Source: an optimization exercise on an open RTL-to-GDS flow (aim: a short achievable clock period and few clock cycles). Production flows keep margins and buffers that such runs may drop.
Only simulation tests tie the RTL to the original design; equivalence was not proved.
Some runs may be left out. An edit can pass the tests and still lose a function that they never use.

**design/flow/run.sh**
```bash
#!/bin/bash
# synth_recipe.tcl (not shown) runs the flow's synth.tcl, then flattens the netlist and writes it again
# the make line also repeats each setting of config.mk as NAME=value (left out here)
make -C /OpenROAD-flow-scripts/flow DESIGN_CONFIG=/design/flow/config.mk WORK_HOME=/design/flow/orfs CLKGATE_MAP_FILE= SYNTH_SCRIPT=/design/flow/synth_recipe.tcl finish
```
**design/flow/config.mk**
```make
export PLATFORM = sky130hd
export DESIGN_NAME = black_bean
export DESIGN_NICKNAME = black_bean
export VERILOG_FILES = /design/flow/design.v
export SDC_FILE = /design/flow/constraint.sdc
export NUM_CORES = 4
export LEC_CHECK = 0
export CAP_MARGIN = 20
export CORE_MARGIN = 2
export CORE_UTILIZATION = 40
export SLEW_MARGIN = 20
```
**design/flow/constraint.sdc**
```tcl
create_clock -name core_clock -period 5.5 [get_ports {clk}]
set_input_delay 1.1000 -clock core_clock [delete_from_list [all_inputs] [get_ports {clk}]]
set_output_delay 1.1000 -clock core_clock [all_outputs]
set_load 0.01 [all_outputs]
```
**design/flow/design.v**
```verilog
`timescale 1ns/1ps
module mem_controller(
    clk,
    rst_n,
    i_ren,
    i_wen,
    i_address,
    i_data,
    o_data,
    mem_r_data,
    mem_w_data,
    mem_addr,
    mem_r_en,
    mem_w_en
);
input clk, rst_n;
input i_ren, i_wen;
input [8-1:0] i_address ;
input [8-1:0] i_data ;
output [8-1:0] o_data ;
input [8-1:0] mem_r_data;
output [8-1:0] mem_w_data;
output [8-1:0] mem_addr;
output mem_r_en;
output mem_w_en;
assign mem_r_en = i_ren;
assign mem_w_en = i_wen;
assign mem_w_data = i_data;
assign mem_addr = i_address;
assign o_data = mem_r_data ;
endmodule
`timescale 1ns/1ps
module skin(
    clk,
    rst_n,
    i_mem_oen,
    i_mem_ien,
    i_mem_addr,
    i_mem_pc,
    i_mem_data,
    o_mem_data,
    o_mem_interrupt,
    i_mem_r_data,
    o_mem_w_data,
    o_mem_addr,
    o_mem_r_en,
    o_mem_w_en
);
input  clk, rst_n;
input  [1:0] i_mem_oen;
input  [1:0] i_mem_ien;
input  [8-1:0] i_mem_addr;
input  [8-1:0] i_mem_pc  ;
input  [8-1:0] i_mem_data;
output [8-1:0] o_mem_data;
output [8-1:0] o_mem_interrupt;
input  [8-1:0] i_mem_r_data;
output [8-1:0] o_mem_w_data;
output [8-1:0] o_mem_addr;
output o_mem_r_en;
output o_mem_w_en;
wire [8-1:0] mem_addr;
assign o_mem_interrupt = 8'h0;
assign mem_addr = (i_mem_ien[0]|i_mem_oen[0]) ? i_mem_pc:i_mem_addr;
mem_controller mem_controller_0(
    .clk (clk),
    .rst_n (rst_n),
    .i_ren (|i_mem_oen),
    .i_wen (|i_mem_ien),
    .i_address (mem_addr),
    .i_data (i_mem_data),
    .o_data (o_mem_data),
    .mem_r_data (i_mem_r_data),
    .mem_w_data (o_mem_w_data),
    .mem_addr   (o_mem_addr  ),
    .mem_r_en   (o_mem_r_en  ),
    .mem_w_en   (o_mem_w_en  )
);
endmodule
`timescale 1ns/1ps
module adder(
    clk,
    rst_n,
    i_operand0,
    i_operand1,
    o_adder_sum,
    o_adder_carry
);
input  clk, rst_n;
input [8-1:0] i_operand0, i_operand1;
output [8-1:0] o_adder_sum, o_adder_carry;
assign {o_adder_carry, o_adder_sum} = i_operand0+i_operand1;
endmodule
`timescale 1ns/1ps
module comparer(
    clk,
    rst_n,
    i_data0,
    i_data1,
    o_relation
);
input clk, rst_n;
input [8-1:0] i_data0;
input [8-1:0] i_data1;
output [8-1:0] o_relation;
assign o_relation = 
    ((i_data0 <  i_data1) ? 8'h3c : 8'h00) |
    ((i_data0 == i_data1) ? 8'h3d : 8'h00) |
    ((i_data0 >  i_data1) ? 8'h3e : 8'h00) ;
endmodule
`timescale 1ns/1ps
module jump_condition(
    clk,
    rst_n,
    i_operand0,
    i_operand1,
    i_direct_addr,
    i_program_addr,
    o_addr
);
input clk, rst_n;
input [8-1:0] i_operand0, i_operand1, i_direct_addr, i_program_addr;
output [8-1:0] o_addr;
assign o_addr = (i_operand0 == i_operand1) ? i_direct_addr : i_program_addr;
endmodule
`timescale 1ns/1ps
module alu(
    clk,
    rst_n,
    i_alu_re_oen,
    i_alu_ad_oen,
    i_operand0,
    i_operand1,
    i_address_reg,
    i_program_count,
    i_config,
    o_alu_result
);
input clk, rst_n;
input i_alu_re_oen, i_alu_ad_oen;
input [8-1:0] i_operand0, i_operand1, i_address_reg, i_program_count, i_config;
output [8-1:0] o_alu_result;
wire [8-1:0] adder_result, comparer_result, jump_result;
wire [8-1:0] adder_except, comparer_except, jump_except;
reg [8-1:0] o_result, o_except;
assign comparer_except = 8'h0;
assign jump_except = 8'h0;
always @(*) begin
    case (i_config)
        8'h11: begin
            o_result = adder_result;
            o_except = adder_except;
        end
        8'h01: begin
            o_result = comparer_result;
            o_except = comparer_except;
        end
        8'h10: begin
            o_result = jump_result;
            o_except = jump_except;
        end
        default: begin
            o_result = 8'h0;
            o_except = 8'h0;
        end
    endcase
end
assign o_alu_result = (i_alu_re_oen ? o_result : 8'h0) |
        (i_alu_ad_oen ? o_except : 8'h0);
adder adder_0(
    .clk    (clk),
    .rst_n    (rst_n),
    .i_operand0    (i_operand0),
    .i_operand1    (i_operand1),
    .o_adder_sum    (adder_result),
    .o_adder_carry    (adder_except)
);
comparer comparer_0(
    .clk (clk),
    .rst_n (rst_n),
    .i_data0 (i_operand0),
    .i_data1 (i_operand1),
    .o_relation (comparer_result)
);
jump_condition jump_condition_0(
    .clk (clk),
    .rst_n (rst_n),
    .i_operand0 (i_operand0),
    .i_operand1 (i_operand1),
    .i_direct_addr (i_address_reg),
    .i_program_addr (i_program_count),
    .o_addr (jump_result)
);
endmodule
`timescale 1ns/1ps
module brancher(
    clk,
    rst_n,
    i_program_count,
    i_address_reg,
    i_operand0,
    i_operand1,
    i_config_reg,
    o_branch_addr
);
input  clk, rst_n;
input [8-1:0] i_program_count, i_address_reg, i_operand0, i_operand1, i_config_reg;
output [8-1:0] o_branch_addr;
reg [8-1:0] o_branch_addr;
always @(*) begin
    case (i_config_reg)
        8'h01: begin
            o_branch_addr = (i_operand0< i_operand1) ? i_program_count:i_address_reg;
        end                                                                         
        8'h02: begin                                                               
            o_branch_addr = (i_operand0==i_operand1) ? i_program_count:i_address_reg;
        end                                                                         
        8'h03: begin                                                              
            o_branch_addr = (i_operand0> i_operand1) ? i_program_count:i_address_reg;
        end                                                                         
        8'h04: begin                                                            
            o_branch_addr = !(i_operand0<i_operand1) ? i_program_count:i_address_reg;
        end                                                                         
        8'h05: begin                                                              
            o_branch_addr = (i_operand0!=i_operand1) ? i_program_count:i_address_reg;
        end                                                                         
        8'h06: begin                                                             
            o_branch_addr = !(i_operand0>i_operand1) ? i_program_count:i_address_reg;
        end
        default: begin
            o_branch_addr = i_program_count;
        end
    endcase
end
endmodule
`timescale 1ns/1ps
module decoder(
    clk,
    rst_n,
    i_ins,
    o_unit_ien,
    o_unit_oen
);
input clk, rst_n;
input [8-1:0] i_ins;
output [15:0] o_unit_ien, o_unit_oen;
reg [4:0] reg_state;
reg [4:0] next_state;
reg [3:0] unit_source, unit_target;
reg [15:0] n_unit_ien, n_unit_oen;
always @(posedge clk) begin
    if (!rst_n) begin
        reg_state       <= 5'b00000;
    end else begin
        reg_state       <= next_state;
    end
end
always @(reg_state, unit_source, unit_target) begin
    case (reg_state)
        5'h00: begin
            next_state = 5'h02;
        end
        5'h01: begin
            next_state = 5'h01;
        end
        5'h03: begin
            next_state = 5'h02;
        end
        5'h02: begin
            if (unit_source == 4'h0 && unit_target == 4'h0) begin
                next_state = 5'h01;
            end else if (unit_target == 4'h1) begin
                next_state = 5'h02;
            end else begin
                next_state = 5'h03;
            end
        end
        default: begin
            next_state = 5'h01;
        end
    endcase
end
always @(reg_state, i_ins) begin
    case (reg_state)
        5'h00: begin
            unit_source = 4'hc;
            unit_target = 4'h1;
        end
        5'h01: begin
            unit_source = 4'hc;
            unit_target = 4'h1;
        end
        5'h02: begin
            unit_source = i_ins[7:4];
            unit_target = i_ins[3:0];
        end
        5'h03: begin
            unit_source = 4'hc;
            unit_target = 4'h1;
        end
        default: begin
            unit_source = 4'h0;
            unit_target = 4'h0;
        end
    endcase
end
always @(unit_target) begin
    case (unit_target)
        4'h0: begin
            n_unit_ien = 16'b0000000000000001;
        end
        4'h1: begin
            n_unit_ien = 16'b0000000000000010;
        end
        4'h2: begin
            n_unit_ien = 16'b0000000000000100;
        end
        4'h3: begin
            n_unit_ien = 16'b0000000000001000;
        end
        4'h4: begin
            n_unit_ien = 16'b0000000000010000;
        end
        4'h5: begin
            n_unit_ien = 16'b0000000000100000;
        end
        4'h6: begin
            n_unit_ien = 16'b0000000001000000;
        end
        4'h7: begin
            n_unit_ien = 16'b0000000010000000;
        end
        4'h8: begin
            n_unit_ien = 16'b0000000100000000;
        end
        4'h9: begin
            n_unit_ien = 16'b0000001000000000;
        end
        4'ha: begin
            n_unit_ien = 16'b0000010000000000;
        end
        4'hb: begin
            n_unit_ien = 16'b0000100000000000;
        end
        4'hc: begin
            n_unit_ien = 16'b0001000000000000;
        end
        4'hd: begin
            n_unit_ien = 16'b0010000000000000;
        end
        4'he: begin
            n_unit_ien = 16'b0100000000000000;
        end
        4'hf: begin
            n_unit_ien = 16'b1000000000000000;
        end
        default: begin
            n_unit_ien = 16'b0000000000000001;
        end
    endcase
end
always @(unit_source) begin
    case (unit_source)
        4'h0: begin
            n_unit_oen = 16'b0000000000000001;
        end
        4'h1: begin
            n_unit_oen = 16'b0000000000000010;
        end
        4'h2: begin
            n_unit_oen = 16'b0000000000000100;
        end
        4'h3: begin
            n_unit_oen = 16'b0000000000001000;
        end
        4'h4: begin
            n_unit_oen = 16'b0000000000010000;
        end
        4'h5: begin
            n_unit_oen = 16'b0000000000100000;
        end
        4'h6: begin
            n_unit_oen = 16'b0000000001000000;
        end
        4'h7: begin
            n_unit_oen = 16'b0000000010000000;
        end
        4'h8: begin
            n_unit_oen = 16'b0000000100000000;
        end
        4'h9: begin
            n_unit_oen = 16'b0000001000000000;
        end
        4'ha: begin
            n_unit_oen = 16'b0000010000000000;
        end
        4'hb: begin
            n_unit_oen = 16'b0000100000000000;
        end
        4'hc: begin
            n_unit_oen = 16'b0001000000000000;
        end
        4'hd: begin
            n_unit_oen = 16'b0010000000000000;
        end
        4'he: begin
            n_unit_oen = 16'b0100000000000000;
        end
        4'hf: begin
            n_unit_oen = 16'b1000000000000000;
        end
        default: begin
            n_unit_oen = 16'b0000000000000001;
        end
    endcase
end
assign o_unit_ien = n_unit_ien;
assign o_unit_oen = n_unit_oen;
endmodule
`timescale 1ns/1ps
module common_register(
    clk,
    rst_n,
    i_skin_data,
    i_core_data,
    i_unit_ien,
    i_unit_oen,
    i_branch_addr,
    o_address_reg,
    o_operand0,
    o_operand1,
    o_config_reg,
    o_program_count,
    o_instruction,
    o_reg_value
);
input clk, rst_n;
input [8-1:0] i_skin_data, i_core_data;
input [15:0] i_unit_ien ;
input [15:0] i_unit_oen;
input [8-1:0] i_branch_addr;
output [8-1:0] o_address_reg, o_operand0, o_operand1, o_config_reg, o_program_count, o_instruction;
output [8-1:0] o_reg_value;
reg [8-1:0] reg_AR, reg_DR0, reg_DR1, reg_CR, reg_DR2, reg_IR, reg_PC;
wire [8-1:0] cr_data_in;  
always @(posedge clk) begin
    if (!rst_n) begin
        reg_AR  <= 8'h0;
        reg_DR0 <= 8'h0;
        reg_DR1 <= 8'h0;
        reg_DR2 <= 8'h0;
        reg_CR  <= 8'h0;
        reg_IR  <= 8'h0;
        reg_PC  <= 8'h0;
    end else begin
        reg_IR  <= i_unit_ien[1] ? cr_data_in : reg_IR ;
        reg_AR  <= i_unit_ien[3] ? cr_data_in : reg_AR ;
        reg_DR0 <= i_unit_ien[4] ? cr_data_in : reg_DR0;
        reg_DR1 <= i_unit_ien[5] ? cr_data_in : reg_DR1;
        reg_CR  <= i_unit_ien[6] ? cr_data_in : reg_CR ;
        reg_DR2 <= i_unit_ien[7] ? cr_data_in : reg_DR2;
        reg_PC  <= i_unit_ien[2] ? cr_data_in :
                (i_unit_oen[12]) ? reg_PC+1 : reg_PC;
    end
end
assign cr_data_in = (|i_unit_oen[14:12]) ? i_skin_data :
        (|i_unit_oen[11:1]) ? i_core_data : 8'h0;
assign o_reg_value = 
    (i_unit_oen[4] ? ( i_unit_ien[4] ? reg_DR0+1     : reg_DR0 ) : 8'h0) |
    (i_unit_oen[6]  ? ( i_unit_ien[2]  ? i_branch_addr : reg_CR  ) : 8'h0) |
    (i_unit_oen[1]  ? reg_IR        : 8'h0) |
    (i_unit_oen[2]  ? reg_PC        : 8'h0) |
    (i_unit_oen[3]  ? reg_AR        : 8'h0) |
    (i_unit_oen[5] ? reg_DR1       : 8'h0) |
    (i_unit_oen[7] ? reg_DR2       : 8'h0) ;
assign o_instruction    = reg_IR;
assign o_program_count  = reg_PC;
assign o_address_reg    = reg_AR;
assign o_operand0       = reg_DR0;
assign o_operand1       = reg_DR1;
assign o_config_reg     = reg_CR;
endmodule
`timescale 1ns/1ps
module bb_core(
    clk,
    rst_n,
    i_mem_data,
    o_mem_oen,
    o_mem_ien,
    o_mem_addr,
    o_mem_pc,
    o_mem_data,
    i_oth_data,
    o_oth_oen,
    o_oth_ien,
    o_oth_addr,
    o_oth_data
);
input  clk,  rst_n;
input  [8-1:0] i_mem_data;
output [1:0] o_mem_oen;
output [1:0] o_mem_ien;
output [8-1:0] o_mem_addr, o_mem_pc;
output [8-1:0] o_mem_data;
input  [8-1:0] i_oth_data;
output o_oth_oen, o_oth_ien;
output [8-1:0] o_oth_addr;
output [8-1:0] o_oth_data;
wire [8-1:0] alu_output, register_output ;
wire [8-1:0] address_reg, config_reg ;
wire [8-1:0] operand0, operand1, program_count;
wire [8-1:0] device_data, ins;
wire [8-1:0] branch_addr;
wire [15:0] unit_oen, unit_ien;
assign device_data = unit_oen[14] ? i_oth_data : i_mem_data;
assign o_mem_oen  = {unit_oen[13], unit_oen[12]};
assign o_mem_ien  = {unit_ien[13], unit_ien[12]};
assign o_mem_data = alu_output | register_output;
assign o_mem_addr = address_reg;
assign o_mem_pc   = program_count;
assign o_oth_oen  = unit_oen[14];
assign o_oth_ien  = unit_ien[14];
assign o_oth_addr = address_reg;
assign o_oth_data = alu_output | register_output;
decoder decoder_0(
    .clk (clk),
    .rst_n (rst_n),
    .i_ins (ins),
    .o_unit_ien (unit_ien),
    .o_unit_oen (unit_oen)
);
brancher brancher_0(
    .clk                (clk),
    .rst_n              (rst_n),
    .i_program_count    (program_count),
    .i_address_reg      (address_reg),
    .i_operand0         (operand0),
    .i_operand1         (operand1),
    .i_config_reg       (config_reg),
    .o_branch_addr      (branch_addr)
);
common_register common_register_0(
    .clk (clk),
    .rst_n (rst_n),
    .i_skin_data (device_data),
    .i_core_data (o_mem_data),
    .i_unit_ien (unit_ien),
    .i_unit_oen (unit_oen),
    .i_branch_addr      (branch_addr),
    .o_address_reg (address_reg),
    .o_operand0 (operand0),
    .o_operand1 (operand1),
    .o_config_reg (config_reg),
    .o_program_count (program_count),
    .o_instruction(ins),
    .o_reg_value (register_output)
);
alu alu_0(
    .clk (clk),
    .rst_n (rst_n),
    .i_alu_re_oen (unit_oen[8]),
    .i_alu_ad_oen (unit_oen[9]),
    .i_operand0 (operand0),
    .i_operand1 (operand1),
    .i_address_reg (address_reg),
    .i_program_count (program_count),
    .i_config (config_reg),
    .o_alu_result (alu_output)
);
endmodule
`timescale 1ns/1ps
module black_bean(
    clk,
    rst_n,
    IO_MEM_R_DATA,
    IO_MEM_W_DATA,
    IO_MEM_ADDR,
    IO_MEM_R_EN,
    IO_MEM_W_EN
);
input clk, rst_n;
input  [8-1:0]   IO_MEM_R_DATA;
output [8-1:0]   IO_MEM_W_DATA;
output [8-1:0]   IO_MEM_ADDR;
output    IO_MEM_R_EN;
output    IO_MEM_W_EN;
wire [8-1:0] mem_address, mem_data_read_in, mem_data_to_write;
wire [1:0] mem_oen;
wire [1:0] mem_ien;
wire [8-1:0] mem_interrupt;
wire [8-1:0] mem_addr, mem_pc, data_to_mem, data_from_mem;
wire mem_sc_oen, mem_sc_ien;
wire [8-1:0] mem_sc_in_data, mem_sc_addr, mem_sc_out_data;
wire [8-1:0] mem_sc_interrupt;
wire oth_oen, oth_ien;
wire [8-1:0] oth_in_data, oth_addr, oth_out_data;
assign oth_out_data = 8'h0;  
wire mem_r_en_unused;
assign IO_MEM_R_EN = 1'b1;  
bb_core bb_core_0(
    .clk (clk),
    .rst_n (rst_n),
    .i_mem_data (data_from_mem),
    .o_mem_oen (mem_oen),
    .o_mem_ien (mem_ien),
    .o_mem_addr (mem_addr),
    .o_mem_pc   (mem_pc  ),
    .o_mem_data (data_to_mem),
    .i_oth_data (oth_out_data),
    .o_oth_oen (oth_oen),
    .o_oth_ien (oth_ien),
    .o_oth_addr (oth_addr),
    .o_oth_data (oth_in_data)
);
skin skin_0(
    .clk    (clk),
    .rst_n    (rst_n),
    .i_mem_oen    (mem_oen),
    .i_mem_ien    (mem_ien),
    .i_mem_addr    (mem_addr),
    .i_mem_pc    (mem_pc),
    .i_mem_data    (data_to_mem),
    .o_mem_data    (data_from_mem),
    .o_mem_interrupt    (mem_interrupt),
    .i_mem_r_data  (IO_MEM_R_DATA),
    .o_mem_w_data  (IO_MEM_W_DATA),
    .o_mem_addr    (IO_MEM_ADDR),
    .o_mem_r_en    (mem_r_en_unused),
    .o_mem_w_en    (IO_MEM_W_EN)
);
endmodule
```
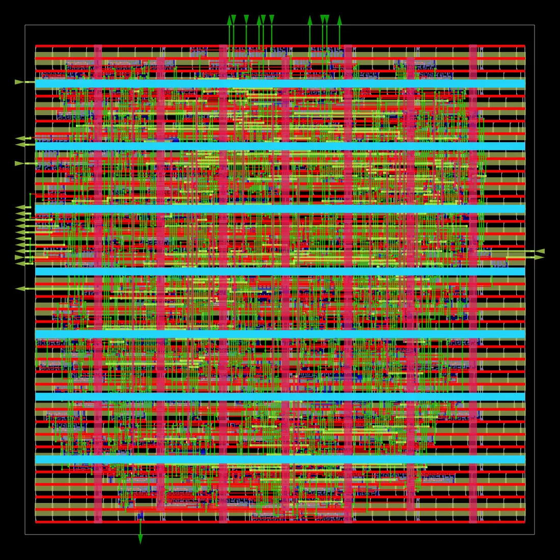
Figure 1: run 1, top view of the die.
FP Rows: 38
Post-Layout Cell Count: 745
io pins: 28
drt total wl: 17800 um
Die Ht: 111 um

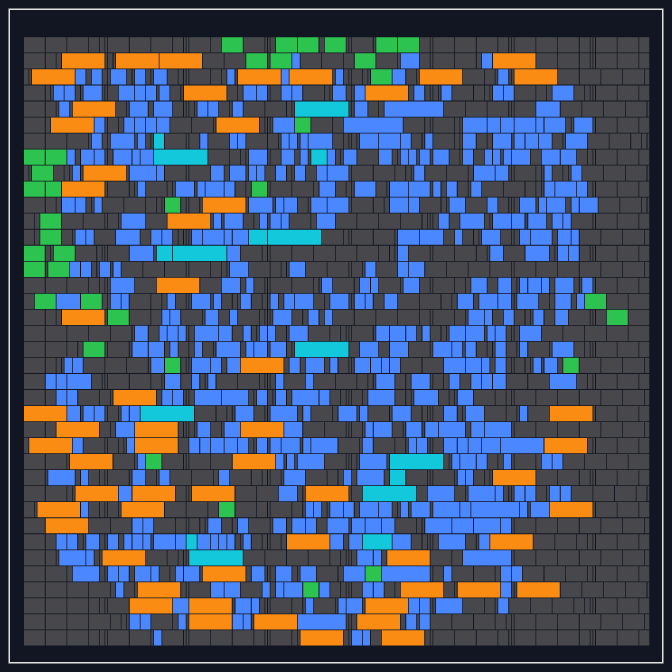
Figure 2: run 1, placement by cell class.
Fill, decap, tap and diode cells in grey.
- all other logic: blue (cells 494; share of their area 65%)
- flops: orange (cells 58; share of their area 23%)
- other buffers and delay cells: green (cells 36; share of their area 6.7%)
- clock drivers and dummy loads: cyan (cells 16; share of their area 5.6%)
Seq area share: 22.4%
Post-Route Utilization: 47.2%
Core Footprint: 11000 um2
fin area: 5180 um2

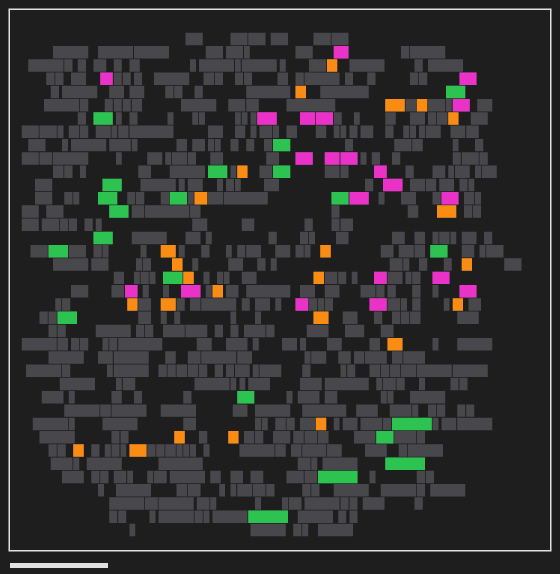
Figure 3: run 1, logic cells by family.
The bar under the picture is 20 um long.
- AND and OR gates: orange (cells 25; most used or3_1)
- AND-OR and OR-AND gates: magenta (cells 21; most used a32o_1)
- multiplexers: green (cells 21; most used mux2_2)
fraction of area in multi-input gates: 60.0%
commonest non-fill, non-tap cell in the layout: o21ai_0

==> impl_metrics.yaml, run 1 <==
min_path:
  worstHoldEndpoint: "bb_core_0.common_register_0.reg_DR2[0]"
  min-delay-start: "bb_core_0.common_register_0.reg_DR2[0]"
  holdPathStages: 2
  worst_hold_path_type: "reg -> reg"
synth:
  synth_cell_type_count: 85
  yosys.area_share.xor_xnor_pct: 3.66
  ys_ff_latch: 58
  syn_area_per_cell_um2: 7.68
  yosys-top-cells-area: "dfxtp_1 26%, o21ai_0 7.7%, a21oi_1 5.9%, ha_1 5.5%, nand2_1 3.8%"
  yosys.area.top_type_share_pct: 25.5
  netlist_area_um2: 4550
  ys.flop_type: "dfxtp_1"
  synth_compound_gate_area_share_pct: 32.4
  async_flop_share_pct: 0
  ys_seq_area_share_pct: 25.5
  synthSimpleGateAreaFrac_pct: 20.2
  netlist_instances: 592
  synth_top_family_by_area: "compound AO/OA/AOI/OAI gates"
  synth_edf_count: 0
  synth.most_common_cell: "o21ai_0"
  yosys_warnings: 4
  synthMuxAreaShare_pct: 6.00
  yosys.area.top_type: "dfxtp_1"
  synth_common_cells: "70 x o21ai_0, 58 x dfxtp_1, 54 x a21oi_1"
  synth_fa_ha_area_share_pct: 5.94
timing:
  finalCritPeriodShare_pct: 90.6
  hold_violations: 0
  worst_slack_ps: 516
  rsz0062_at_grt: "false"
  drv_slew: 0
  fin_crit_ps: 4980
  max_clock_freq_ghz: 0.201
  max_slew_margin_pct: 36.9
  setup_viol: 0
  finalSetupTns_ps: 0
  clock_skew_ps: 8.93
  fin_hold_ws_ps: 536
  tightest_slew_ps: 942
worst_setup_path:
  critPathKind: "reg -> out"
  slowest_stage: "clkdlybuf4s50_1"
  critPathBufInv: 4
  worstReg2RegStart: "bb_core_0.common_register_0.reg_DR1[1]"
  path_common_cell: "inv_1"
  required_ps: 4400
  reg2reg_depth: 10
  endpoint: "IO_MEM_W_DATA[5]"
  r2r-end: "bb_core_0.common_register_0.reg_IR[1]"
  cp_slowest_stage_delay_ps: 470
  crit_start: "bb_core_0.common_register_0.reg_DR1[1]"
  critPathMaxFanout: 11
  end_kind: "primary output"
  r2r_slack_ps: 1850
  worstPathCellList: "inv_1 > ha_1 > nor2b_1 > o211ai_1 > a21o_1 > nand4b_1 > a211o_2 > a221o_1 > a21oi_2 > buf_4 > inv_1 > clkdlybuf4s50_1"
  cp.depth: 12
  startpoint_type: "flip-flop"
  path_delay_family: "compound AO/OA/AOI/OAI gates"
  cp_data_arrival_time_ps: 3880
place:
  hpwl_um: 13000
  portBuffers: 26
  post_dp_cell_area_um2: 4900
  dp.cells: 728
  gp_congestion: 0.966
  pre_cts_ws_ps: 976
finish:
  nClkBuffers: 10
  drive_above_1_share_pct: 10.1
  largest_class: "multi-input gates"
  n_all_buffers: 36
  seq_cells: 58
  fillers: 1098
  inverters_excl_clock: 31
  area_delta_synth_final_pct: 13.9
  clock_area_share_pct: 5.41
  multi_input_area_um2: 3110
  final-seq-area_um2: 1160
  multi_input_cells: 463
  antenna_cells: 1
  nonClkBufAreaFrac_pct: 6.47
  finalNetCount: 630
  layout_common_cells: "70 x o21ai_0, 58 x dfxtp_1, 54 x a21oi_1"
global_routing:
  grt_pass1_wl_um: 27600
  grt_usage_pct: 29.2
  overflow: 0
  grt_antenna_before_repair: 1
  grt_pass1_vias: 4661
  grt_max_degree: 50
floorplan:
  n_tap_cell: 140
  dieArea_um2: 12200
  die-width_um: 111
  initial_core_util_pct: 41.4
clock_network:
  cts_root_buf: "clkbuf_16"
  path_clk_slew_ps: 60
  ctsHoldBuffers: 0
  clockBufferDepth: 2
  htreeDepth: 3
  clk_latency_ps: 340
  numCtsBuffers: 9
  cts_sinks: 58
  cts_resized: 0
  cts_tree: "yes"
  postCtsSetupBuffers: 0
detailed_routing:
  antenna_left: 0
  via_count: 4768
  wl_per_cell_um: 23.8
  viasPerCell: 6.40
  drtPass1Iterations: 8
  drc: 0
  drt-initial-drc-count: 465
run_status:
  status: "no timing/DRC/antenna violations"
flow_run:
  maxCapViolCount: 0
[run 1: metal layers]
metal / global-route usage (%) / wire [um] / vias up
li1: - / - / 2225
met1: 39.4 / 7650 / 2231
met2: 43.9 / 7670 / 255
met3: 6.04 / 1580 / 57
met4: 15.3 / 873 / 0
met5: 0 / 0 / -
[run 1: sequential cells by signal, summed over array words and instances, names as in the netlist]
register                             flops
bb_core_0.common_register_0.reg_IR       8
bb_core_0.common_register_0.reg_CR       8
bb_core_0.common_register_0.reg_DR0      8
bb_core_0.common_register_0.reg_AR       8
bb_core_0.common_register_0.reg_DR1      8
bb_core_0.common_register_0.reg_PC       8
bb_core_0.decoder_0.reg_state            2
bb_core_0.common_register_0.reg_DR2      8
[run 1: worst min-delay path, stage by stage (launching register included)]
cell and delay [ps]:
dfxtp_1 330, o21ai_0 90, nor2_1 80
Figure 4. Wiring by layer (run 1).
The bar under the picture is 20 um long. Two of the layers only.
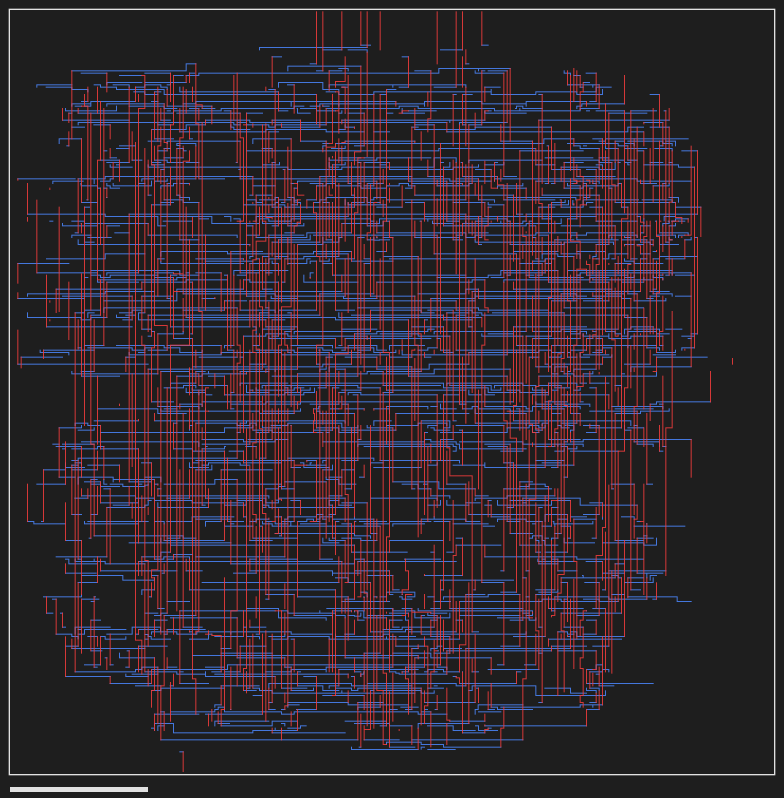

## Run 2: files that changed since run 1, shown whole
==> design/flow/design.v <==
`timescale 1ns/1ps
module black_bean(
    clk,
    rst_n,
    IO_MEM_R_DATA,
    IO_MEM_W_DATA,
    IO_MEM_ADDR,
    IO_MEM_R_EN,
    IO_MEM_W_EN
);
input clk, rst_n;
input  [7:0] IO_MEM_R_DATA;
output [7:0] IO_MEM_W_DATA;
output [7:0] IO_MEM_ADDR;
output       IO_MEM_R_EN;
output       IO_MEM_W_EN;
reg [7:0] pc;     
reg [7:0] ar, dr0, dr1, dr2, cr, ir;
reg [7:0] addr_q, wdata_q;
reg       wen_q;
reg       m_mem;    
reg       m_irx;    
reg       m_halt;   
reg [3:0] mt;       
reg       msc;      
assign IO_MEM_R_EN   = 1'b1;
assign IO_MEM_ADDR   = addr_q;
assign IO_MEM_W_DATA = wdata_q;
assign IO_MEM_W_EN   = wen_q;
wire [7:0] rd = IO_MEM_R_DATA;
wire [7:0] pc1 = pc + 8'd1;
wire [7:0] pc2 = pc + 8'd2;
wire [7:0] pcx = m_irx ? pc : pc1;         
wire [7:0] pcx1 = m_irx ? pc1 : pc2;       
wire [8:0] sum = {1'b0, dr0} + {1'b0, dr1};
wire       lt = dr0 < dr1;
wire       eq = dr0 == dr1;
wire       gt = dr0 > dr1;
reg  [7:0] re;
always @(*) begin
    case (cr)
        8'h11: re = sum[7:0];
        8'h01: re = lt ? 8'h3c : eq ? 8'h3d : 8'h3e;
        8'h10: re = eq ? ar : pcx;
        default: re = 8'h00;
    endcase
end
wire [7:0] ad = (cr == 8'h11) ? {7'd0, sum[8]} : 8'h00;
reg br_hold;   
always @(*) begin
    case (cr)
        8'h01: br_hold = lt;
        8'h02: br_hold = eq;
        8'h03: br_hold = gt;
        8'h04: br_hold = !lt;
        8'h05: br_hold = !eq;
        8'h06: br_hold = !gt;
        default: br_hold = 1'b1;
    endcase
end
wire [7:0] br = br_hold ? pcx : ar;
wire [7:0] dr0_inc = dr0 + 8'd1;
wire [7:0] b = m_irx ? ir : rd;
wire [3:0] s = b[7:4];
wire [3:0] t = b[3:0];
reg [7:0] v;   
always @(*) begin
    case (s)
        4'h1: v = b;
        4'h2: v = pcx;
        4'h3: v = ar;
        4'h4: v = (t == 4'h4) ? dr0_inc : dr0;
        4'h5: v = dr1;
        4'h6: v = (t == 4'h2) ? br : cr;
        4'h7: v = dr2;
        4'h8: v = re;
        4'h9: v = ad;
        default: v = 8'h00;
    endcase
end
wire s_c    = (s == 4'hc);
wire s_mem  = (s == 4'hc) || (s == 4'hd);
wire t_mem  = (t == 4'hc) || (t == 4'hd);
wire t_reg  = (t != 4'h0) && (t[3] == 1'b0);    
wire halt   = (b == 8'h00);
wire needbus = t_mem || (s_mem && t_reg);
wire exec   = !m_mem && !m_halt;
wire ex_wr  = exec && !s_mem;
always @(posedge clk) begin
    if (!rst_n) begin
        pc      <= 8'h00;
        ar      <= 8'h00;
        dr0     <= 8'h00;
        dr1     <= 8'h00;
        dr2     <= 8'h00;
        cr      <= 8'h00;
        ir      <= 8'h00;
        addr_q  <= 8'h00;
        wdata_q <= 8'h00;
        wen_q   <= 1'b0;
        m_mem   <= 1'b0;
        m_irx   <= 1'b0;
        m_halt  <= 1'b0;
        mt      <= 4'h0;
        msc     <= 1'b0;
    end else if (m_halt) begin
        wen_q   <= 1'b0;
    end else if (m_mem) begin
        wen_q <= 1'b0;
        if (mt == 4'h1) ir  <= rd;
        if (mt == 4'h3) ar  <= rd;
        if (mt == 4'h4) dr0 <= rd;
        if (mt == 4'h5) dr1 <= rd;
        if (mt == 4'h6) cr  <= rd;
        if (mt == 4'h7) dr2 <= rd;
        m_mem <= 1'b0;
        m_irx <= (mt == 4'h1);
        if (mt == 4'h2) begin
            pc     <= rd;
            addr_q <= rd;
        end else if (msc) begin
            pc     <= pc1;
            addr_q <= pc1;
        end else begin
            addr_q <= pc;
        end
    end else begin
        if (ex_wr && t == 4'h3) ar  <= v;
        if (ex_wr && t == 4'h4) dr0 <= v;
        if (ex_wr && t == 4'h5) dr1 <= v;
        if (ex_wr && t == 4'h6) cr  <= v;
        if (ex_wr && t == 4'h7) dr2 <= v;
        if (ex_wr && t == 4'h1) ir  <= v;
        wdata_q <= v;
        mt      <= t;
        msc     <= s_c;
        if (halt) begin
            m_halt <= 1'b1;
            m_irx  <= 1'b0;
            wen_q  <= 1'b0;
        end else if (needbus) begin
            m_mem  <= 1'b1;
            m_irx  <= 1'b0;
            wen_q  <= t_mem;
            pc     <= pcx;
            addr_q <= (s_c || t == 4'hc) ? pcx : ar;
        end else begin
            wen_q  <= 1'b0;
            m_irx  <= (t == 4'h1);
            if (t == 4'h2) begin
                pc     <= v;
                addr_q <= v;
            end else if (s_c) begin
                pc     <= pcx1;
                addr_q <= pcx1;
            end else begin
                pc     <= pcx;
                addr_q <= pcx;
            end
        end
    end
end
endmodule
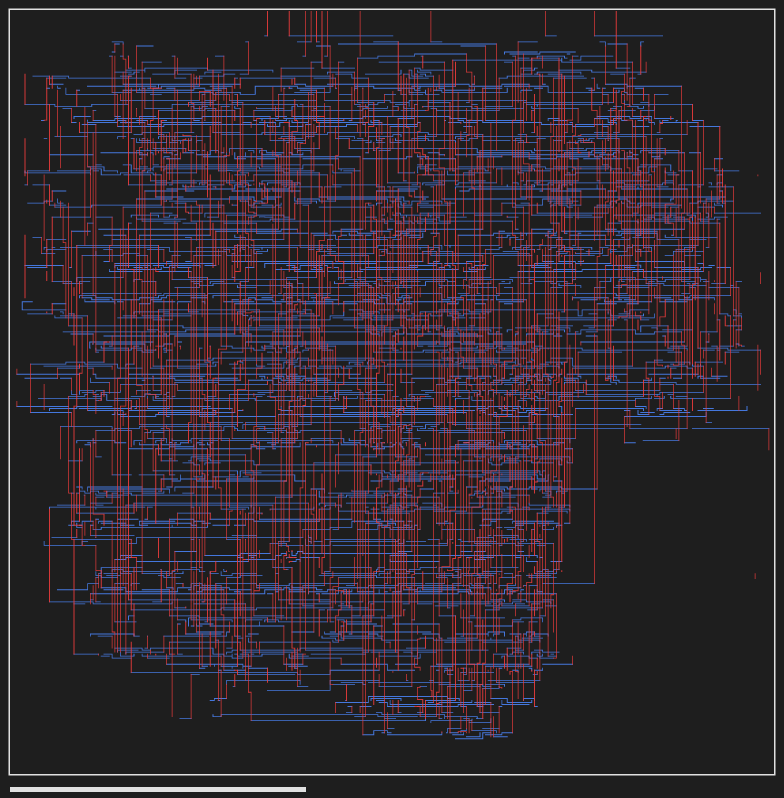
Figure 5: run 2, wiring by layer.
The bar under the picture is 50 um long. Two of the layers only.
- met2: red (wire length 10600 um)
- met1: blue (wire length 10600 um)
GRT Overall Usage: 29.6%
via count: 6964
drt total wl: 24500 um
wire per inst: 23.1 um

==> run 2 against run 1 <==
Net effect: hold slack got worse by 57 ps; synthesized area increased by 37%; clock skew increased by 4.2 ps; flip-flop and latch count increased by 23; critical path depth decreased by 2; die area increased by 36%; wire length increased by 38%.
==> impl_metrics.yaml, run 2 <==
run_status:
  status: "no timing/DRC/antenna violations"
synth:
  async_flop_share_pct: 0
  synth_edf_count: 0
  ys_seq_area_share_pct: 26.0
  synth_cell_type_count: 76
  synth_fa_ha_area_share_pct: 4.45
  synthSimpleGateAreaFrac_pct: 26.1
  synth_top_family_by_area: "compound AO/OA/AOI/OAI gates"
  netlist_instances: 850
  synth.most_common_cell: "nand2_1"
  synthMuxAreaShare_pct: 2.52
  yosys.area.top_type_share_pct: 26.0
  yosys.area_share.xor_xnor_pct: 4.06
  ys.flop_type: "dfxtp_1"
  yosys.area.top_type: "dfxtp_1"
  yosys-top-cells-area: "dfxtp_1 26%, nand2_1 6.3%, o21ai_0 5.2%, nor2_1 5.1%, ha_1 3.8%"
  synth_compound_gate_area_share_pct: 31.6
  ys_ff_latch: 81
  yosys_warnings: 1
  syn_area_per_cell_um2: 7.35
  synth_common_cells: "105 x nand2_1, 85 x nor2_1, 81 x dfxtp_1"
  netlist_area_um2: 6250
place:
  gp_congestion: 0.994
  hpwl_um: 18100
  dp.cells: 1044
  pre_cts_ws_ps: 1140
  portBuffers: 26
  post_dp_cell_area_um2: 6640
worst_setup_path:
  slowest_stage: "nor3_1"
  cp_data_arrival_time_ps: 4430
  path_delay_family: "compound AO/OA/AOI/OAI gates"
  critPathMaxFanout: 9
  critPathKind: "reg -> reg"
  worstPathCellList: "inv_1 > ha_1 > nand4_1 > nor3_1 > nor2_1 > o311a_1 > a211oi_1 > o31ai_1 > a31oi_1 > a22o_1"
  cp_slowest_stage_delay_ps: 740
  worstReg2RegStart: "dr1[5]"
  critPathBufInv: 1
  cp.depth: 10
  required_ps: 5800
  r2r_slack_ps: 1370
  reg2reg_depth: 10
  end_kind: "flip-flop"
  r2r-end: "ar[5]"
  startpoint_type: "flip-flop"
global_routing:
  globalRouteMet1Util_pct: 41.5
  grt_antenna_before_repair: 0
  overflow: 0
  grt_max_degree: 54
  grt_pass1_wl_um: 37300
  grt_use_met2_pct: 45.0
  grt_pass1_vias: 6177
  top_usage_layer: "met2"
  gr-usage-met3_pct: 7.15
finish:
  antenna_cells: 0
  drive_above_1_share_pct: 6.36
  utilization_pct: 45.5
  fillers: 1559
  final_cell_area_um2: 6940
  fin_cells: 1060
  multi_input_area_um2: 4300
  layout_common_cells: "105 x nand2_1, 85 x nor2_1, 80 x dfxtp_1"
  final_common_cell: "nand2_1"
  finalNetCount: 874
  area_delta_synth_final_pct: 11.1
  final-seq-area_um2: 1620
timing:
  worst_slack_ps: 1370
  max_slew_margin_pct: 28.3
  rsz0062_at_grt: "false"
  tightest_slew_ps: 1070
  finalSetupTns_ps: 0
  fin_hold_ws_ps: 478
  finalCritPeriodShare_pct: 75.1
  hold_violations: 0
  fin_crit_ps: 4130
  setup_viol: 0
  drv_slew: 0
  max_clock_freq_ghz: 0.242
  clock_skew_ps: 13.1
min_path:
  worstHoldEndpoint: "dr2[7]"
  min-delay-start: "dr2[7]"
  worst_hold_path_type: "reg -> reg"
  holdPathStages: 2
detailed_routing:
  met3_length_um: 2610
  drtPass1Iterations: 8
  wl_met2_um: 10600
  wl_met1_um: 10600
  antenna_left: 0
  drt-initial-drc-count: 905
  viasPerCell: 6.57
  highest_layer: "met5"
  drc: 0
clock_network:
  clk_latency_ps: 360
  cts_tree: "yes"
  ctsHoldBuffers: 0
  htreeDepth: 3
  cts_sinks: 81
  postCtsSetupBuffers: 0
  clockBufferDepth: 2
  path_clk_slew_ps: 70
  cts_resized: 0
  numCtsBuffers: 9
  cts_root_buf: "clkbuf_16"
flow_run:
  maxCapViolCount: 0
floorplan:
  initial_core_util_pct: 41.0
  dieArea_um2: 16600
  pin_count: 28
  rows: 45
Testbench counts for the RTL of run 2, summed over its fixed seeds: cycles 318,156.
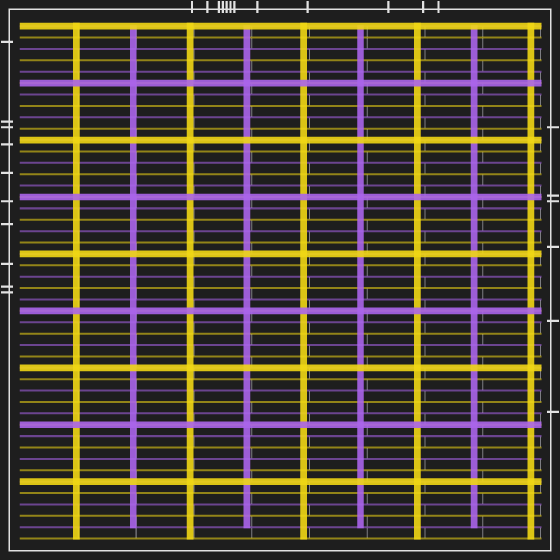
Figure 6: run 2, floorplan with the power grid.
Pins as bars on the die edge. Tap cells in grey.
- VSS: yellow
- VDD: purple
- tap cells: 211
- met5 straps: 9
- signal pins: 28
Core Footprint: 15300 um2
Die W: 129 um

-- run 2: cell types whose count changed after synthesis, moves of 8 or more --
cell      change
nand3_1      +11
o31a_1        +9
o22ai_1      +17
o31ai_1      +11
a22o_1        +9
dfxtp_1      +23
o211ai_1     +11
nand2_1      +59
xnor2_1       +8
nor3_1       +22
clkbuf_1     +13
a21oi_1      -18
nor2_1       +41
-- run 2: worst max path at each step --
stage	from	endpoint	slack [ps]
floorplan	IO_MEM_R_DATA[5]	cr[0]	2050
global placement	IO_MEM_R_DATA[1]	ir[1]	1160
detailed placement	IO_MEM_R_DATA[5]	ir[0]	1140
CTS	IO_MEM_R_DATA[5]	ir[0]	1470
global route	IO_MEM_R_DATA[1]	dr2[1]	1190
finish	dr1[5]	ar[5]	1370
-- run 2: area by class of cell --
cell class	count	share of cell area [%]
Clock buffer	9	3.24
Tap cell	211	3.80
Clock inverter	7	1.14
Inverter	26	1.41
Sequential cell	81	23.4
Timing Repair Buffer	38	5.05
Multi-Input combinational cell	688	62.0
-- run 2: tightest hold or removal path: stages, from the launching register on --
cell	delay [ps]
dfxtp_1	340
nand2_1	50
o21ai_0	60
Figure 7. Placement by cell class (run 2).
Fill, decap, tap and diode cells in grey.
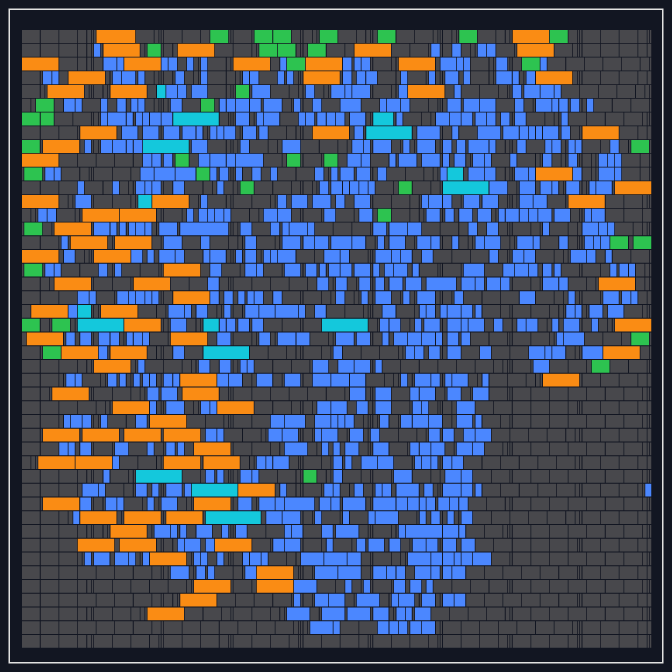

--- run 3 (diff from run 2) ---
--- a/design/flow/config.mk
+++ b/design/flow/config.mk
@@ -5,7 +5,10 @@
 export SDC_FILE = /design/flow/constraint.sdc
 export NUM_CORES = 4
 export LEC_CHECK = 0
+export ABC_CLOCK_PERIOD_IN_PS = 1500
 export CAP_MARGIN = 20
 export CORE_MARGIN = 2
 export CORE_UTILIZATION = 40
+export SETUP_SLACK_MARGIN = 4
 export SLEW_MARGIN = 20
+export TNS_END_PERCENT = 100
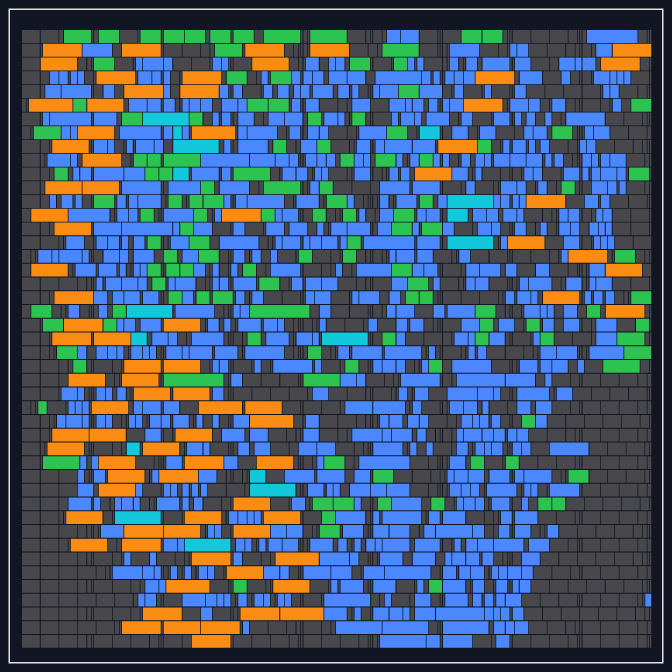
Figure 8: run 3, placement by cell class.
Fill, decap, tap and diode cells in grey.
- clock drivers and dummy loads: cyan (cells 16; share of their area 3.3%)
- all other logic: blue (cells 715; share of their area 62%)
- other buffers and delay cells: green (cells 127; share of their area 15%)
- flops: orange (cells 81; share of their area 19%)
FP Rows: 45
Post-Route Utilization: 59.1%
fin area: 9010 um2

==> run 3 against run 2 <==
Net effect: cell count increased by 8.5%; count of clock-buffer cells in the layout unchanged; register-to-register slack improved by 1000 ps; critical endpoint is now cr[0].
==> impl_metrics.yaml, run 3 <==
floorplan:
  pin_count: 28
  initial_core_util_pct: 41.0
  core_um2: 15300
  die-width_um: 129
finish:
  fillers: 1362
  drive_above_1_share_pct: 35.6
  finalNetCount: 964
  layout_common_cells: "99 x nand2_1, 73 x nor2_1, 65 x buf_4"
  final_common_cell: "nand2_1"
  area_delta_synth_final_pct: 44.2
  antenna_cells: 0
place:
  gp_congestion: 1.02
  hpwl_um: 19600
  pre_cts_ws_ps: 841
  dp.cells: 1041
  post_dp_cell_area_um2: 6860
  portBuffers: 26
synth:
  async_flop_share_pct: 0
  synthSimpleGateAreaFrac_pct: 26.1
  synthMuxAreaShare_pct: 2.52
  netlist_area_um2: 6250
  ys_seq_area_share_pct: 26.0
  synth_common_cells: "105 x nand2_1, 85 x nor2_1, 81 x dfxtp_1"
  synth_fa_ha_area_share_pct: 4.45
  synth.most_common_cell: "nand2_1"
  ys_ff_latch: 81
  ys.flop_type: "dfxtp_1"
  yosys-top-cells-area: "dfxtp_1 26%, nand2_1 6.3%, o21ai_0 5.2%, nor2_1 5.1%, ha_1 3.8%"
  yosys_warnings: 1
  syn_area_per_cell_um2: 7.35
  synth_compound_gate_area_share_pct: 31.6
  synth_cell_type_count: 76
  yosys.area.top_type_share_pct: 26.0
  yosys.area.top_type: "dfxtp_1"
  synth_edf_count: 0
  yosys.area_share.xor_xnor_pct: 4.06
  synth_top_family_by_area: "compound AO/OA/AOI/OAI gates"
  netlist_instances: 850
detailed_routing:
  drc: 0
  drtPass1Iterations: 5
  viasPerCell: 6.72
  antenna_left: 0
  via_count: 7723
  drt-initial-drc-count: 963
  wl_met2_um: 13000
  wl_met1_um: 12100
  wl_per_cell_um: 25.3
  highest_layer: "met4"
  met3_length_um: 2900
global_routing:
  gr-usage-met3_pct: 6.69
  grt_max_degree: 30
  grt_antenna_before_repair: 0
  grt_use_met2_pct: 54.1
  top_usage_layer: "met2"
  grt_usage_pct: 34.7
  grt_pass1_wl_um: 43400
  overflow: 0
  globalRouteMet1Util_pct: 47.8
  grt_pass1_vias: 7139
worst_setup_path:
  end_kind: "flip-flop"
  cp_slowest_stage_delay_ps: 420
  required_ps: 5720
  worstPathCellList: "buf_12 > or3b_4 > o2bb2ai_4 > xnor2_2 > a222oi_1 > o31ai_1 > a311o_2 > a221oi_4 > buf_12 > o22ai_2"
  path_common_cell: "buf_12"
  critPathMaxFanout: 6
  cp_data_arrival_time_ps: 3460
  path_delay_family: "compound AO/OA/AOI/OAI gates"
  startpoint_type: "primary input"
  slowest_stage: "a222oi_1"
  critPathKind: "in -> reg"
  critPathBufInv: 2
run_status:
  status: "no timing/DRC/antenna violations"
clock_network:
  cts_root_buf: "clkbuf_16"
  numCtsBuffers: 9
  htreeDepth: 3
  cts_sinks: 81
  ctsHoldBuffers: 0
  cts_tree: "yes"
  clockBufferDepth: 2
  path_clk_slew_ps: 60
  clk_latency_ps: 360
timing:
  clock_skew_ps: 12.8
  rsz0062_at_grt: "true"
  fin_crit_ps: 3240
  tightest_slew_ps: 826
  fin_hold_ws_ps: 454
  worst_slack_ps: 2260
  finalCritPeriodShare_pct: 59.0
  setup_viol: 0
  max_slew_margin_pct: 44.7
  hold_violations: 0
  drv_slew: 0
  max_clock_freq_ghz: 0.308
  finalSetupTns_ps: 0
min_path:
  worst_hold_path_type: "reg -> reg"
flow_run:
  maxCapViolCount: 0
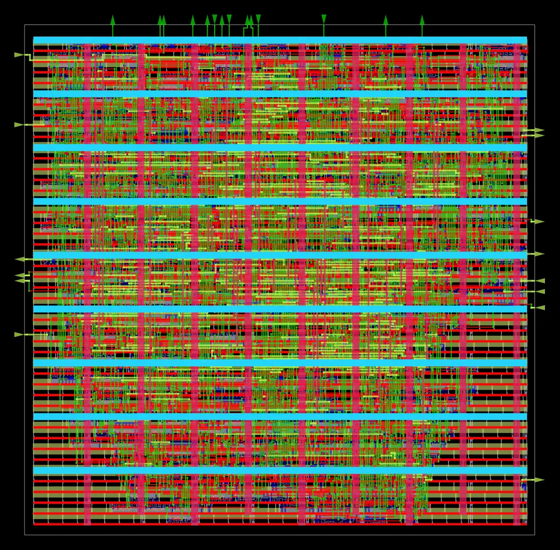
Figure 9: run 3, top view of the die.
Die ar.: 16600 um2
Die Ht: 129 um
drt total wl: 29100 um
Post-Layout Cell Count: 1150

-- run 3: cell counts after synthesis --
Identical to the previous run, type by type.
-- run 3: what timing repair did --
action,CTS,global route
pin swaps,58,39
hold endpoints to repair,0,0
endpoints found under the setup margin,98,98
gates cloned,3,0
resized for setup,343,47
setup buffers,70,20
-- run 3: path summary, 6_finish.rpt --
path	slack [ps]	start	endpoint	depth (start not counted)
setup / recovery	2260	IO_MEM_R_DATA[3]	cr[0]	10
hold / removal	450	dr2[0]	dr2[0]	2
hold reg to reg	450	dr2[0]	dr2[0]	2
setup reg to reg	2390	dr0[0]	cr[0]	11
-- run 3: logic make-up (layout without fill, tap and decap cells) --
kind of cell | after synthesis | count (layout)
mux | 15 | 15
simple gates | 340 | 340
xor+xnor | 29 | 29
fa+ha+maj | 22 | 22
flops | 81 | 81
buf+inv | 81 | 169
compound gates | 281 | 282
other cells | 1 | 1
-- run 3: layout make-up --
class                      count  area (um2)  area share, %
clock buffer                   9         225           2.50
clock inverter                 7        61.3          0.680
inverter                      26         114           1.26
multi-input combinational    689        5340           59.3
sequential                    81        1690           18.7
tap                          211         264           2.93
timing repair buffer         127        1320           14.6
Figure 10. Logic cells by family (run 3).
The bar under the picture is 50 um long.
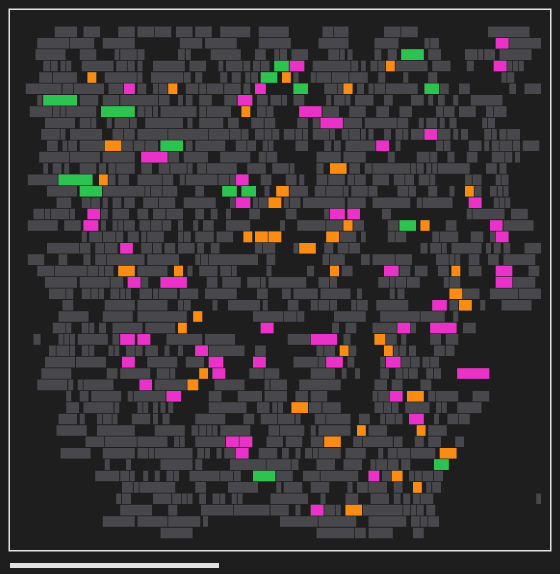

--- run 4 (diff from run 3) ---
--- a/design/flow/design.v
+++ b/design/flow/design.v
@@ -32,10 +32,9 @@
 wire [7:0] pc2 = pc + 8'd2;
 wire [7:0] pcx = m_irx ? pc : pc1;         
 wire [7:0] pcx1 = m_irx ? pc1 : pc2;       
-wire [8:0] sum = {1'b0, dr0} + {1'b0, dr1};
-wire       lt = dr0 < dr1;
-wire       eq = dr0 == dr1;
-wire       gt = dr0 > dr1;
+reg  [8:0] sum;
+reg        lt, eq, gt;
+reg        alu_stale;    
 reg  [7:0] re;
 always @(*) begin
     case (cr)
@@ -84,8 +83,23 @@
 wire t_reg  = (t != 4'h0) && (t[3] == 1'b0);    
 wire halt   = (b == 8'h00);
 wire needbus = t_mem || (s_mem && t_reg);
+wire stall  = alu_stale && ((s == 4'h8) || (s == 4'h9) || (s == 4'h6 && t == 4'h2));
 wire exec   = !m_mem && !m_halt;
 wire ex_wr  = exec && !s_mem;
+always @(posedge clk) begin
+    sum <= {1'b0, dr0} + {1'b0, dr1};
+    lt  <= dr0 < dr1;
+    eq  <= dr0 == dr1;
+    gt  <= dr0 > dr1;
+    if (!rst_n)
+        alu_stale <= 1'b1;
+    else if (m_halt)
+        alu_stale <= 1'b0;
+    else if (m_mem)
+        alu_stale <= (mt == 4'h4) || (mt == 4'h5);
+    else
+        alu_stale <= !stall && !s_mem && ((t == 4'h4) || (t == 4'h5));
+end
 always @(posedge clk) begin
     if (!rst_n) begin
         pc      <= 8'h00;
@@ -124,6 +138,8 @@
         end else begin
             addr_q <= pc;
         end
+    end else if (stall) begin
+        wen_q <= 1'b0;
     end else begin
         if (ex_wr && t == 4'h3) ar  <= v;
         if (ex_wr && t == 4'h4) dr0 <= v;
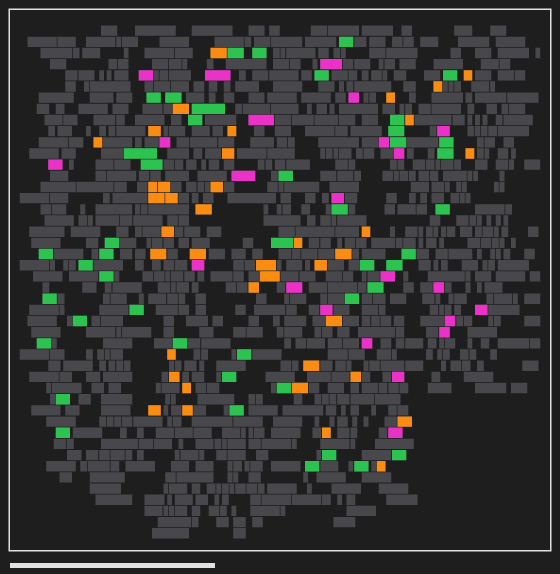
Figure 11: run 4, logic cells by family.
The bar under the picture is 50 um long.
- AND-OR and OR-AND gates: magenta (cells 23)
- AND and OR gates: orange (cells 39)
- multiplexers: green (cells 45; most used mux2i_1; where all over the die)
fraction of area in multi-input gates: 56.9%
Post-Layout Cell Count: 1156

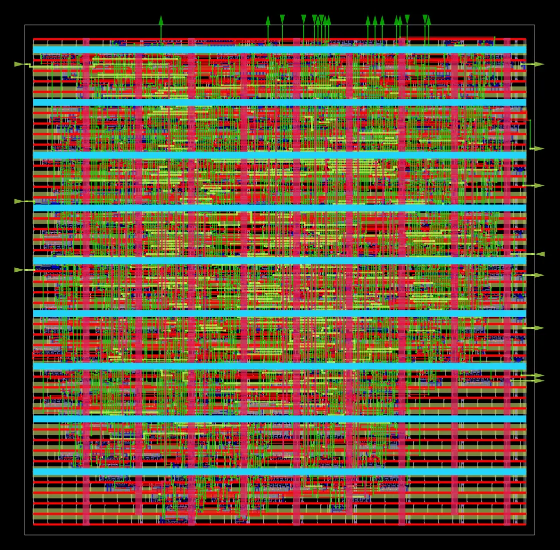
Figure 12: run 4, top view of the die.
Die Ht: 132 um
Die W: 132 um

==> run 4 against run 3 <==
Net effect: first-iteration DRC count is 12% lower; still clean; via count is 4.9% lower.
==> impl_metrics.yaml, run 4 <==
worst_setup_path:
  endpoint: "cr[6]"
  cp_data_arrival_time_ps: 3390
  required_ps: 5800
  reg2reg_depth: 11
  critPathMaxFanout: 6
  crit_start: "IO_MEM_R_DATA[5]"
  r2r-end: "addr_q[7]"
  r2r_slack_ps: 2520
  worstPathCellList: "buf_12 > or4b_4 > a2111o_1 > nand2b_4 > a21oi_2 > a211o_1 > buf_6 > buf_6 > o311ai_4 > buf_12 > mux2i_1"
  slowest_stage: "or4b_4"
  startpoint_type: "primary input"
  cp_slowest_stage_delay_ps: 540
  end_kind: "flip-flop"
detailed_routing:
  drt-initial-drc-count: 849
  wl_per_cell_um: 24.5
  drtPass1Iterations: 6
  viasPerCell: 6.35
  via_count: 7345
  highest_layer: "met4"
  drt-total-wl_um: 28300
  antenna_left: 0
  drc: 0
  wl_met2_um: 12700
finish:
  fillers: 1368
  utilization_pct: 59.7
  drive_above_1_share_pct: 39.8
  multi_input_area_um2: 5400
  final-seq-area_um2: 1930
  antenna_cells: 0
  area_delta_synth_final_pct: 45.7
  finalNetCount: 965
synth:
  synth_common_cells: "94 x dfxtp_1, 78 x nor2_1, 73 x nand2_1"
  ys_ff_latch: 94
  async_flop_share_pct: 0
  yosys_warnings: 1
  netlist_area_um2: 6500
  yosys-top-cells-area: "dfxtp_1 29%, mux2i_1 5.4%, nor2_1 4.5%, o21ai_0 4.4%, nand2_1 4.2%"
  yosys.area.top_type: "dfxtp_1"
  netlist_instances: 836
  yosys.area.top_type_share_pct: 28.9
  synth.most_common_cell: "dfxtp_1"
  ys_seq_area_share_pct: 28.9
  synth_cell_type_count: 79
  synth_edf_count: 0
min_path:
  worst_hold_path_type: "reg -> reg"
  min-delay-start: "dr2[7]"
clock_network:
  cts_root_buf: "clkbuf_16"
  htreeDepth: 3
  cts_tree: "yes"
  path_clk_slew_ps: 80
  clockBufferDepth: 2
  cts_sinks: 94
  clk_latency_ps: 370
  numCtsBuffers: 9
timing:
  tightest_slew_ps: 1220
  finalCritPeriodShare_pct: 56.2
  rsz0062_at_grt: "true"
  drv_slew: 0
  max_clock_freq_ghz: 0.324
  setup_viol: 0
  fin_crit_ps: 3090
  finalSetupTns_ps: 0
  hold_violations: 0
  fin_hold_ws_ps: 490
  worst_slack_ps: 2410
  clock_skew_ps: 12.6
  max_slew_margin_pct: 18.3
place:
  gp_congestion: 1.01
global_routing:
  grt_antenna_before_repair: 0
  grt_usage_pct: 31.8
  grt_pass1_vias: 7064
  grt_pass1_wl_um: 42400
  grt_max_degree: 53
floorplan:
  dieArea_um2: 17300
  rows: 46
  core_um2: 15900
  pin_count: 28
  initial_core_util_pct: 40.9
run_status:
  status: "no timing/DRC/antenna violations"
Testbench counts for the RTL of run 4, summed over its fixed seeds: cycles 318,900.
-- run 4: routing by layer --
layer	vias up	GRT usage (%)
met4	0	17.7
met3	106	5.05
li1	3302	-
met1	3509	41.7
met2	428	49.7
met5	-	0
-- run 4: cell families after synthesis --
kind of cell	share of synthesized area, %
buffers and inverters	5.37
AOI/OAI and AO/OA	25.7
muxes	7.12
and+or+nand+nor	25.1
DFF	28.9
adders and majority gates	3.96
xor gates and xnor gates	3.77
other	0.0577
-- run 4: worst reg2reg max path, delay by kind of cell, from the launching register on --
kind | cells | cell delay [ps]
and+or+nand+nor | 4 | 910
buffers and inverters | 3 | 600
DFF | 1 | 430
AOI/OAI and AO/OA | 4 | 960
-- run 4: area by class of cell --
class	instances	share of cell area, %
clock buffer	9	2.38
clock inverter	7	0.779
inverter	28	1.15
multi-input combinational	655	56.9
sequential	94	20.4
tap	216	2.85
timing repair buffer	147	15.6
-- run 4: what timing repair did --
action,in CTS,in global routing
gates cloned,7,0
hold buffers,0,0
gates resized for setup,273,75
endpoints found under the setup margin,106,106
pin swaps,70,57
buffers inserted,69,29
Figure 13. Floorplan with the power grid (run 4).
Pins as bars on the die edge. Tap cells in grey.
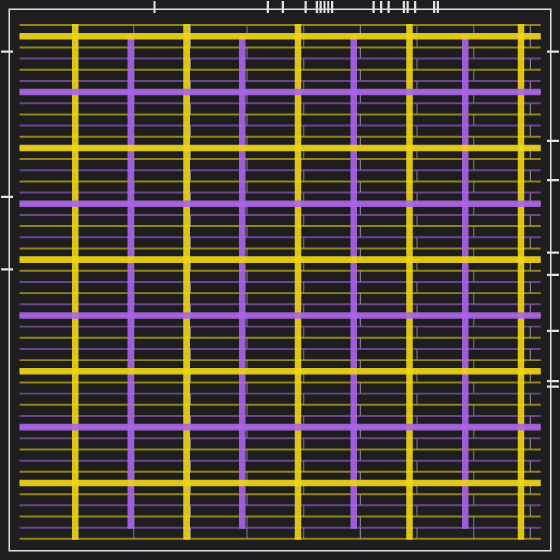

==> run 5: a larger rewrite; changed files in full <==
==> design/flow/design.v <==
`timescale 1ns/1ps
module black_bean(
    clk,
    rst_n,
    IO_MEM_R_DATA,
    IO_MEM_W_DATA,
    IO_MEM_ADDR,
    IO_MEM_R_EN,
    IO_MEM_W_EN
);
input clk, rst_n;
input  [7:0] IO_MEM_R_DATA;
output [7:0] IO_MEM_W_DATA;
output [7:0] IO_MEM_ADDR;
output       IO_MEM_R_EN;
output       IO_MEM_W_EN;
reg [7:0] pc;     
reg [7:0] ar, dr0, dr1, dr2, cr;
reg [7:0] ir;     
reg [7:0] v_q;
reg       wb_ar, wb_dr0, wb_dr1, wb_cr, wb_dr2;
reg [7:0] addr_q, wdata_q;
reg       wen_q;
reg       m_mem;    
reg       m_irx;    
reg       m_jmp;    
reg       m_halt;   
reg [3:0] mt;       
reg       msc;      
assign IO_MEM_R_EN   = 1'b1;
assign IO_MEM_ADDR   = addr_q;
assign IO_MEM_W_DATA = wdata_q;
assign IO_MEM_W_EN   = wen_q;
wire [7:0] rd = IO_MEM_R_DATA;
wire [7:0] ar_e  = wb_ar  ? v_q : ar;
wire [7:0] dr0_e = wb_dr0 ? v_q : dr0;
wire [7:0] dr1_e = wb_dr1 ? v_q : dr1;
wire [7:0] cr_e  = wb_cr  ? v_q : cr;
wire [7:0] dr2_e = wb_dr2 ? v_q : dr2;
wire [7:0] pc1 = pc + 8'd1;
wire [7:0] pc2 = pc + 8'd2;
wire [7:0] pcx  = m_irx ? pc : pc1;        
wire [7:0] pcx1 = m_irx ? pc1 : pc2;       
wire [7:0] dr0_inc = wb_dr0 ? (v_q + 8'd1) : (dr0 + 8'd1);
reg  [8:0] sum;
reg        lt, eq, gt;
reg        alu_stale;
reg  [7:0] re;
always @(*) begin
    case (cr_e)
        8'h11: re = sum[7:0];
        8'h01: re = lt ? 8'h3c : eq ? 8'h3d : 8'h3e;
        8'h10: re = eq ? ar_e : pcx;
        default: re = 8'h00;
    endcase
end
wire [7:0] ad = (cr_e == 8'h11) ? {7'd0, sum[8]} : 8'h00;
reg br_hold;   
always @(*) begin
    case (cr_e)
        8'h01: br_hold = lt;
        8'h02: br_hold = eq;
        8'h03: br_hold = gt;
        8'h04: br_hold = !lt;
        8'h05: br_hold = !eq;
        8'h06: br_hold = !gt;
        default: br_hold = 1'b1;
    endcase
end
wire [7:0] br = br_hold ? pcx : ar_e;
wire [7:0] b = m_irx ? ir : rd;
wire [3:0] s = b[7:4];
wire [3:0] t = b[3:0];
reg [7:0] v;   
always @(*) begin
    case (s)
        4'h1: v = b;
        4'h2: v = pcx;
        4'h3: v = ar_e;
        4'h4: v = (t == 4'h4) ? dr0_inc : dr0_e;
        4'h5: v = dr1_e;
        4'h6: v = (t == 4'h2) ? br : cr_e;
        4'h7: v = dr2_e;
        4'h8: v = re;
        4'h9: v = ad;
        default: v = 8'h00;
    endcase
end
wire s_c     = (s == 4'hc);
wire s_mem   = (s == 4'hc) || (s == 4'hd);
wire t_mem   = (t == 4'hc) || (t == 4'hd);
wire t_reg   = (t != 4'h0) && (t[3] == 1'b0);    
wire halt    = (b == 8'h00);
wire needbus = t_mem || (s_mem && t_reg);
wire is_br   = (s == 4'h6) && (t == 4'h2);
wire stall   = alu_stale && ((s == 4'h8) || (s == 4'h9) || is_br);
wire exec    = !m_mem && !m_halt && !m_jmp;
wire go      = exec && !stall && !halt && !needbus;
always @(posedge clk) begin
    sum <= {1'b0, dr0_e} + {1'b0, dr1_e};
    lt  <= dr0_e < dr1_e;
    eq  <= dr0_e == dr1_e;
    gt  <= dr0_e > dr1_e;
    v_q <= v;
    wdata_q <= v;
    if (!rst_n) begin
        alu_stale <= 1'b1;
        wb_ar  <= 1'b0;
        wb_dr0 <= 1'b0;
        wb_dr1 <= 1'b0;
        wb_cr  <= 1'b0;
        wb_dr2 <= 1'b0;
    end else begin
        alu_stale <= m_mem ? ((mt == 4'h4) || (mt == 4'h5))
                           : (go && ((t == 4'h4) || (t == 4'h5)));
        wb_ar  <= go && (t == 4'h3);
        wb_dr0 <= go && (t == 4'h4);
        wb_dr1 <= go && (t == 4'h5);
        wb_cr  <= go && (t == 4'h6);
        wb_dr2 <= go && (t == 4'h7);
    end
end
always @(posedge clk) begin
    if (!rst_n) begin
        ar  <= 8'h00;
        dr0 <= 8'h00;
        dr1 <= 8'h00;
        dr2 <= 8'h00;
        cr  <= 8'h00;
    end else begin
        if (m_mem && mt == 4'h3) ar <= rd; else if (wb_ar) ar <= v_q;
        if (m_mem && mt == 4'h4) dr0 <= rd; else if (wb_dr0) dr0 <= v_q;
        if (m_mem && mt == 4'h5) dr1 <= rd; else if (wb_dr1) dr1 <= v_q;
        if (m_mem && mt == 4'h6) cr <= rd; else if (wb_cr) cr <= v_q;
        if (m_mem && mt == 4'h7) dr2 <= rd; else if (wb_dr2) dr2 <= v_q;
    end
end
always @(posedge clk) begin
    if (!rst_n) begin
        pc      <= 8'h00;
        ir      <= 8'h00;
        addr_q  <= 8'h00;
        wen_q   <= 1'b0;
        m_mem   <= 1'b0;
        m_irx   <= 1'b0;
        m_jmp   <= 1'b0;
        m_halt  <= 1'b0;
        mt      <= 4'h0;
        msc     <= 1'b0;
    end else if (m_halt) begin
        wen_q   <= 1'b0;
    end else if (m_jmp) begin
        m_jmp  <= 1'b0;
        pc     <= v_q;
        addr_q <= v_q;
    end else if (m_mem) begin
        wen_q <= 1'b0;
        ir    <= rd;
        m_mem <= 1'b0;
        m_irx <= (mt == 4'h1);
        if (mt == 4'h2) begin
            pc     <= rd;
            addr_q <= rd;
        end else if (msc) begin
            pc     <= pc1;
            addr_q <= pc1;
        end else begin
            addr_q <= pc;
        end
    end else if (stall) begin
        wen_q <= 1'b0;
    end else begin
        ir  <= v;
        mt  <= t;
        msc <= s_c;
        if (halt) begin
            m_halt <= 1'b1;
            m_irx  <= 1'b0;
            wen_q  <= 1'b0;
        end else if (needbus) begin
            m_mem  <= 1'b1;
            m_irx  <= 1'b0;
            wen_q  <= t_mem;
            pc     <= pcx;
            addr_q <= (s_c || t == 4'hc) ? pcx : ar_e;
        end else begin
            wen_q  <= 1'b0;
            m_irx  <= (t == 4'h1);
            if (is_br) begin
                pc     <= br;
                addr_q <= br;
            end else if (t == 4'h2) begin
                m_jmp  <= 1'b1;
            end else if (s_c) begin
                pc     <= pcx1;
                addr_q <= pcx1;
            end else begin
                pc     <= pcx;
                addr_q <= pcx;
            end
        end
    end
end
endmodule
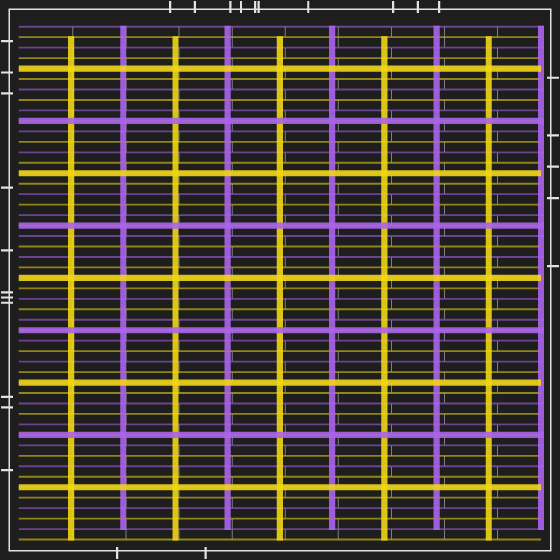
Figure 14: run 5, floorplan with the power grid.
Pins as bars on the die edge. Tap cells in grey.
Core Footprint: 18100 um2
Die W: 140 um
Die Ht: 140 um

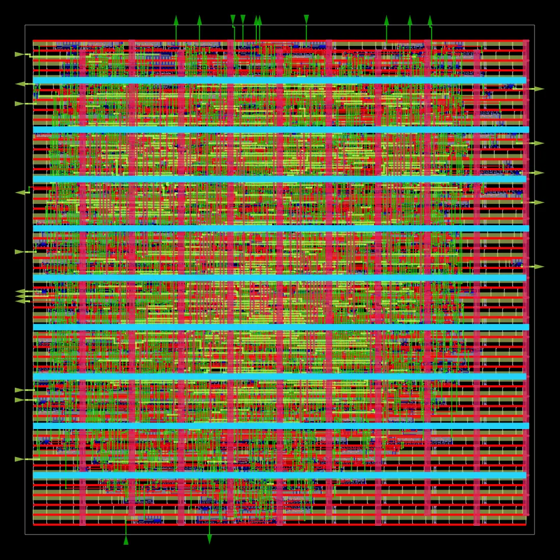
Figure 15: run 5, top view of the die.
fin area: 11700 um2
FP Rows: 49
Post-Route Utilization: 64.9%

==> run 5 against run 4 <==
Net effect: hold slack better by 46 ps; die area rose by 14%; still clean on timing, DRC and antenna; critical path depth shrank 2; non-clock buffer count is 92 higher.
==> impl_metrics.yaml, run 5 <==
clock_network:
  cts_sinks: 100
  path_clk_slew_ps: 80
  cts_root_buf: "clkbuf_16"
  numCtsBuffers: 9
  htreeDepth: 3
  clockBufferDepth: 2
  clk_latency_ps: 380
floorplan:
  n_tap_cell: 229
min_path:
  min-delay-start: "addr_q[2]"
  worst_hold_path_type: "reg -> reg"
worst_setup_path:
  crit_start: "IO_MEM_R_DATA[2]"
  startpoint_type: "primary input"
  r2r-end: "ir[6]"
  critPathMaxFanout: 5
  cp_data_arrival_time_ps: 3130
  reg2reg_depth: 8
  cp_slowest_stage_delay_ps: 520
  endpoint: "ir[4]"
  worstPathCellList: "buf_12 > buf_6 > nor3b_2 > o22ai_1 > nor3_2 > xnor2_1 > nor2_1 > or3_4 > a21o_1"
  end_kind: "flip-flop"
  required_ps: 5770
timing:
  max_slew_margin_pct: 39.9
  drv_slew: 0
  finalCritPeriodShare_pct: 51.9
  worst_slack_ps: 2650
  fin_crit_ps: 2850
  finalSetupTns_ps: 0
  setup_viol: 0
  clock_skew_ps: 19.6
  fin_hold_ws_ps: 536
  max_clock_freq_ghz: 0.350
detailed_routing:
  drt-initial-drc-count: 1245
  drt-total-wl_um: 35300
  drc: 0
  drtPass1Iterations: 8
  antenna_left: 0
synth:
  yosys.area.top_type_share_pct: 26.9
  synth_edf_count: 0
  netlist_area_um2: 7440
  async_flop_share_pct: 0
  yosys_warnings: 1
  synth_cell_type_count: 99
  synth.most_common_cell: "dfxtp_1"
  netlist_instances: 924
  yosys.area.top_type: "dfxtp_1"
  synth_common_cells: "100 x dfxtp_1, 97 x nor2_1, 54 x mux2i_1"
finish:
  seq_cells: 100
  multi_input_area_um2: 6500
  fillers: 1364
  drive_above_1_share_pct: 49.1
  clock_area_share_pct: 2.62
  multi_input_cells: 721
  antenna_cells: 0
  n_all_buffers: 239
  fin_cells: 1342
  area_delta_synth_final_pct: 57.8
  finalNetCount: 1138
  nClkBuffers: 9
  multi_input_area_share_pct: 55.4
  seq_share_pct: 17.6
global_routing:
  grt_max_degree: 56
  grt_pass1_wl_um: 49600
  grt_antenna_before_repair: 0
  grt_pass1_vias: 8187
run_status:
  status: "no timing/DRC/antenna violations"
Testbench counts for the RTL of run 5, summed over its fixed seeds: cycles 318,900.
==> run 5: cell types whose count changed after synthesis, sizes merged, moves of 8 or more <==
cell	delta
nand2	-23
inv	+8
nor2	+22
a211oi	+22
a21oi	-12
nand2b	-17
o21ai	-15
nand3	-8
nand4	+12
mux2i	+20
==> run 5: logic make-up after synthesis <==
logic type | synth area share (%)
compound gates | 26.7
xor+xnor | 3.06
fa+ha+maj | 3.47
buf+inv | 6.29
flops | 26.9
mux | 9.73
other cells | 0.0504
simple gates | 23.8
==> run 5: per-layer routing <==
layer	routed length [um]	share of wire, %	track usage, %	vias to the layer above
met2	15400	44	50.9	657
met3	3940	11	8.58	199
met1	13700	39	43.7	4380
met5	0	0	0	-
li1	-	-	-	3865
met4	2220	6.3	15.9	0
==> run 5: repair_timing <==
item                                    4_1_cts  5_1_grt
gates cloned                                  6        4
endpoints found under the setup margin      117      117
buffers inserted                            141       46
resized for setup                           345      142
pin swaps                                    75       73
Figure 16. Placement by cell class (run 5).
Fill, decap, tap and diode cells in grey.
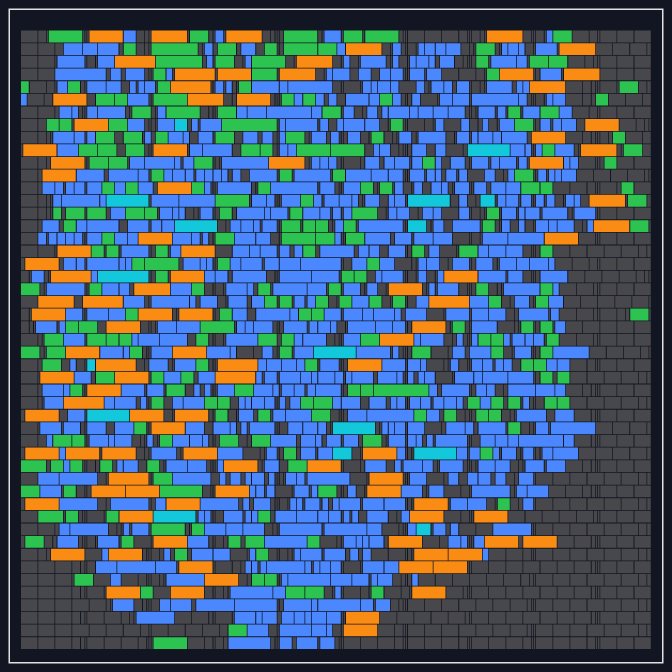

==> run 6: a larger rewrite; changed files in full <==
==> design/flow/design.v <==
`timescale 1ns/1ps
module bb_dec(
    input  [7:0] b,
    input        en,          
    input        m_irx,
    input        alu_stale,
    output       vs1, vs2, vs3, vs4i, vs4, vs5, vs6b, vs6, vs7, vs8, vs9,
    output       a_hold, a_pcx, a_pcx1, a_ar, a_br,
    output       p_pcx,
    output       mem_n, halt_n, jmp_n, irx_n, wen_n, stale_n,
    output       wb3, wb4, wb5, wb6, wb7
);
wire [3:0] s = b[7:4];
wire [3:0] t = b[3:0];
wire s_c     = (s == 4'hc);
wire s_mem   = (s == 4'hc) || (s == 4'hd);
wire t_c     = (t == 4'hc);
wire t_mem   = (t == 4'hc) || (t == 4'hd);
wire t_reg   = (t != 4'h0) && (t[3] == 1'b0);    
wire halt    = (b == 8'h00);
wire needbus = t_mem || (s_mem && t_reg);
wire is_br   = (s == 4'h6) && (t == 4'h2);
wire stall   = alu_stale && ((s == 4'h8) || (s == 4'h9) || is_br);
wire go      = !stall && !halt && !needbus;
wire jo      = (t == 4'h2) && !is_br;            
wire seq     = go && !is_br && !jo;              
assign vs1  = (s == 4'h1);
assign vs2  = (s == 4'h2);
assign vs3  = (s == 4'h3);
assign vs4i = (s == 4'h4) && (t == 4'h4);
assign vs4  = (s == 4'h4) && (t != 4'h4);
assign vs5  = (s == 4'h5);
assign vs6b = is_br;
assign vs6  = (s == 4'h6) && (t != 4'h2);
assign vs7  = (s == 4'h7);
assign vs8  = (s == 4'h8);
assign vs9  = (s == 4'h9);
assign a_hold = en && (stall || halt || (go && jo));
assign a_pcx  = en && ((!stall && needbus && (s_c || t_c)) || (seq && !s_c));
assign a_pcx1 = en && seq && s_c;
assign a_ar   = en && !stall && needbus && !(s_c || t_c);
assign a_br   = en && go && is_br;
assign p_pcx  = en && ((!stall && needbus) || (seq && !s_c));
assign mem_n   = en && !stall && needbus;
assign halt_n  = en && halt;
assign jmp_n   = en && go && jo;
assign irx_n   = en && go && (t == 4'h1);
assign wen_n   = en && !stall && t_mem;
assign stale_n = en && go && ((t == 4'h4) || (t == 4'h5));
assign wb3 = en && go && (t == 4'h3);
assign wb4 = en && go && (t == 4'h4);
assign wb5 = en && go && (t == 4'h5);
assign wb6 = en && go && (t == 4'h6);
assign wb7 = en && go && (t == 4'h7);
endmodule
module bb_vsel(
    input        vs1, vs2, vs3, vs4i, vs4, vs5, vs6b, vs6, vs7, vs8, vs9,
    input  [3:0] t,
    input  [7:0] pcx, ar, dr0_inc, dr0, dr1, br, cr, dr2, re, ad,
    output [7:0] v
);
assign v = ({8{vs1 }} & {4'h1, t}) |
           ({8{vs2 }} & pcx)       |
           ({8{vs3 }} & ar)        |
           ({8{vs4i}} & dr0_inc)   |
           ({8{vs4 }} & dr0)       |
           ({8{vs5 }} & dr1)       |
           ({8{vs6b}} & br)        |
           ({8{vs6 }} & cr)        |
           ({8{vs7 }} & dr2)       |
           ({8{vs8 }} & re)        |
           ({8{vs9 }} & ad);
endmodule
module bb_asel(
    input        s0, s1, s2, s3, s4, s5, s6, s7, s8, s9, s10,
    input  [7:0] d0, d1, d2, d3, d4, d5, d6, d7, d8, d9, d10,
    output [7:0] y
);
assign y = ({8{s0}} & d0) | ({8{s1}} & d1) | ({8{s2}} & d2) |
           ({8{s3}} & d3) | ({8{s4}} & d4) | ({8{s5}} & d5) |
           ({8{s6}} & d6) | ({8{s7}} & d7) | ({8{s8}} & d8) |
           ({8{s9}} & d9) | ({8{s10}} & d10);
endmodule
module black_bean(
    clk,
    rst_n,
    IO_MEM_R_DATA,
    IO_MEM_W_DATA,
    IO_MEM_ADDR,
    IO_MEM_R_EN,
    IO_MEM_W_EN
);
input clk, rst_n;
input  [7:0] IO_MEM_R_DATA;
output [7:0] IO_MEM_W_DATA;
output [7:0] IO_MEM_ADDR;
output       IO_MEM_R_EN;
output       IO_MEM_W_EN;
reg [7:0] pc;     
reg [7:0] ar, dr0, dr1, dr2, cr;
reg [7:0] ir_m;   
reg [7:0] v_q;
reg       wb_ar, wb_dr0, wb_dr1, wb_cr, wb_dr2;
reg [7:0] addr_q, wdata_q;
reg       wen_q;
reg       m_mem;    
reg       m_irx;    
reg       m_irm;    
reg       m_jmp;    
reg       m_halt;   
reg [3:0] mt;       
reg       msc;      
assign IO_MEM_R_EN   = 1'b1;
assign IO_MEM_ADDR   = addr_q;
assign IO_MEM_W_DATA = wdata_q;
assign IO_MEM_W_EN   = wen_q;
wire [7:0] rd = IO_MEM_R_DATA;
wire [7:0] ar_e  = wb_ar  ? v_q : ar;
wire [7:0] dr0_e = wb_dr0 ? v_q : dr0;
wire [7:0] dr1_e = wb_dr1 ? v_q : dr1;
wire [7:0] cr_e  = wb_cr  ? v_q : cr;
wire [7:0] dr2_e = wb_dr2 ? v_q : dr2;
wire [7:0] pc1 = pc + 8'd1;
wire [7:0] pc2 = pc + 8'd2;
wire [7:0] pcx  = m_irx ? pc : pc1;        
wire [7:0] pcx1 = m_irx ? pc1 : pc2;       
wire [7:0] dr0_inc = wb_dr0 ? (v_q + 8'd1) : (dr0 + 8'd1);
reg  [8:0] sum;
reg        lt, eq, gt;
reg        alu_stale;
reg  [7:0] re;
always @(*) begin
    case (cr_e)
        8'h11: re = sum[7:0];
        8'h01: re = lt ? 8'h3c : eq ? 8'h3d : 8'h3e;
        8'h10: re = eq ? ar_e : pcx;
        default: re = 8'h00;
    endcase
end
wire [7:0] ad = (cr_e == 8'h11) ? {7'd0, sum[8]} : 8'h00;
reg br_hold;   
always @(*) begin
    case (cr_e)
        8'h01: br_hold = lt;
        8'h02: br_hold = eq;
        8'h03: br_hold = gt;
        8'h04: br_hold = !lt;
        8'h05: br_hold = !eq;
        8'h06: br_hold = !gt;
        default: br_hold = 1'b1;
    endcase
end
wire [7:0] br = br_hold ? pcx : ar_e;
wire [7:0] b = m_irx ? (m_irm ? ir_m : v_q) : rd;
wire exec = !m_mem && !m_halt && !m_jmp;
wire vs1, vs2, vs3, vs4i, vs4, vs5, vs6b, vs6, vs7, vs8, vs9;
wire a_hold, a_pcx, a_pcx1, a_ar, a_br, p_pcx;
wire mem_n, halt_n, jmp_n, irx_n, wen_n, stale_n;
wire wb3, wb4, wb5, wb6, wb7;
bb_dec dec(
    .b(b), .en(exec && rst_n), .m_irx(m_irx), .alu_stale(alu_stale),
    .vs1(vs1), .vs2(vs2), .vs3(vs3), .vs4i(vs4i), .vs4(vs4), .vs5(vs5),
    .vs6b(vs6b), .vs6(vs6), .vs7(vs7), .vs8(vs8), .vs9(vs9),
    .a_hold(a_hold), .a_pcx(a_pcx), .a_pcx1(a_pcx1), .a_ar(a_ar), .a_br(a_br),
    .p_pcx(p_pcx),
    .mem_n(mem_n), .halt_n(halt_n), .jmp_n(jmp_n), .irx_n(irx_n),
    .wen_n(wen_n), .stale_n(stale_n),
    .wb3(wb3), .wb4(wb4), .wb5(wb5), .wb6(wb6), .wb7(wb7)
);
wire [7:0] v;
bb_vsel vsel(
    .vs1(vs1), .vs2(vs2), .vs3(vs3), .vs4i(vs4i), .vs4(vs4), .vs5(vs5),
    .vs6b(vs6b), .vs6(vs6), .vs7(vs7), .vs8(vs8), .vs9(vs9),
    .t(b[3:0]),
    .pcx(pcx), .ar(ar_e), .dr0_inc(dr0_inc), .dr0(dr0_e), .dr1(dr1_e),
    .br(br), .cr(cr_e), .dr2(dr2_e), .re(re), .ad(ad),
    .v(v)
);
wire live    = rst_n;
wire k_jmp   = live && m_jmp;
wire k_halt  = live && m_halt;
wire mem_rd  = live && m_mem && (mt == 4'h2);
wire mem_pc1 = live && m_mem && (mt != 4'h2) && msc;
wire mem_pc  = live && m_mem && (mt != 4'h2) && !msc;
wire [7:0] addr_n, pc_n;
bb_asel asel(
    .s0(a_hold),           .d0(addr_q),
    .s1(a_pcx),            .d1(pcx),
    .s2(a_pcx1),           .d2(pcx1),
    .s3(a_ar),             .d3(ar_e),
    .s4(a_br),             .d4(br),
    .s5(k_jmp),            .d5(v_q),
    .s6(mem_rd),           .d6(rd),
    .s7(mem_pc1),          .d7(pc1),
    .s8(mem_pc),           .d8(pc),
    .s9(k_halt),           .d9(addr_q),
    .s10(1'b0),            .d10(8'h00),
    .y(addr_n)
);
bb_asel psel(
    .s0(a_hold),           .d0(pc),
    .s1(p_pcx),            .d1(pcx),
    .s2(a_pcx1),           .d2(pcx1),
    .s3(1'b0),             .d3(ar_e),
    .s4(a_br),             .d4(br),
    .s5(k_jmp),            .d5(v_q),
    .s6(mem_rd),           .d6(rd),
    .s7(mem_pc1),          .d7(pc1),
    .s8(mem_pc),           .d8(pc),
    .s9(k_halt),           .d9(pc),
    .s10(1'b0),            .d10(8'h00),
    .y(pc_n)
);
always @(posedge clk) begin
    sum <= {1'b0, dr0_e} + {1'b0, dr1_e};
    lt  <= dr0_e < dr1_e;
    eq  <= dr0_e == dr1_e;
    gt  <= dr0_e > dr1_e;
    v_q     <= v;
    wdata_q <= v;
    ir_m    <= rd;
    addr_q  <= addr_n;
    pc      <= pc_n;
    mt      <= b[3:0];
    msc     <= (b[7:4] == 4'hc);
    wb_ar   <= wb3;
    wb_dr0  <= wb4;
    wb_dr1  <= wb5;
    wb_cr   <= wb6;
    wb_dr2  <= wb7;
    wen_q   <= wen_n;
    m_mem   <= mem_n;
    m_jmp   <= jmp_n;
    m_halt  <= halt_n || k_halt;
    m_irx   <= irx_n || (live && m_mem && (mt == 4'h1));
    m_irm   <= live && m_mem && (mt == 4'h1);
    alu_stale <= !live || stale_n || (m_mem && ((mt == 4'h4) || (mt == 4'h5)));
end
always @(posedge clk) begin
    if (!rst_n) begin
        ar  <= 8'h00;
        dr0 <= 8'h00;
        dr1 <= 8'h00;
        dr2 <= 8'h00;
        cr  <= 8'h00;
    end else begin
        if (m_mem && mt == 4'h3) ar <= rd; else if (wb_ar) ar <= v_q;
        if (m_mem && mt == 4'h4) dr0 <= rd; else if (wb_dr0) dr0 <= v_q;
        if (m_mem && mt == 4'h5) dr1 <= rd; else if (wb_dr1) dr1 <= v_q;
        if (m_mem && mt == 4'h6) cr <= rd; else if (wb_cr) cr <= v_q;
        if (m_mem && mt == 4'h7) dr2 <= rd; else if (wb_dr2) dr2 <= v_q;
    end
end
endmodule
==> design/flow/config.mk <==
export PLATFORM = sky130hd
export DESIGN_NAME = black_bean
export DESIGN_NICKNAME = black_bean
export VERILOG_FILES = /design/flow/design.v
export SDC_FILE = /design/flow/constraint.sdc
export NUM_CORES = 4
export LEC_CHECK = 0
export ABC_CLOCK_PERIOD_IN_PS = 1500
export CAP_MARGIN = 20
export CORE_MARGIN = 2
export CORE_UTILIZATION = 40
export SETUP_SLACK_MARGIN = 4
export SLEW_MARGIN = 20
export SYNTH_HIERARCHICAL = 1
export SYNTH_MINIMUM_KEEP_SIZE = 0
export TNS_END_PERCENT = 100
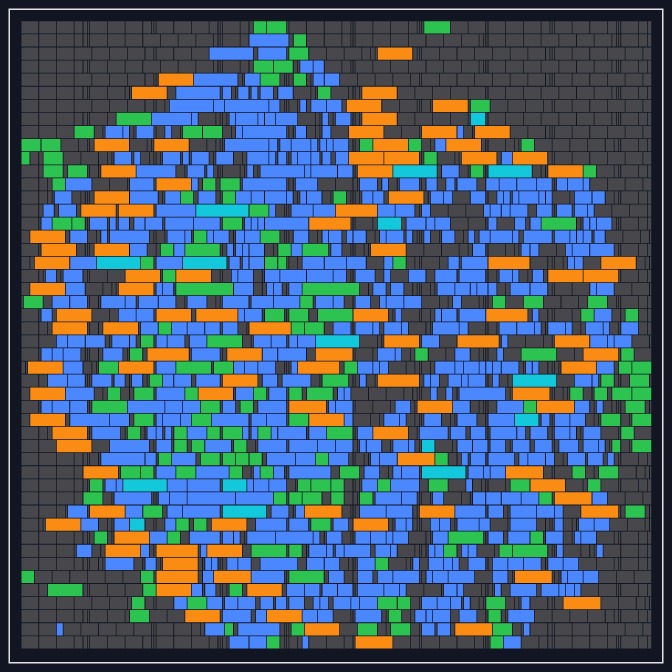
Figure 17: run 6, placement by cell class.
Fill, decap, tap and diode cells in grey.
- flops: orange (cells 101; share of their area 21%)
- all other logic: blue (cells 636; share of their area 57%)
- clock drivers and dummy loads: cyan (cells 16; share of their area 3.3%)
- other buffers and delay cells: green (cells 178; share of their area 18%)
Core Footprint: 17100 um2
fin area: 10100 um2
FP Rows: 48
Post-Route Utilization: 59.0%
Seq area share: 20.6%

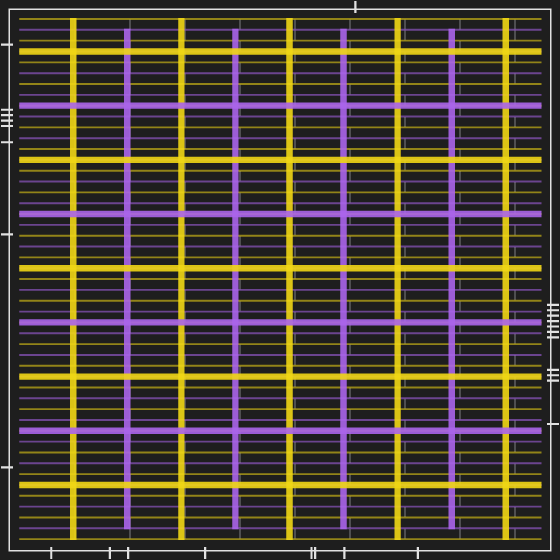
Figure 18: run 6, floorplan with the power grid.
Pins as bars on the die edge. Tap cells in grey.
- VSS: yellow
- VDD: purple
- tap cells: 225
- met4 straps: 9
- signal pins: 28
- rows: 48
Die W: 136 um
Die Ht: 136 um

==> run 6 against run 5 <==
Net effect: still clean; die area down 6.7%; design area down 14%; hold slack better by 21 ps; fmax down 1.1%; worst setup slack worse by 32 ps; utilization down 5.9 points; sequential share of layout area up 3.1 points; flip-flop and latch count up 1.
==> impl_metrics.yaml, run 6 <==
synth:
  synth_top_family_by_area: "compound AO/OA/AOI/OAI gates"
  yosys.area.top_type_share_pct: 29.2
  netlist_instances: 779
  ys.flop_type: "dfxtp_1"
  synthSimpleGateAreaFrac_pct: 18.5
  synthMuxAreaShare_pct: 11.4
  synth_edf_count: 0
  yosys.area_share.xor_xnor_pct: 3.80
  async_flop_share_pct: 0
  syn_area_per_cell_um2: 8.88
  ys_ff_latch: 101
  ys_seq_area_share_pct: 29.2
  synth_cell_type_count: 73
  netlist_area_um2: 6920
  yosys.area.top_type: "dfxtp_1"
  yosys-top-cells-area: "dfxtp_1 29%, mux2i_1 7.7%, a22o_1 4.9%, a221oi_1 4.4%, mux2_2 3.7%"
  synth.most_common_cell: "dfxtp_1"
  synth_fa_ha_area_share_pct: 3.72
  yosys_warnings: 7
  synth_common_cells: "101 x dfxtp_1, 55 x nand2_1, 53 x mux2i_1"
  synth_compound_gate_area_share_pct: 25.4
detailed_routing:
  met3_length_um: 3160
  via_count: 7423
  drt-total-wl_um: 29900
  wl_met1_um: 11500
  antenna_left: 0
  drtPass1Iterations: 9
  viasPerCell: 6.42
  drc: 0
  highest_layer: "met5"
  wl_met2_um: 13500
  drt-initial-drc-count: 1199
  wl_per_cell_um: 25.8
timing:
  max_clock_freq_ghz: 0.346
  clock_skew_ps: 14.8
  max_slew_margin_pct: 41.5
  rsz0062_at_grt: "true"
  fin_crit_ps: 2890
  setup_viol: 0
  worst_slack_ps: 2610
  fin_hold_ws_ps: 557
  drv_slew: 0
  hold_violations: 0
  finalSetupTns_ps: 0
  tightest_slew_ps: 870
  finalCritPeriodShare_pct: 52.5
global_routing:
  top_usage_layer: "met2"
  grt_max_degree: 27
  gr-usage-met3_pct: 9.54
  grt_antenna_before_repair: 1
  grt_pass1_wl_um: 43400
  grt_usage_pct: 32.1
  overflow: 0
  globalRouteMet1Util_pct: 40.3
  grt_pass1_vias: 7048
  grt_use_met2_pct: 51.0
place:
  pre_cts_ws_ps: 1060
  dp.cells: 1005
  post_dp_cell_area_um2: 7680
  hpwl_um: 17800
  gp_congestion: 0.955
  portBuffers: 26
worst_setup_path:
  cp_slowest_stage_delay_ps: 250
  critPathMaxFanout: 8
  slowest_stage: "a31oi_4"
  path_delay_family: "simple AND/OR/NAND/NOR gates"
  critPathBufInv: 4
  required_ps: 5740
  startpoint_type: "primary input"
  end_kind: "flip-flop"
  worstPathCellList: "buf_6 > buf_6 > nor2_4 > a21oi_4 > buf_12 > nor4_4 > buf_4 > nand2_4 > a31oi_4 > nor2_4 > a22o_1 > a221oi_2 > and3_1 > nand2_1"
  critPathKind: "in -> reg"
  cp_data_arrival_time_ps: 3130
clock_network:
  numCtsBuffers: 9
  clk_latency_ps: 370
  clockBufferDepth: 2
  cts_tree: "yes"
  ctsHoldBuffers: 0
  cts_root_buf: "clkbuf_16"
  htreeDepth: 3
  cts_sinks: 101
  path_clk_slew_ps: 80
finish:
  drive_above_1_share_pct: 42.2
  area_delta_synth_final_pct: 45.9
  finalNetCount: 956
  final_common_cell: "buf_4"
  largest-register: "sum"
  antenna_cells: 0
  largest_reg_flops: 9
  fin_cells: 1156
  fillers: 1390
  layout_common_cells: "93 x buf_4, 75 x dfxtp_1, 61 x buf_6"
floorplan:
  dieArea_um2: 18400
  initial_core_util_pct: 40.4
  pin_count: 28
run_status:
  status: "no timing/DRC/antenna violations"
min_path:
  worst_hold_path_type: "reg -> reg"
flow_run:
  maxCapViolCount: 0
Testbench counts for the RTL of run 6, summed over its fixed seeds: cycles 318,900.
## run 6: final cells by class
cell class | instances | area (um2) | share of cell area, %
clock buffers | 12 | 267 | 2.64
clock inverters | 4 | 55.1 | 0.545
inverters | 42 | 160 | 1.59
multi-input cells | 594 | 5440 | 53.9
flip-flops and latches | 101 | 2080 | 20.6
well taps | 225 | 282 | 2.79
repair buffers | 178 | 1810 | 17.9
## run 6: repair_timing
action	CTS	global route
cloned	7	0
setup buffers	104	24
endpoints found under the setup margin	116	95
gates resized for setup	295	47
pin swaps	62	35
## run 6: worst paths after layout
kind | from | end | slack [ps] | cells after the start
setup / recovery | IO_MEM_R_DATA[7] | pc[6] | 2610 | 14
hold / removal | mt[2] | m_irm | 560 | 3
setup reg to reg | m_irm | addr_q[6] | 2720 | 9
hold reg to reg | mt[2] | m_irm | 560 | 3
Figure 19. Wiring by layer (run 6).
The bar under the picture is 50 um long. Two of the layers only.
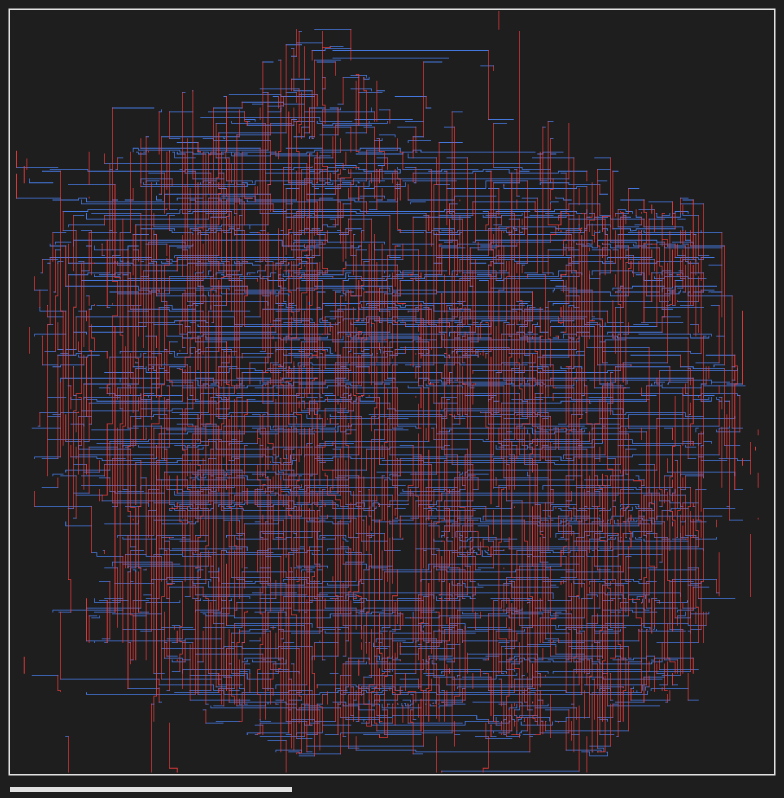

--- run 7 (diff from run 6) ---
--- a/design/flow/design.v
+++ b/design/flow/design.v
@@ -4,8 +4,9 @@
     input        en,          
     input        m_irx,
     input        alu_stale,
-    output       vs1, vs2, vs3, vs4i, vs4, vs5, vs6b, vs6, vs7, vs8, vs9,
-    output       a_hold, a_pcx, a_pcx1, a_ar, a_br,
+    input        imm_hit,     
+    output       vsc, vs1, vs2, vs3, vs4i, vs4, vs5, vs6b, vs6, vs7, vs8, vs9,
+    output       a_hold, a_pcx, a_pcx1, a_ar, a_br, a_imm,
     output       p_pcx,
     output       mem_n, halt_n, jmp_n, irx_n, wen_n, stale_n,
     output       wb3, wb4, wb5, wb6, wb7
@@ -18,12 +19,15 @@
 wire t_mem   = (t == 4'hc) || (t == 4'hd);
 wire t_reg   = (t != 4'h0) && (t[3] == 1'b0);    
 wire halt    = (b == 8'h00);
-wire needbus = t_mem || (s_mem && t_reg);
+wire cimm    = s_c && imm_hit;
+wire needbus = t_mem || (s_mem && t_reg && !cimm);
 wire is_br   = (s == 4'h6) && (t == 4'h2);
 wire stall   = alu_stale && ((s == 4'h8) || (s == 4'h9) || is_br);
 wire go      = !stall && !halt && !needbus;
-wire jo      = (t == 4'h2) && !is_br;            
-wire seq     = go && !is_br && !jo;              
+wire jimm    = cimm && (t == 4'h2);              
+wire jo      = (t == 4'h2) && !is_br && !jimm;   
+wire seq     = go && !is_br && !jo && !jimm;     
+assign vsc  = cimm && !t_mem;
 assign vs1  = (s == 4'h1);
 assign vs2  = (s == 4'h2);
 assign vs3  = (s == 4'h3);
@@ -40,6 +44,7 @@
 assign a_pcx1 = en && seq && s_c;
 assign a_ar   = en && !stall && needbus && !(s_c || t_c);
 assign a_br   = en && go && is_br;
+assign a_imm  = en && go && jimm;
 assign p_pcx  = en && ((!stall && needbus) || (seq && !s_c));
 assign mem_n   = en && !stall && needbus;
 assign halt_n  = en && halt;
@@ -54,12 +59,13 @@
 assign wb7 = en && go && (t == 4'h7);
 endmodule
 module bb_vsel(
-    input        vs1, vs2, vs3, vs4i, vs4, vs5, vs6b, vs6, vs7, vs8, vs9,
+    input        vsc, vs1, vs2, vs3, vs4i, vs4, vs5, vs6b, vs6, vs7, vs8, vs9,
     input  [3:0] t,
-    input  [7:0] pcx, ar, dr0_inc, dr0, dr1, br, cr, dr2, re, ad,
+    input  [7:0] imm, pcx, ar, dr0_inc, dr0, dr1, br, cr, dr2, re, ad,
     output [7:0] v
 );
-assign v = ({8{vs1 }} & {4'h1, t}) |
+assign v = ({8{vsc }} & imm)       |
+           ({8{vs1 }} & {4'h1, t}) |
            ({8{vs2 }} & pcx)       |
            ({8{vs3 }} & ar)        |
            ({8{vs4i}} & dr0_inc)   |
@@ -151,17 +157,53 @@
     endcase
 end
 wire [7:0] br = br_hold ? pcx : ar_e;
+localparam NIC = 8;
+reg  [7:0] ic_tag [0:NIC-1];    
+reg  [7:0] ic_op  [0:NIC-1];    
+reg  [7:0] ic_val [0:NIC-1];
+reg  [NIC-1:0] ic_v;
+reg  [2:0] ic_rr;               
+reg        imm_hit;
+reg  [7:0] imm_val;
+integer ie;
+always @(*) begin
+    imm_hit = 1'b0;
+    imm_val = 8'h00;
+    for (ie = 0; ie < NIC; ie = ie + 1) begin
+        if (ic_v[ie] && ic_op[ie] == pc) begin
+            imm_hit = !m_irx;
+            imm_val = imm_val | ic_val[ie];
+        end
+    end
+end
+always @(posedge clk) begin
+    if (!rst_n) begin
+        ic_v  <= {NIC{1'b0}};
+        ic_rr <= 3'd0;
+    end else if (m_mem && msc && !wen_q) begin
+        ic_tag[ic_rr] <= addr_q;
+        ic_op[ic_rr]  <= addr_q - 8'd1;
+        ic_val[ic_rr] <= rd;
+        ic_v[ic_rr]   <= 1'b1;
+        ic_rr         <= ic_rr + 3'd1;
+    end else if (wen_q) begin
+        for (ie = 0; ie < NIC; ie = ie + 1)
+            if (ic_tag[ie] == addr_q) ic_val[ie] <= wdata_q;
+    end
+end
 wire [7:0] b = m_irx ? (m_irm ? ir_m : v_q) : rd;
 wire exec = !m_mem && !m_halt && !m_jmp;
-wire vs1, vs2, vs3, vs4i, vs4, vs5, vs6b, vs6, vs7, vs8, vs9;
-wire a_hold, a_pcx, a_pcx1, a_ar, a_br, p_pcx;
+wire vsc, vs1, vs2, vs3, vs4i, vs4, vs5, vs6b, vs6, vs7, vs8, vs9;
+wire a_hold, a_pcx, a_pcx1, a_ar, a_br, a_imm, p_pcx;
 wire mem_n, halt_n, jmp_n, irx_n, wen_n, stale_n;
 wire wb3, wb4, wb5, wb6, wb7;
 bb_dec dec(
     .b(b), .en(exec && rst_n), .m_irx(m_irx), .alu_stale(alu_stale),
-    .vs1(vs1), .vs2(vs2), .vs3(vs3), .vs4i(vs4i), .vs4(vs4), .vs5(vs5),
+    .imm_hit(imm_hit),
+    .vsc(vsc), .vs1(vs1), .vs2(vs2), .vs3(vs3), .vs4i(vs4i), .vs4(vs4), .vs5(vs5),
     .vs6b(vs6b), .vs6(vs6), .vs7(vs7), .vs8(vs8), .vs9(vs9),
     .a_hold(a_hold), .a_pcx(a_pcx), .a_pcx1(a_pcx1), .a_ar(a_ar), .a_br(a_br),
+    .a_imm(a_imm),
     .p_pcx(p_pcx),
     .mem_n(mem_n), .halt_n(halt_n), .jmp_n(jmp_n), .irx_n(irx_n),
     .wen_n(wen_n), .stale_n(stale_n),
@@ -169,10 +211,10 @@
 );
 wire [7:0] v;
 bb_vsel vsel(
-    .vs1(vs1), .vs2(vs2), .vs3(vs3), .vs4i(vs4i), .vs4(vs4), .vs5(vs5),
+    .vsc(vsc), .vs1(vs1), .vs2(vs2), .vs3(vs3), .vs4i(vs4i), .vs4(vs4), .vs5(vs5),
     .vs6b(vs6b), .vs6(vs6), .vs7(vs7), .vs8(vs8), .vs9(vs9),
     .t(b[3:0]),
-    .pcx(pcx), .ar(ar_e), .dr0_inc(dr0_inc), .dr0(dr0_e), .dr1(dr1_e),
+    .imm(imm_val), .pcx(pcx), .ar(ar_e), .dr0_inc(dr0_inc), .dr0(dr0_e), .dr1(dr1_e),
     .br(br), .cr(cr_e), .dr2(dr2_e), .re(re), .ad(ad),
     .v(v)
 );
@@ -194,7 +236,7 @@
     .s7(mem_pc1),          .d7(pc1),
     .s8(mem_pc),           .d8(pc),
     .s9(k_halt),           .d9(addr_q),
-    .s10(1'b0),            .d10(8'h00),
+    .s10(a_imm),           .d10(imm_val),
     .y(addr_n)
 );
 bb_asel psel(
@@ -208,7 +250,7 @@
     .s7(mem_pc1),          .d7(pc1),
     .s8(mem_pc),           .d8(pc),
     .s9(k_halt),           .d9(pc),
-    .s10(1'b0),            .d10(8'h00),
+    .s10(a_imm),           .d10(imm_val),
     .y(pc_n)
 );
 always @(posedge clk) begin
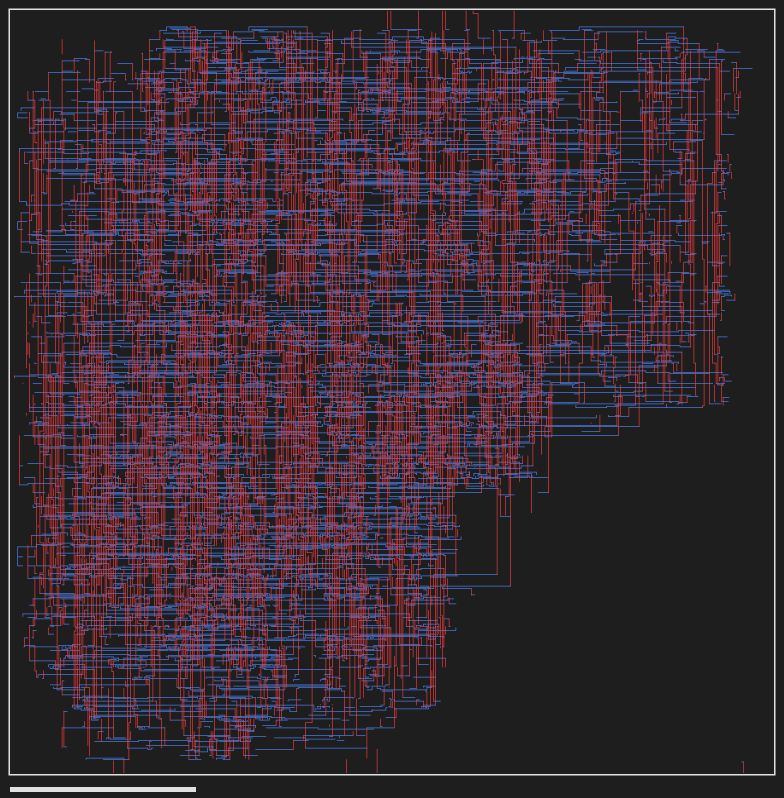
Figure 20: run 7, wiring by layer.
The bar under the picture is 50 um long. Two of the layers only.
- met2: red (wire length 28.3 mm)
- met1: blue (wire length 24.5 mm)
drt total wl: 63200 um
via count: 14200
wire per inst: 27.4 um
GRT Overall Usage: 28.6%

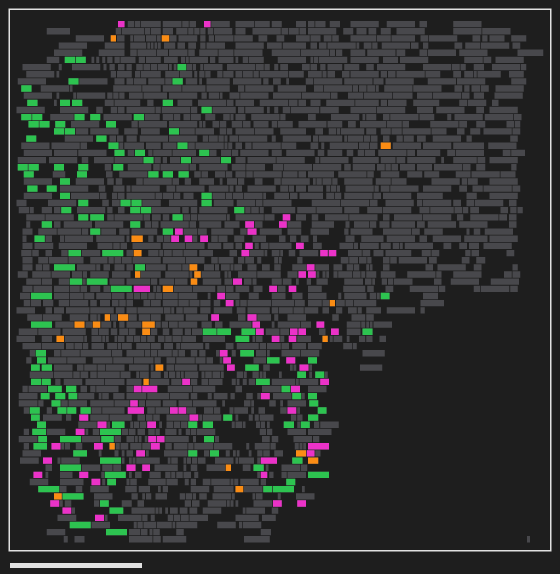
Figure 21: run 7, logic cells by family.
The bar under the picture is 50 um long.
fraction of area in multi-input gates: 40.7%
commonest non-fill, non-tap cell in the layout: buf_4
Post-Layout Cell Count: 2311

==> run 7 against run 6 <==
Net effect: still clean; die area up 130%; synthesized area increased by 130%; flip-flop and latch count is 203 higher; clock skew rose by 8.8 ps; critical path depth rose by 2; sequential share of layout area rose by 13 points; fmax down 5.9%; hold slack about the same; worst setup slack worse by 180 ps; critical endpoint unchanged.
==> impl_metrics.yaml, run 7 <==
run_status:
  status: "no timing/DRC/antenna violations"
finish:
  seq_cells: 304
  nClkBuffers: 48
  layout_common_cells: "210 x buf_4, 192 x edfxtp_1, 106 x buf_6"
  multi_input_area_um2: 9830
  area_delta_synth_final_pct: 49.2
  fillers: 2998
  inverters_excl_clock: 68
  nonClkBufAreaFrac_pct: 17.3
  largest_class: "multi-input gates"
  final-seq-area_um2: 8130
  clock_area_share_pct: 4.60
  multi_input_cells: 962
  drive_above_1_share_pct: 49.4
  finalNetCount: 1796
worst_setup_path:
  cp.depth: 16
  critPathMaxFanout: 7
  cp_slowest_stage_delay_ps: 360
  critPathKind: "reg -> reg"
  reg2reg_depth: 16
  startpoint_type: "flip-flop"
  path_delay_family: "simple AND/OR/NAND/NOR gates"
  worstPathCellList: "buf_6 > xnor2_2 > nand2_2 > nor3_2 > buf_4 > nor4_2 > a21oi_2 > inv_2 > o211ai_4 > nand4_1 > buf_4 > a21oi_4 > a22o_1 > a221oi_2 > and3_1 > nand2_1"
place:
  dp.cells: 1927
  gp_congestion: 0.931
timing:
  finalCritPeriodShare_pct: 55.8
  clock_skew_ps: 23.6
  drv_slew: 0
  fin_crit_ps: 3070
  setup_viol: 0
  tightest_slew_ps: 830
  hold_violations: 0
floorplan:
  pin_count: 28
  die_y_um: 205
  n_tap_cell: 525
detailed_routing:
  antenna_left: 0
  wl_met1_um: 24500
  viasPerCell: 6.13
  wl_met2_um: 28300
  highest_layer: "met4"
global_routing:
  grt_pass1_vias: 13200
  grt_pass1_wl_um: 88400
  grt_antenna_before_repair: 0
  grt_use_met2_pct: 44.3
  globalRouteMet1Util_pct: 38.7
  overflow: 0
synth:
  yosys.area.top_type_share_pct: 35.6
  ys_ff_latch: 304
  async_flop_share_pct: 0
  yosys.area.top_type: "edfxtp_1"
  synthMuxAreaShare_pct: 9.73
  netlist_instances: 1431
  syn_area_per_cell_um2: 11.3
  synth.most_common_cell: "edfxtp_1"
  synth_common_cells: "192 x edfxtp_1, 140 x xnor2_1, 112 x dfxtp_1"
  ys_seq_area_share_pct: 49.4
  synth_fa_ha_area_share_pct: 1.98
  synth_top_family_by_area: "compound AO/OA/AOI/OAI gates"
clock_network:
  cts_tree: "yes"
  postCtsSetupBuffers: 249
  path_clk_slew_ps: 60
  cts_resized: 516
  cts_root_buf: "clkbuf_16"
  numCtsBuffers: 35
min_path:
  holdPathStages: 2
  worst_hold_path_type: "reg -> reg"
Testbench counts for the RTL of run 7, summed over its fixed seeds: cycles 270,027.
[run 7: cell types whose count changed in the layout (fill, tap and decap cells not counted), moves of 28 or more]
cell | previous run | this run
clkbuf_16 | 9 | 37
xnor2_1 | 18 | 96
buf_4 | 93 | 210
mux2_2 | 19 | 77
buf_12 | 13 | 52
nand4_1 | 8 | 38
xnor2_2 | 1 | 36
buf_6 | 61 | 106
edfxtp_1 | 0 | 192
[run 7: per-stage QoR]
| step | hold WS, ps | instance area [um2] | utilization (%) | worst slack (ps) |
|---|---|---|---|---|
| after detailed placement | 476 | 17600 | 44.2 | 980 |
| after global routing | 575 | 24200 | 60.7 | 2380 |
| after global placement | 472 | 17600 | 44.2 | 1020 |
| after CTS | 512 | 22900 | 57.5 | 2570 |
| after floorplan | 440 | 17100 | - | 2160 |
| final | 557 | 24200 | 60.7 | 2430 |
[run 7: final timing paths]
kind,start,endpoint,slack (ps)
setup reg to reg,pc[1],pc[6],2430
hold / removal,ic_v[0],ic_v[0],560
setup / recovery,pc[1],pc[6],2430
hold reg to reg,ic_v[0],ic_v[0],560
Figure 22. Floorplan with the power grid (run 7).
Pins as bars on the die edge. Tap cells in grey.
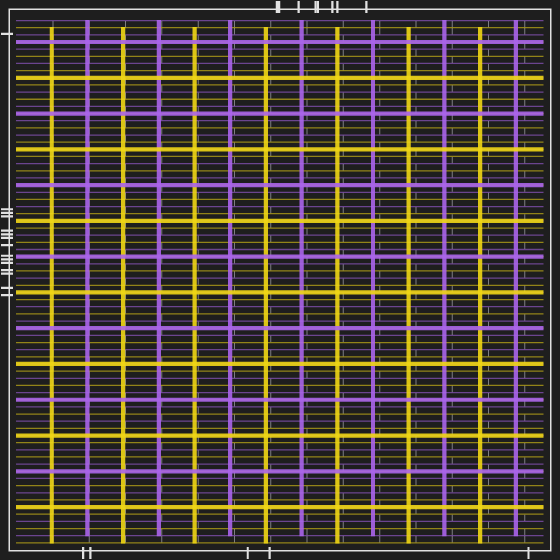

--- run 8: outline of the changes from run 7 ---
design/flow/design.v: 296 -> 249 lines; modules unchanged: 0
  black_bean: edited, 207 -> 248 lines
  removed: bb_dec, bb_vsel, bb_asel
--- a/design/flow/config.mk
+++ b/design/flow/config.mk
@@ -12,5 +12,3 @@
 export SETUP_SLACK_MARGIN = 4
 export SLEW_MARGIN = 20
-export SYNTH_HIERARCHICAL = 1
-export SYNTH_MINIMUM_KEEP_SIZE = 0
 export TNS_END_PERCENT = 100
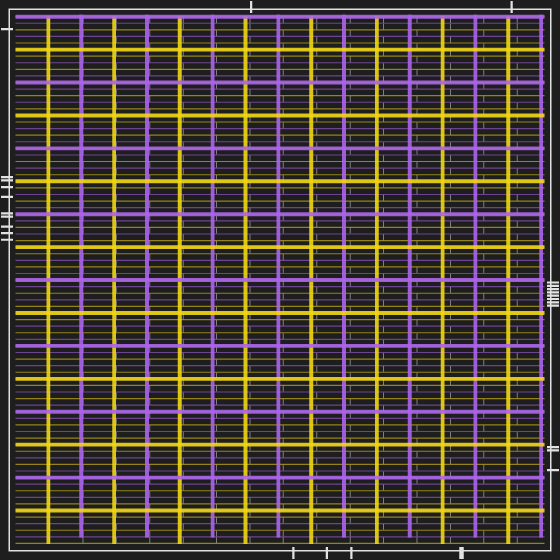
Figure 23: run 8, floorplan with the power grid.
Pins as bars on the die edge. Tap cells in grey.
- VSS: yellow
- VDD: purple
- signal pins: 28
- met1 rails: 81
- met5 straps: 16
Die W: 223 um
Die Ht: 223 um

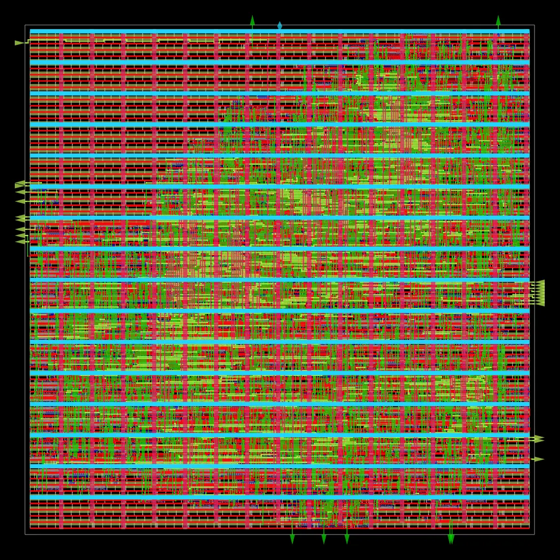
Figure 24: run 8, top view of the die.
Post-Layout Cell Count: 2798
FP Rows: 80
Die ar.: 49800 um2
Post-Route Utilization: 59.6%
fin area: 28300 um2

==> run 8 against run 7 <==
Net effect: still clean on timing, DRC and antenna; synthesized cell count grew 26%; non-clock buffer count grew 28; global-route usage grew 0.39 points; utilization shrank 1.1 points; design area grew 17%; count of clock-buffer cells in the layout is the same; cell count grew 21%; critical path type unchanged; highest routed layer unchanged.
==> impl_metrics.yaml, run 8 <==
place:
  hpwl_um: 44200
  post_dp_cell_area_um2: 21100
  pre_cts_ws_ps: 1290
  gp_congestion: 0.945
  dp.cells: 2374
  portBuffers: 26
worst_setup_path:
  slowest_stage: "or4_4"
  startpoint_type: "flip-flop"
  path_delay_family: "compound AO/OA/AOI/OAI gates"
  critPathBufInv: 0
  worstPathCellList: "or4_4 > or4_4 > a21o_4 > a2111oi_4 > or2_2 > nor3_2 > a221o_1 > o211ai_1 > o31ai_1"
  reg2reg_depth: 9
  r2r_slack_ps: 2120
  crit_start: "cr[6]"
  cp.depth: 9
  r2r-end: "addr_q[6]"
  cp_slowest_stage_delay_ps: 580
  worstReg2RegStart: "cr[6]"
  required_ps: 5940
  path_common_cell: "or4_4"
  end_kind: "flip-flop"
  cp_data_arrival_time_ps: 3810
  critPathKind: "reg -> reg"
  endpoint: "addr_q[6]"
  critPathMaxFanout: 5
clock_network:
  htreeDepth: 2
  clk_latency_ps: 580
  numCtsBuffers: 40
  cts_tree: "yes"
  cts_root_buf: "clkbuf_16"
  path_clk_slew_ps: 60
  cts_sinks: 337
  clockBufferDepth: 3
  ctsHoldBuffers: 0
detailed_routing:
  drc: 0
  drt-initial-drc-count: 2492
  wl_per_cell_um: 27.4
  antenna_left: 0
  wl_met1_um: 30200
  via_count: 17500
  met3_length_um: 7860
  drt-total-wl_um: 76600
  viasPerCell: 6.25
  highest_layer: "met4"
  drtPass1Iterations: 6
  wl_met2_um: 34100
min_path:
  min-delay-start: "halted"
  worstHoldEndpoint: "halted"
  holdPathStages: 1
  worst_hold_path_type: "reg -> reg"
synth:
  ys_ff_latch: 337
  yosys-top-cells-area: "edfxtp_1 41%, xnor2_1 8.2%, dfxtp_1 8.1%, mux2_2 4.8%, xor2_1 3.1%"
  synthMuxAreaShare_pct: 7.46
  synth.most_common_cell: "edfxtp_1"
  async_flop_share_pct: 0
  yosys.area.top_type: "edfxtp_1"
  synth_compound_gate_area_share_pct: 13.0
  synthSimpleGateAreaFrac_pct: 14.3
  syn_area_per_cell_um2: 10.7
  synth_edf_count: 259
  netlist_instances: 1802
  synth_cell_type_count: 87
  synth_fa_ha_area_share_pct: 1.86
  synth_top_family_by_area: "simple AND/OR/NAND/NOR gates"
  yosys.area.top_type_share_pct: 40.5
  synth_common_cells: "259 x edfxtp_1, 179 x xnor2_1, 149 x nor2_1"
  netlist_area_um2: 19200
  yosys_warnings: 1
  ys.flop_type: "edfxtp_1"
  ys_seq_area_share_pct: 48.6
  yosys.area_share.xor_xnor_pct: 11.4
global_routing:
  grt_pass1_vias: 16900
  grt_pass1_wl_um: 109000
  grt_usage_pct: 29.0
  top_usage_layer: "met2"
  overflow: 0
  gr-usage-met3_pct: 4.62
  globalRouteMet1Util_pct: 39.4
  grt_max_degree: 55
  grt_use_met2_pct: 45.0
  grt_antenna_before_repair: 1
floorplan:
  pin_count: 28
  core_um2: 47500
  initial_core_util_pct: 40.4
finish:
  reg_top3: "ic_op x64, ic_tag x64, ic_val x64"
  final_common_cell: "edfxtp_1"
  layout_common_cells: "259 x edfxtp_1, 206 x buf_4, 153 x xnor2_1"
  area_delta_synth_final_pct: 47.6
  antenna_cells: 0
  finalNetCount: 2189
  multi_input_area_um2: 11800
  final-seq-area_um2: 9400
  fillers: 3600
  drive_above_1_share_pct: 41.5
timing:
  tightest_slew_ps: 1050
  max_slew_margin_pct: 29.3
  worst_slack_ps: 2120
  hold_violations: 0
  rsz0062_at_grt: "true"
  fin_hold_ws_ps: 501
  clock_skew_ps: 32.3
  finalSetupTns_ps: 0
  fin_crit_ps: 3380
  max_clock_freq_ghz: 0.296
  drv_slew: 0
  setup_viol: 0
  finalCritPeriodShare_pct: 61.4
run_status:
  status: "no timing/DRC/antenna violations"
flow_run:
  maxCapViolCount: 0
Testbench counts for the RTL of run 8, summed over its fixed seeds: cycles 285,767.
-- run 8: logic make-up (layout without fill, tap and decap cells) --
logic type / after synthesis / count (layout)
AND/OR/NAND/NOR: 540 / 543
AO/OA/AOI/OAI: 356 / 357
flip-flops: 337 / 337
XOR/XNOR: 249 / 249
buffers and inverters: 158 / 535
multiplexers: 133 / 133
adder cells (fa/ha/maj): 28 / 28
other: 1 / 1
-- run 8: timing repair --
item | 4_1_cts | 5_1_grt
endpoints found under the setup margin | 509 | 483
pin swaps | 113 | 103
resized for setup | 419 | 185
gates cloned | 15 | 12
buffers inserted | 236 | 86
-- run 8: area by class of cell --
type / count / share of cell area [%]
Clock inverter: 26 / 1.25
Multi-Input combinational cell: 1311 / 41.8
Sequential cell: 337 / 33.2
Clock buffer: 48 / 3.75
Inverter: 43 / 0.645
Timing Repair Buffer: 418 / 16.7
Tap cell: 615 / 2.72
-- run 8: worst reg2reg max path: stages (launching register included) --
cell and delay [ps]:
dfxtp_2 320, or4_4 580, or4_4 520, a21o_4 260, a2111oi_4 500, or2_2 240
nor3_2 90, a221o_1 380, o211ai_1 250, o31ai_1 110

==> notes/layouts.md <==
Pictures saved along the way, in no particular order.

Top view of the die.
shot_01.png
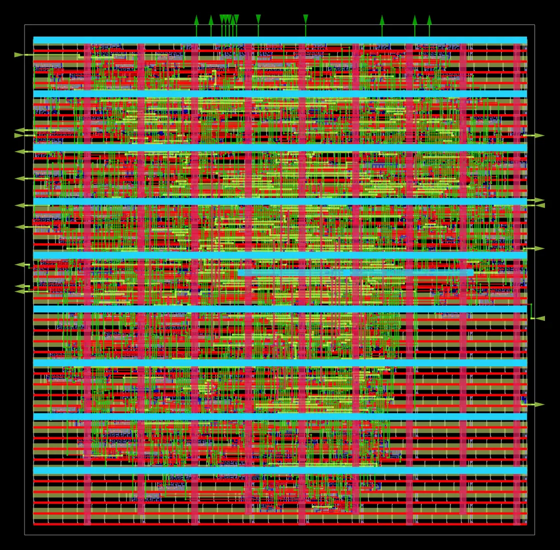
shot_02.png
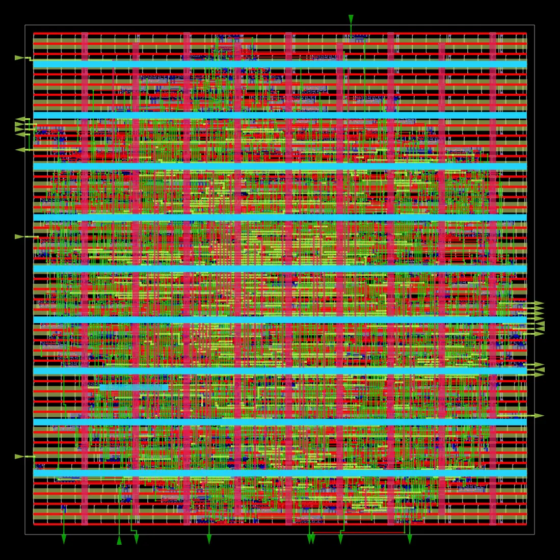
shot_03.png
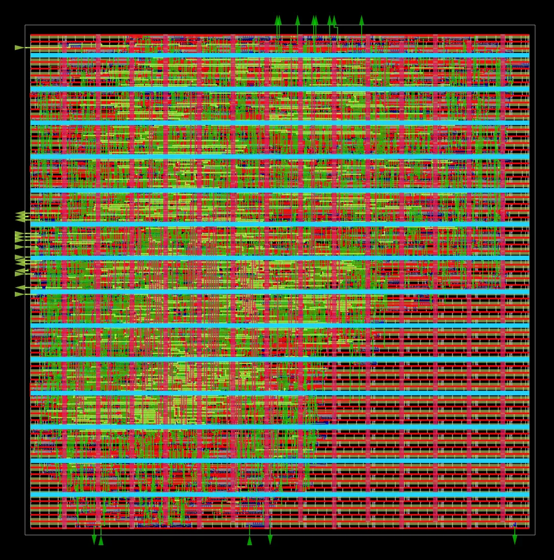
Of these, largest die: shot_03.png
Of these, most wire: shot_03.png
shot_02.png -> run 6
shot_03.png -> run 7
shot_01.png -> run 2


## Gallery

Logic cells by family.
The bar under the picture is 50 um long.
picture 1
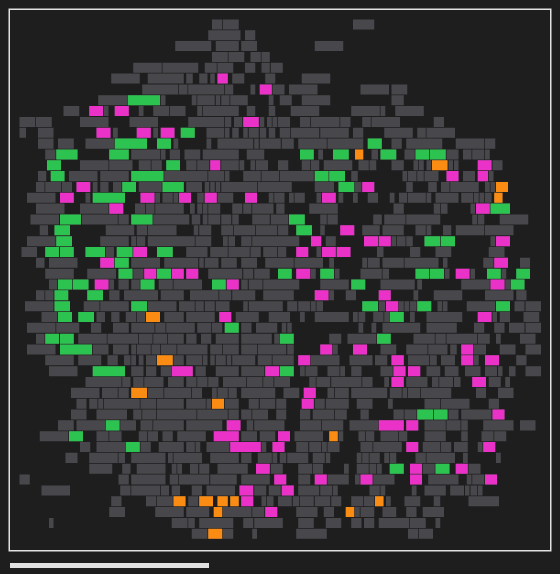
picture 2
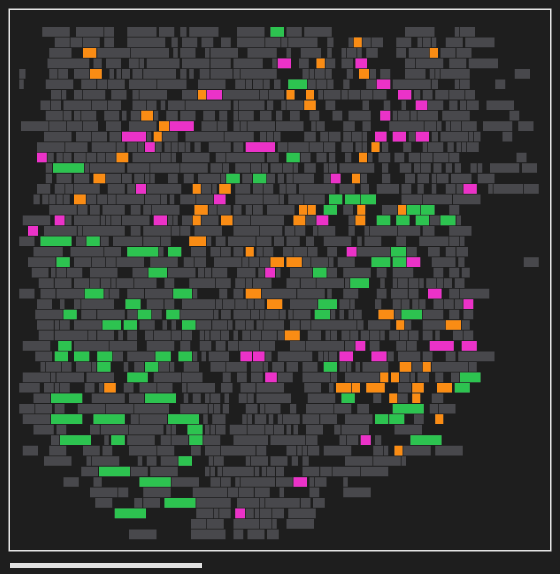
picture 3
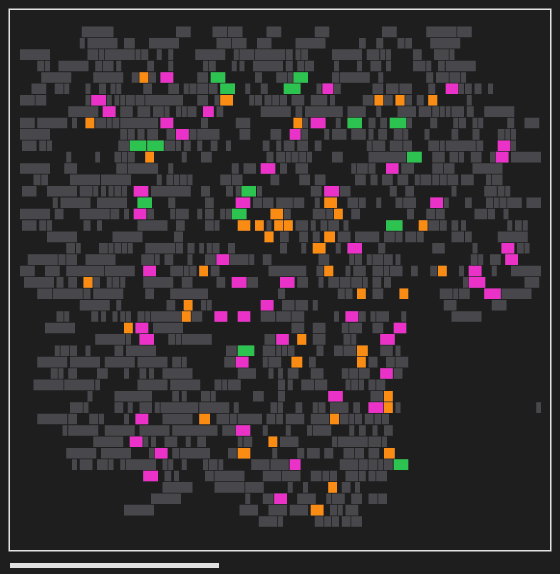
picture 4
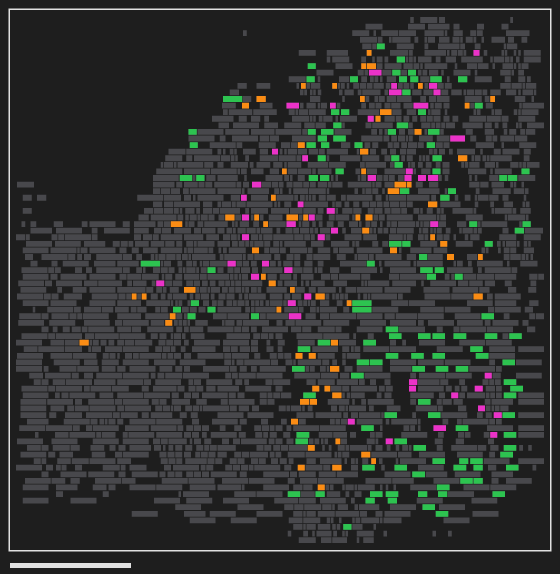
run 2: picture 3
run 6: picture 1
run 8: picture 4
run 5: picture 2
- largest die: picture 4
- most cells: picture 4

Key to picture 1:
- AND and OR gates: orange (cells 17)
- multiplexers: green (cells 76; most used mux2i_1)
- AND-OR and OR-AND gates: magenta (cells 83; most used a22o_1)

## port drivers added, routing unchanged
The results above use ideal ports. As a check the final layouts listed here were re-extracted and re-timed, cells and wires unchanged. Step 1 assumes that a clkbuf_16 drives the clock port and a buf_2 every other input. Step 2 times the ports against the registers' clock, not the clock port: input delays grow and output delays shrink by t, the midpoint of the rising clock arrivals with the driver on. a / b / c = no drivers / after step 1 / after step 2; a / b = the first two.
run	t, ns	slack for setup (ns)	latest minus earliest clock arrival (ns)
run 1	0.377	0.516 / 0.474 / 0.850	0.009 / 0.009
run 2	0.393	1.370 / 1.370 / 1.014	0.013 / 0.013
run 3	0.400	2.257 / 2.255 / 1.856	0.013 / 0.013
run 4	0.406	2.410 / 2.407 / 2.001	0.013 / 0.013
run 5	0.419	2.645 / 2.648 / 2.228	0.020 / 0.019
run 6	0.406	2.613 / 2.628 / 2.222	0.014 / 0.015
run 7	0.613	2.433 / 2.433 / 1.880	0.024 / 0.025
run 8	0.622	2.124 / 2.124 / 1.561	0.032 / 0.032
After both steps every run listed still meets setup and hold. The setup slack of run 8, which loses most, moves by 0.000 ns with the drivers and by -0.563 ns with both steps.
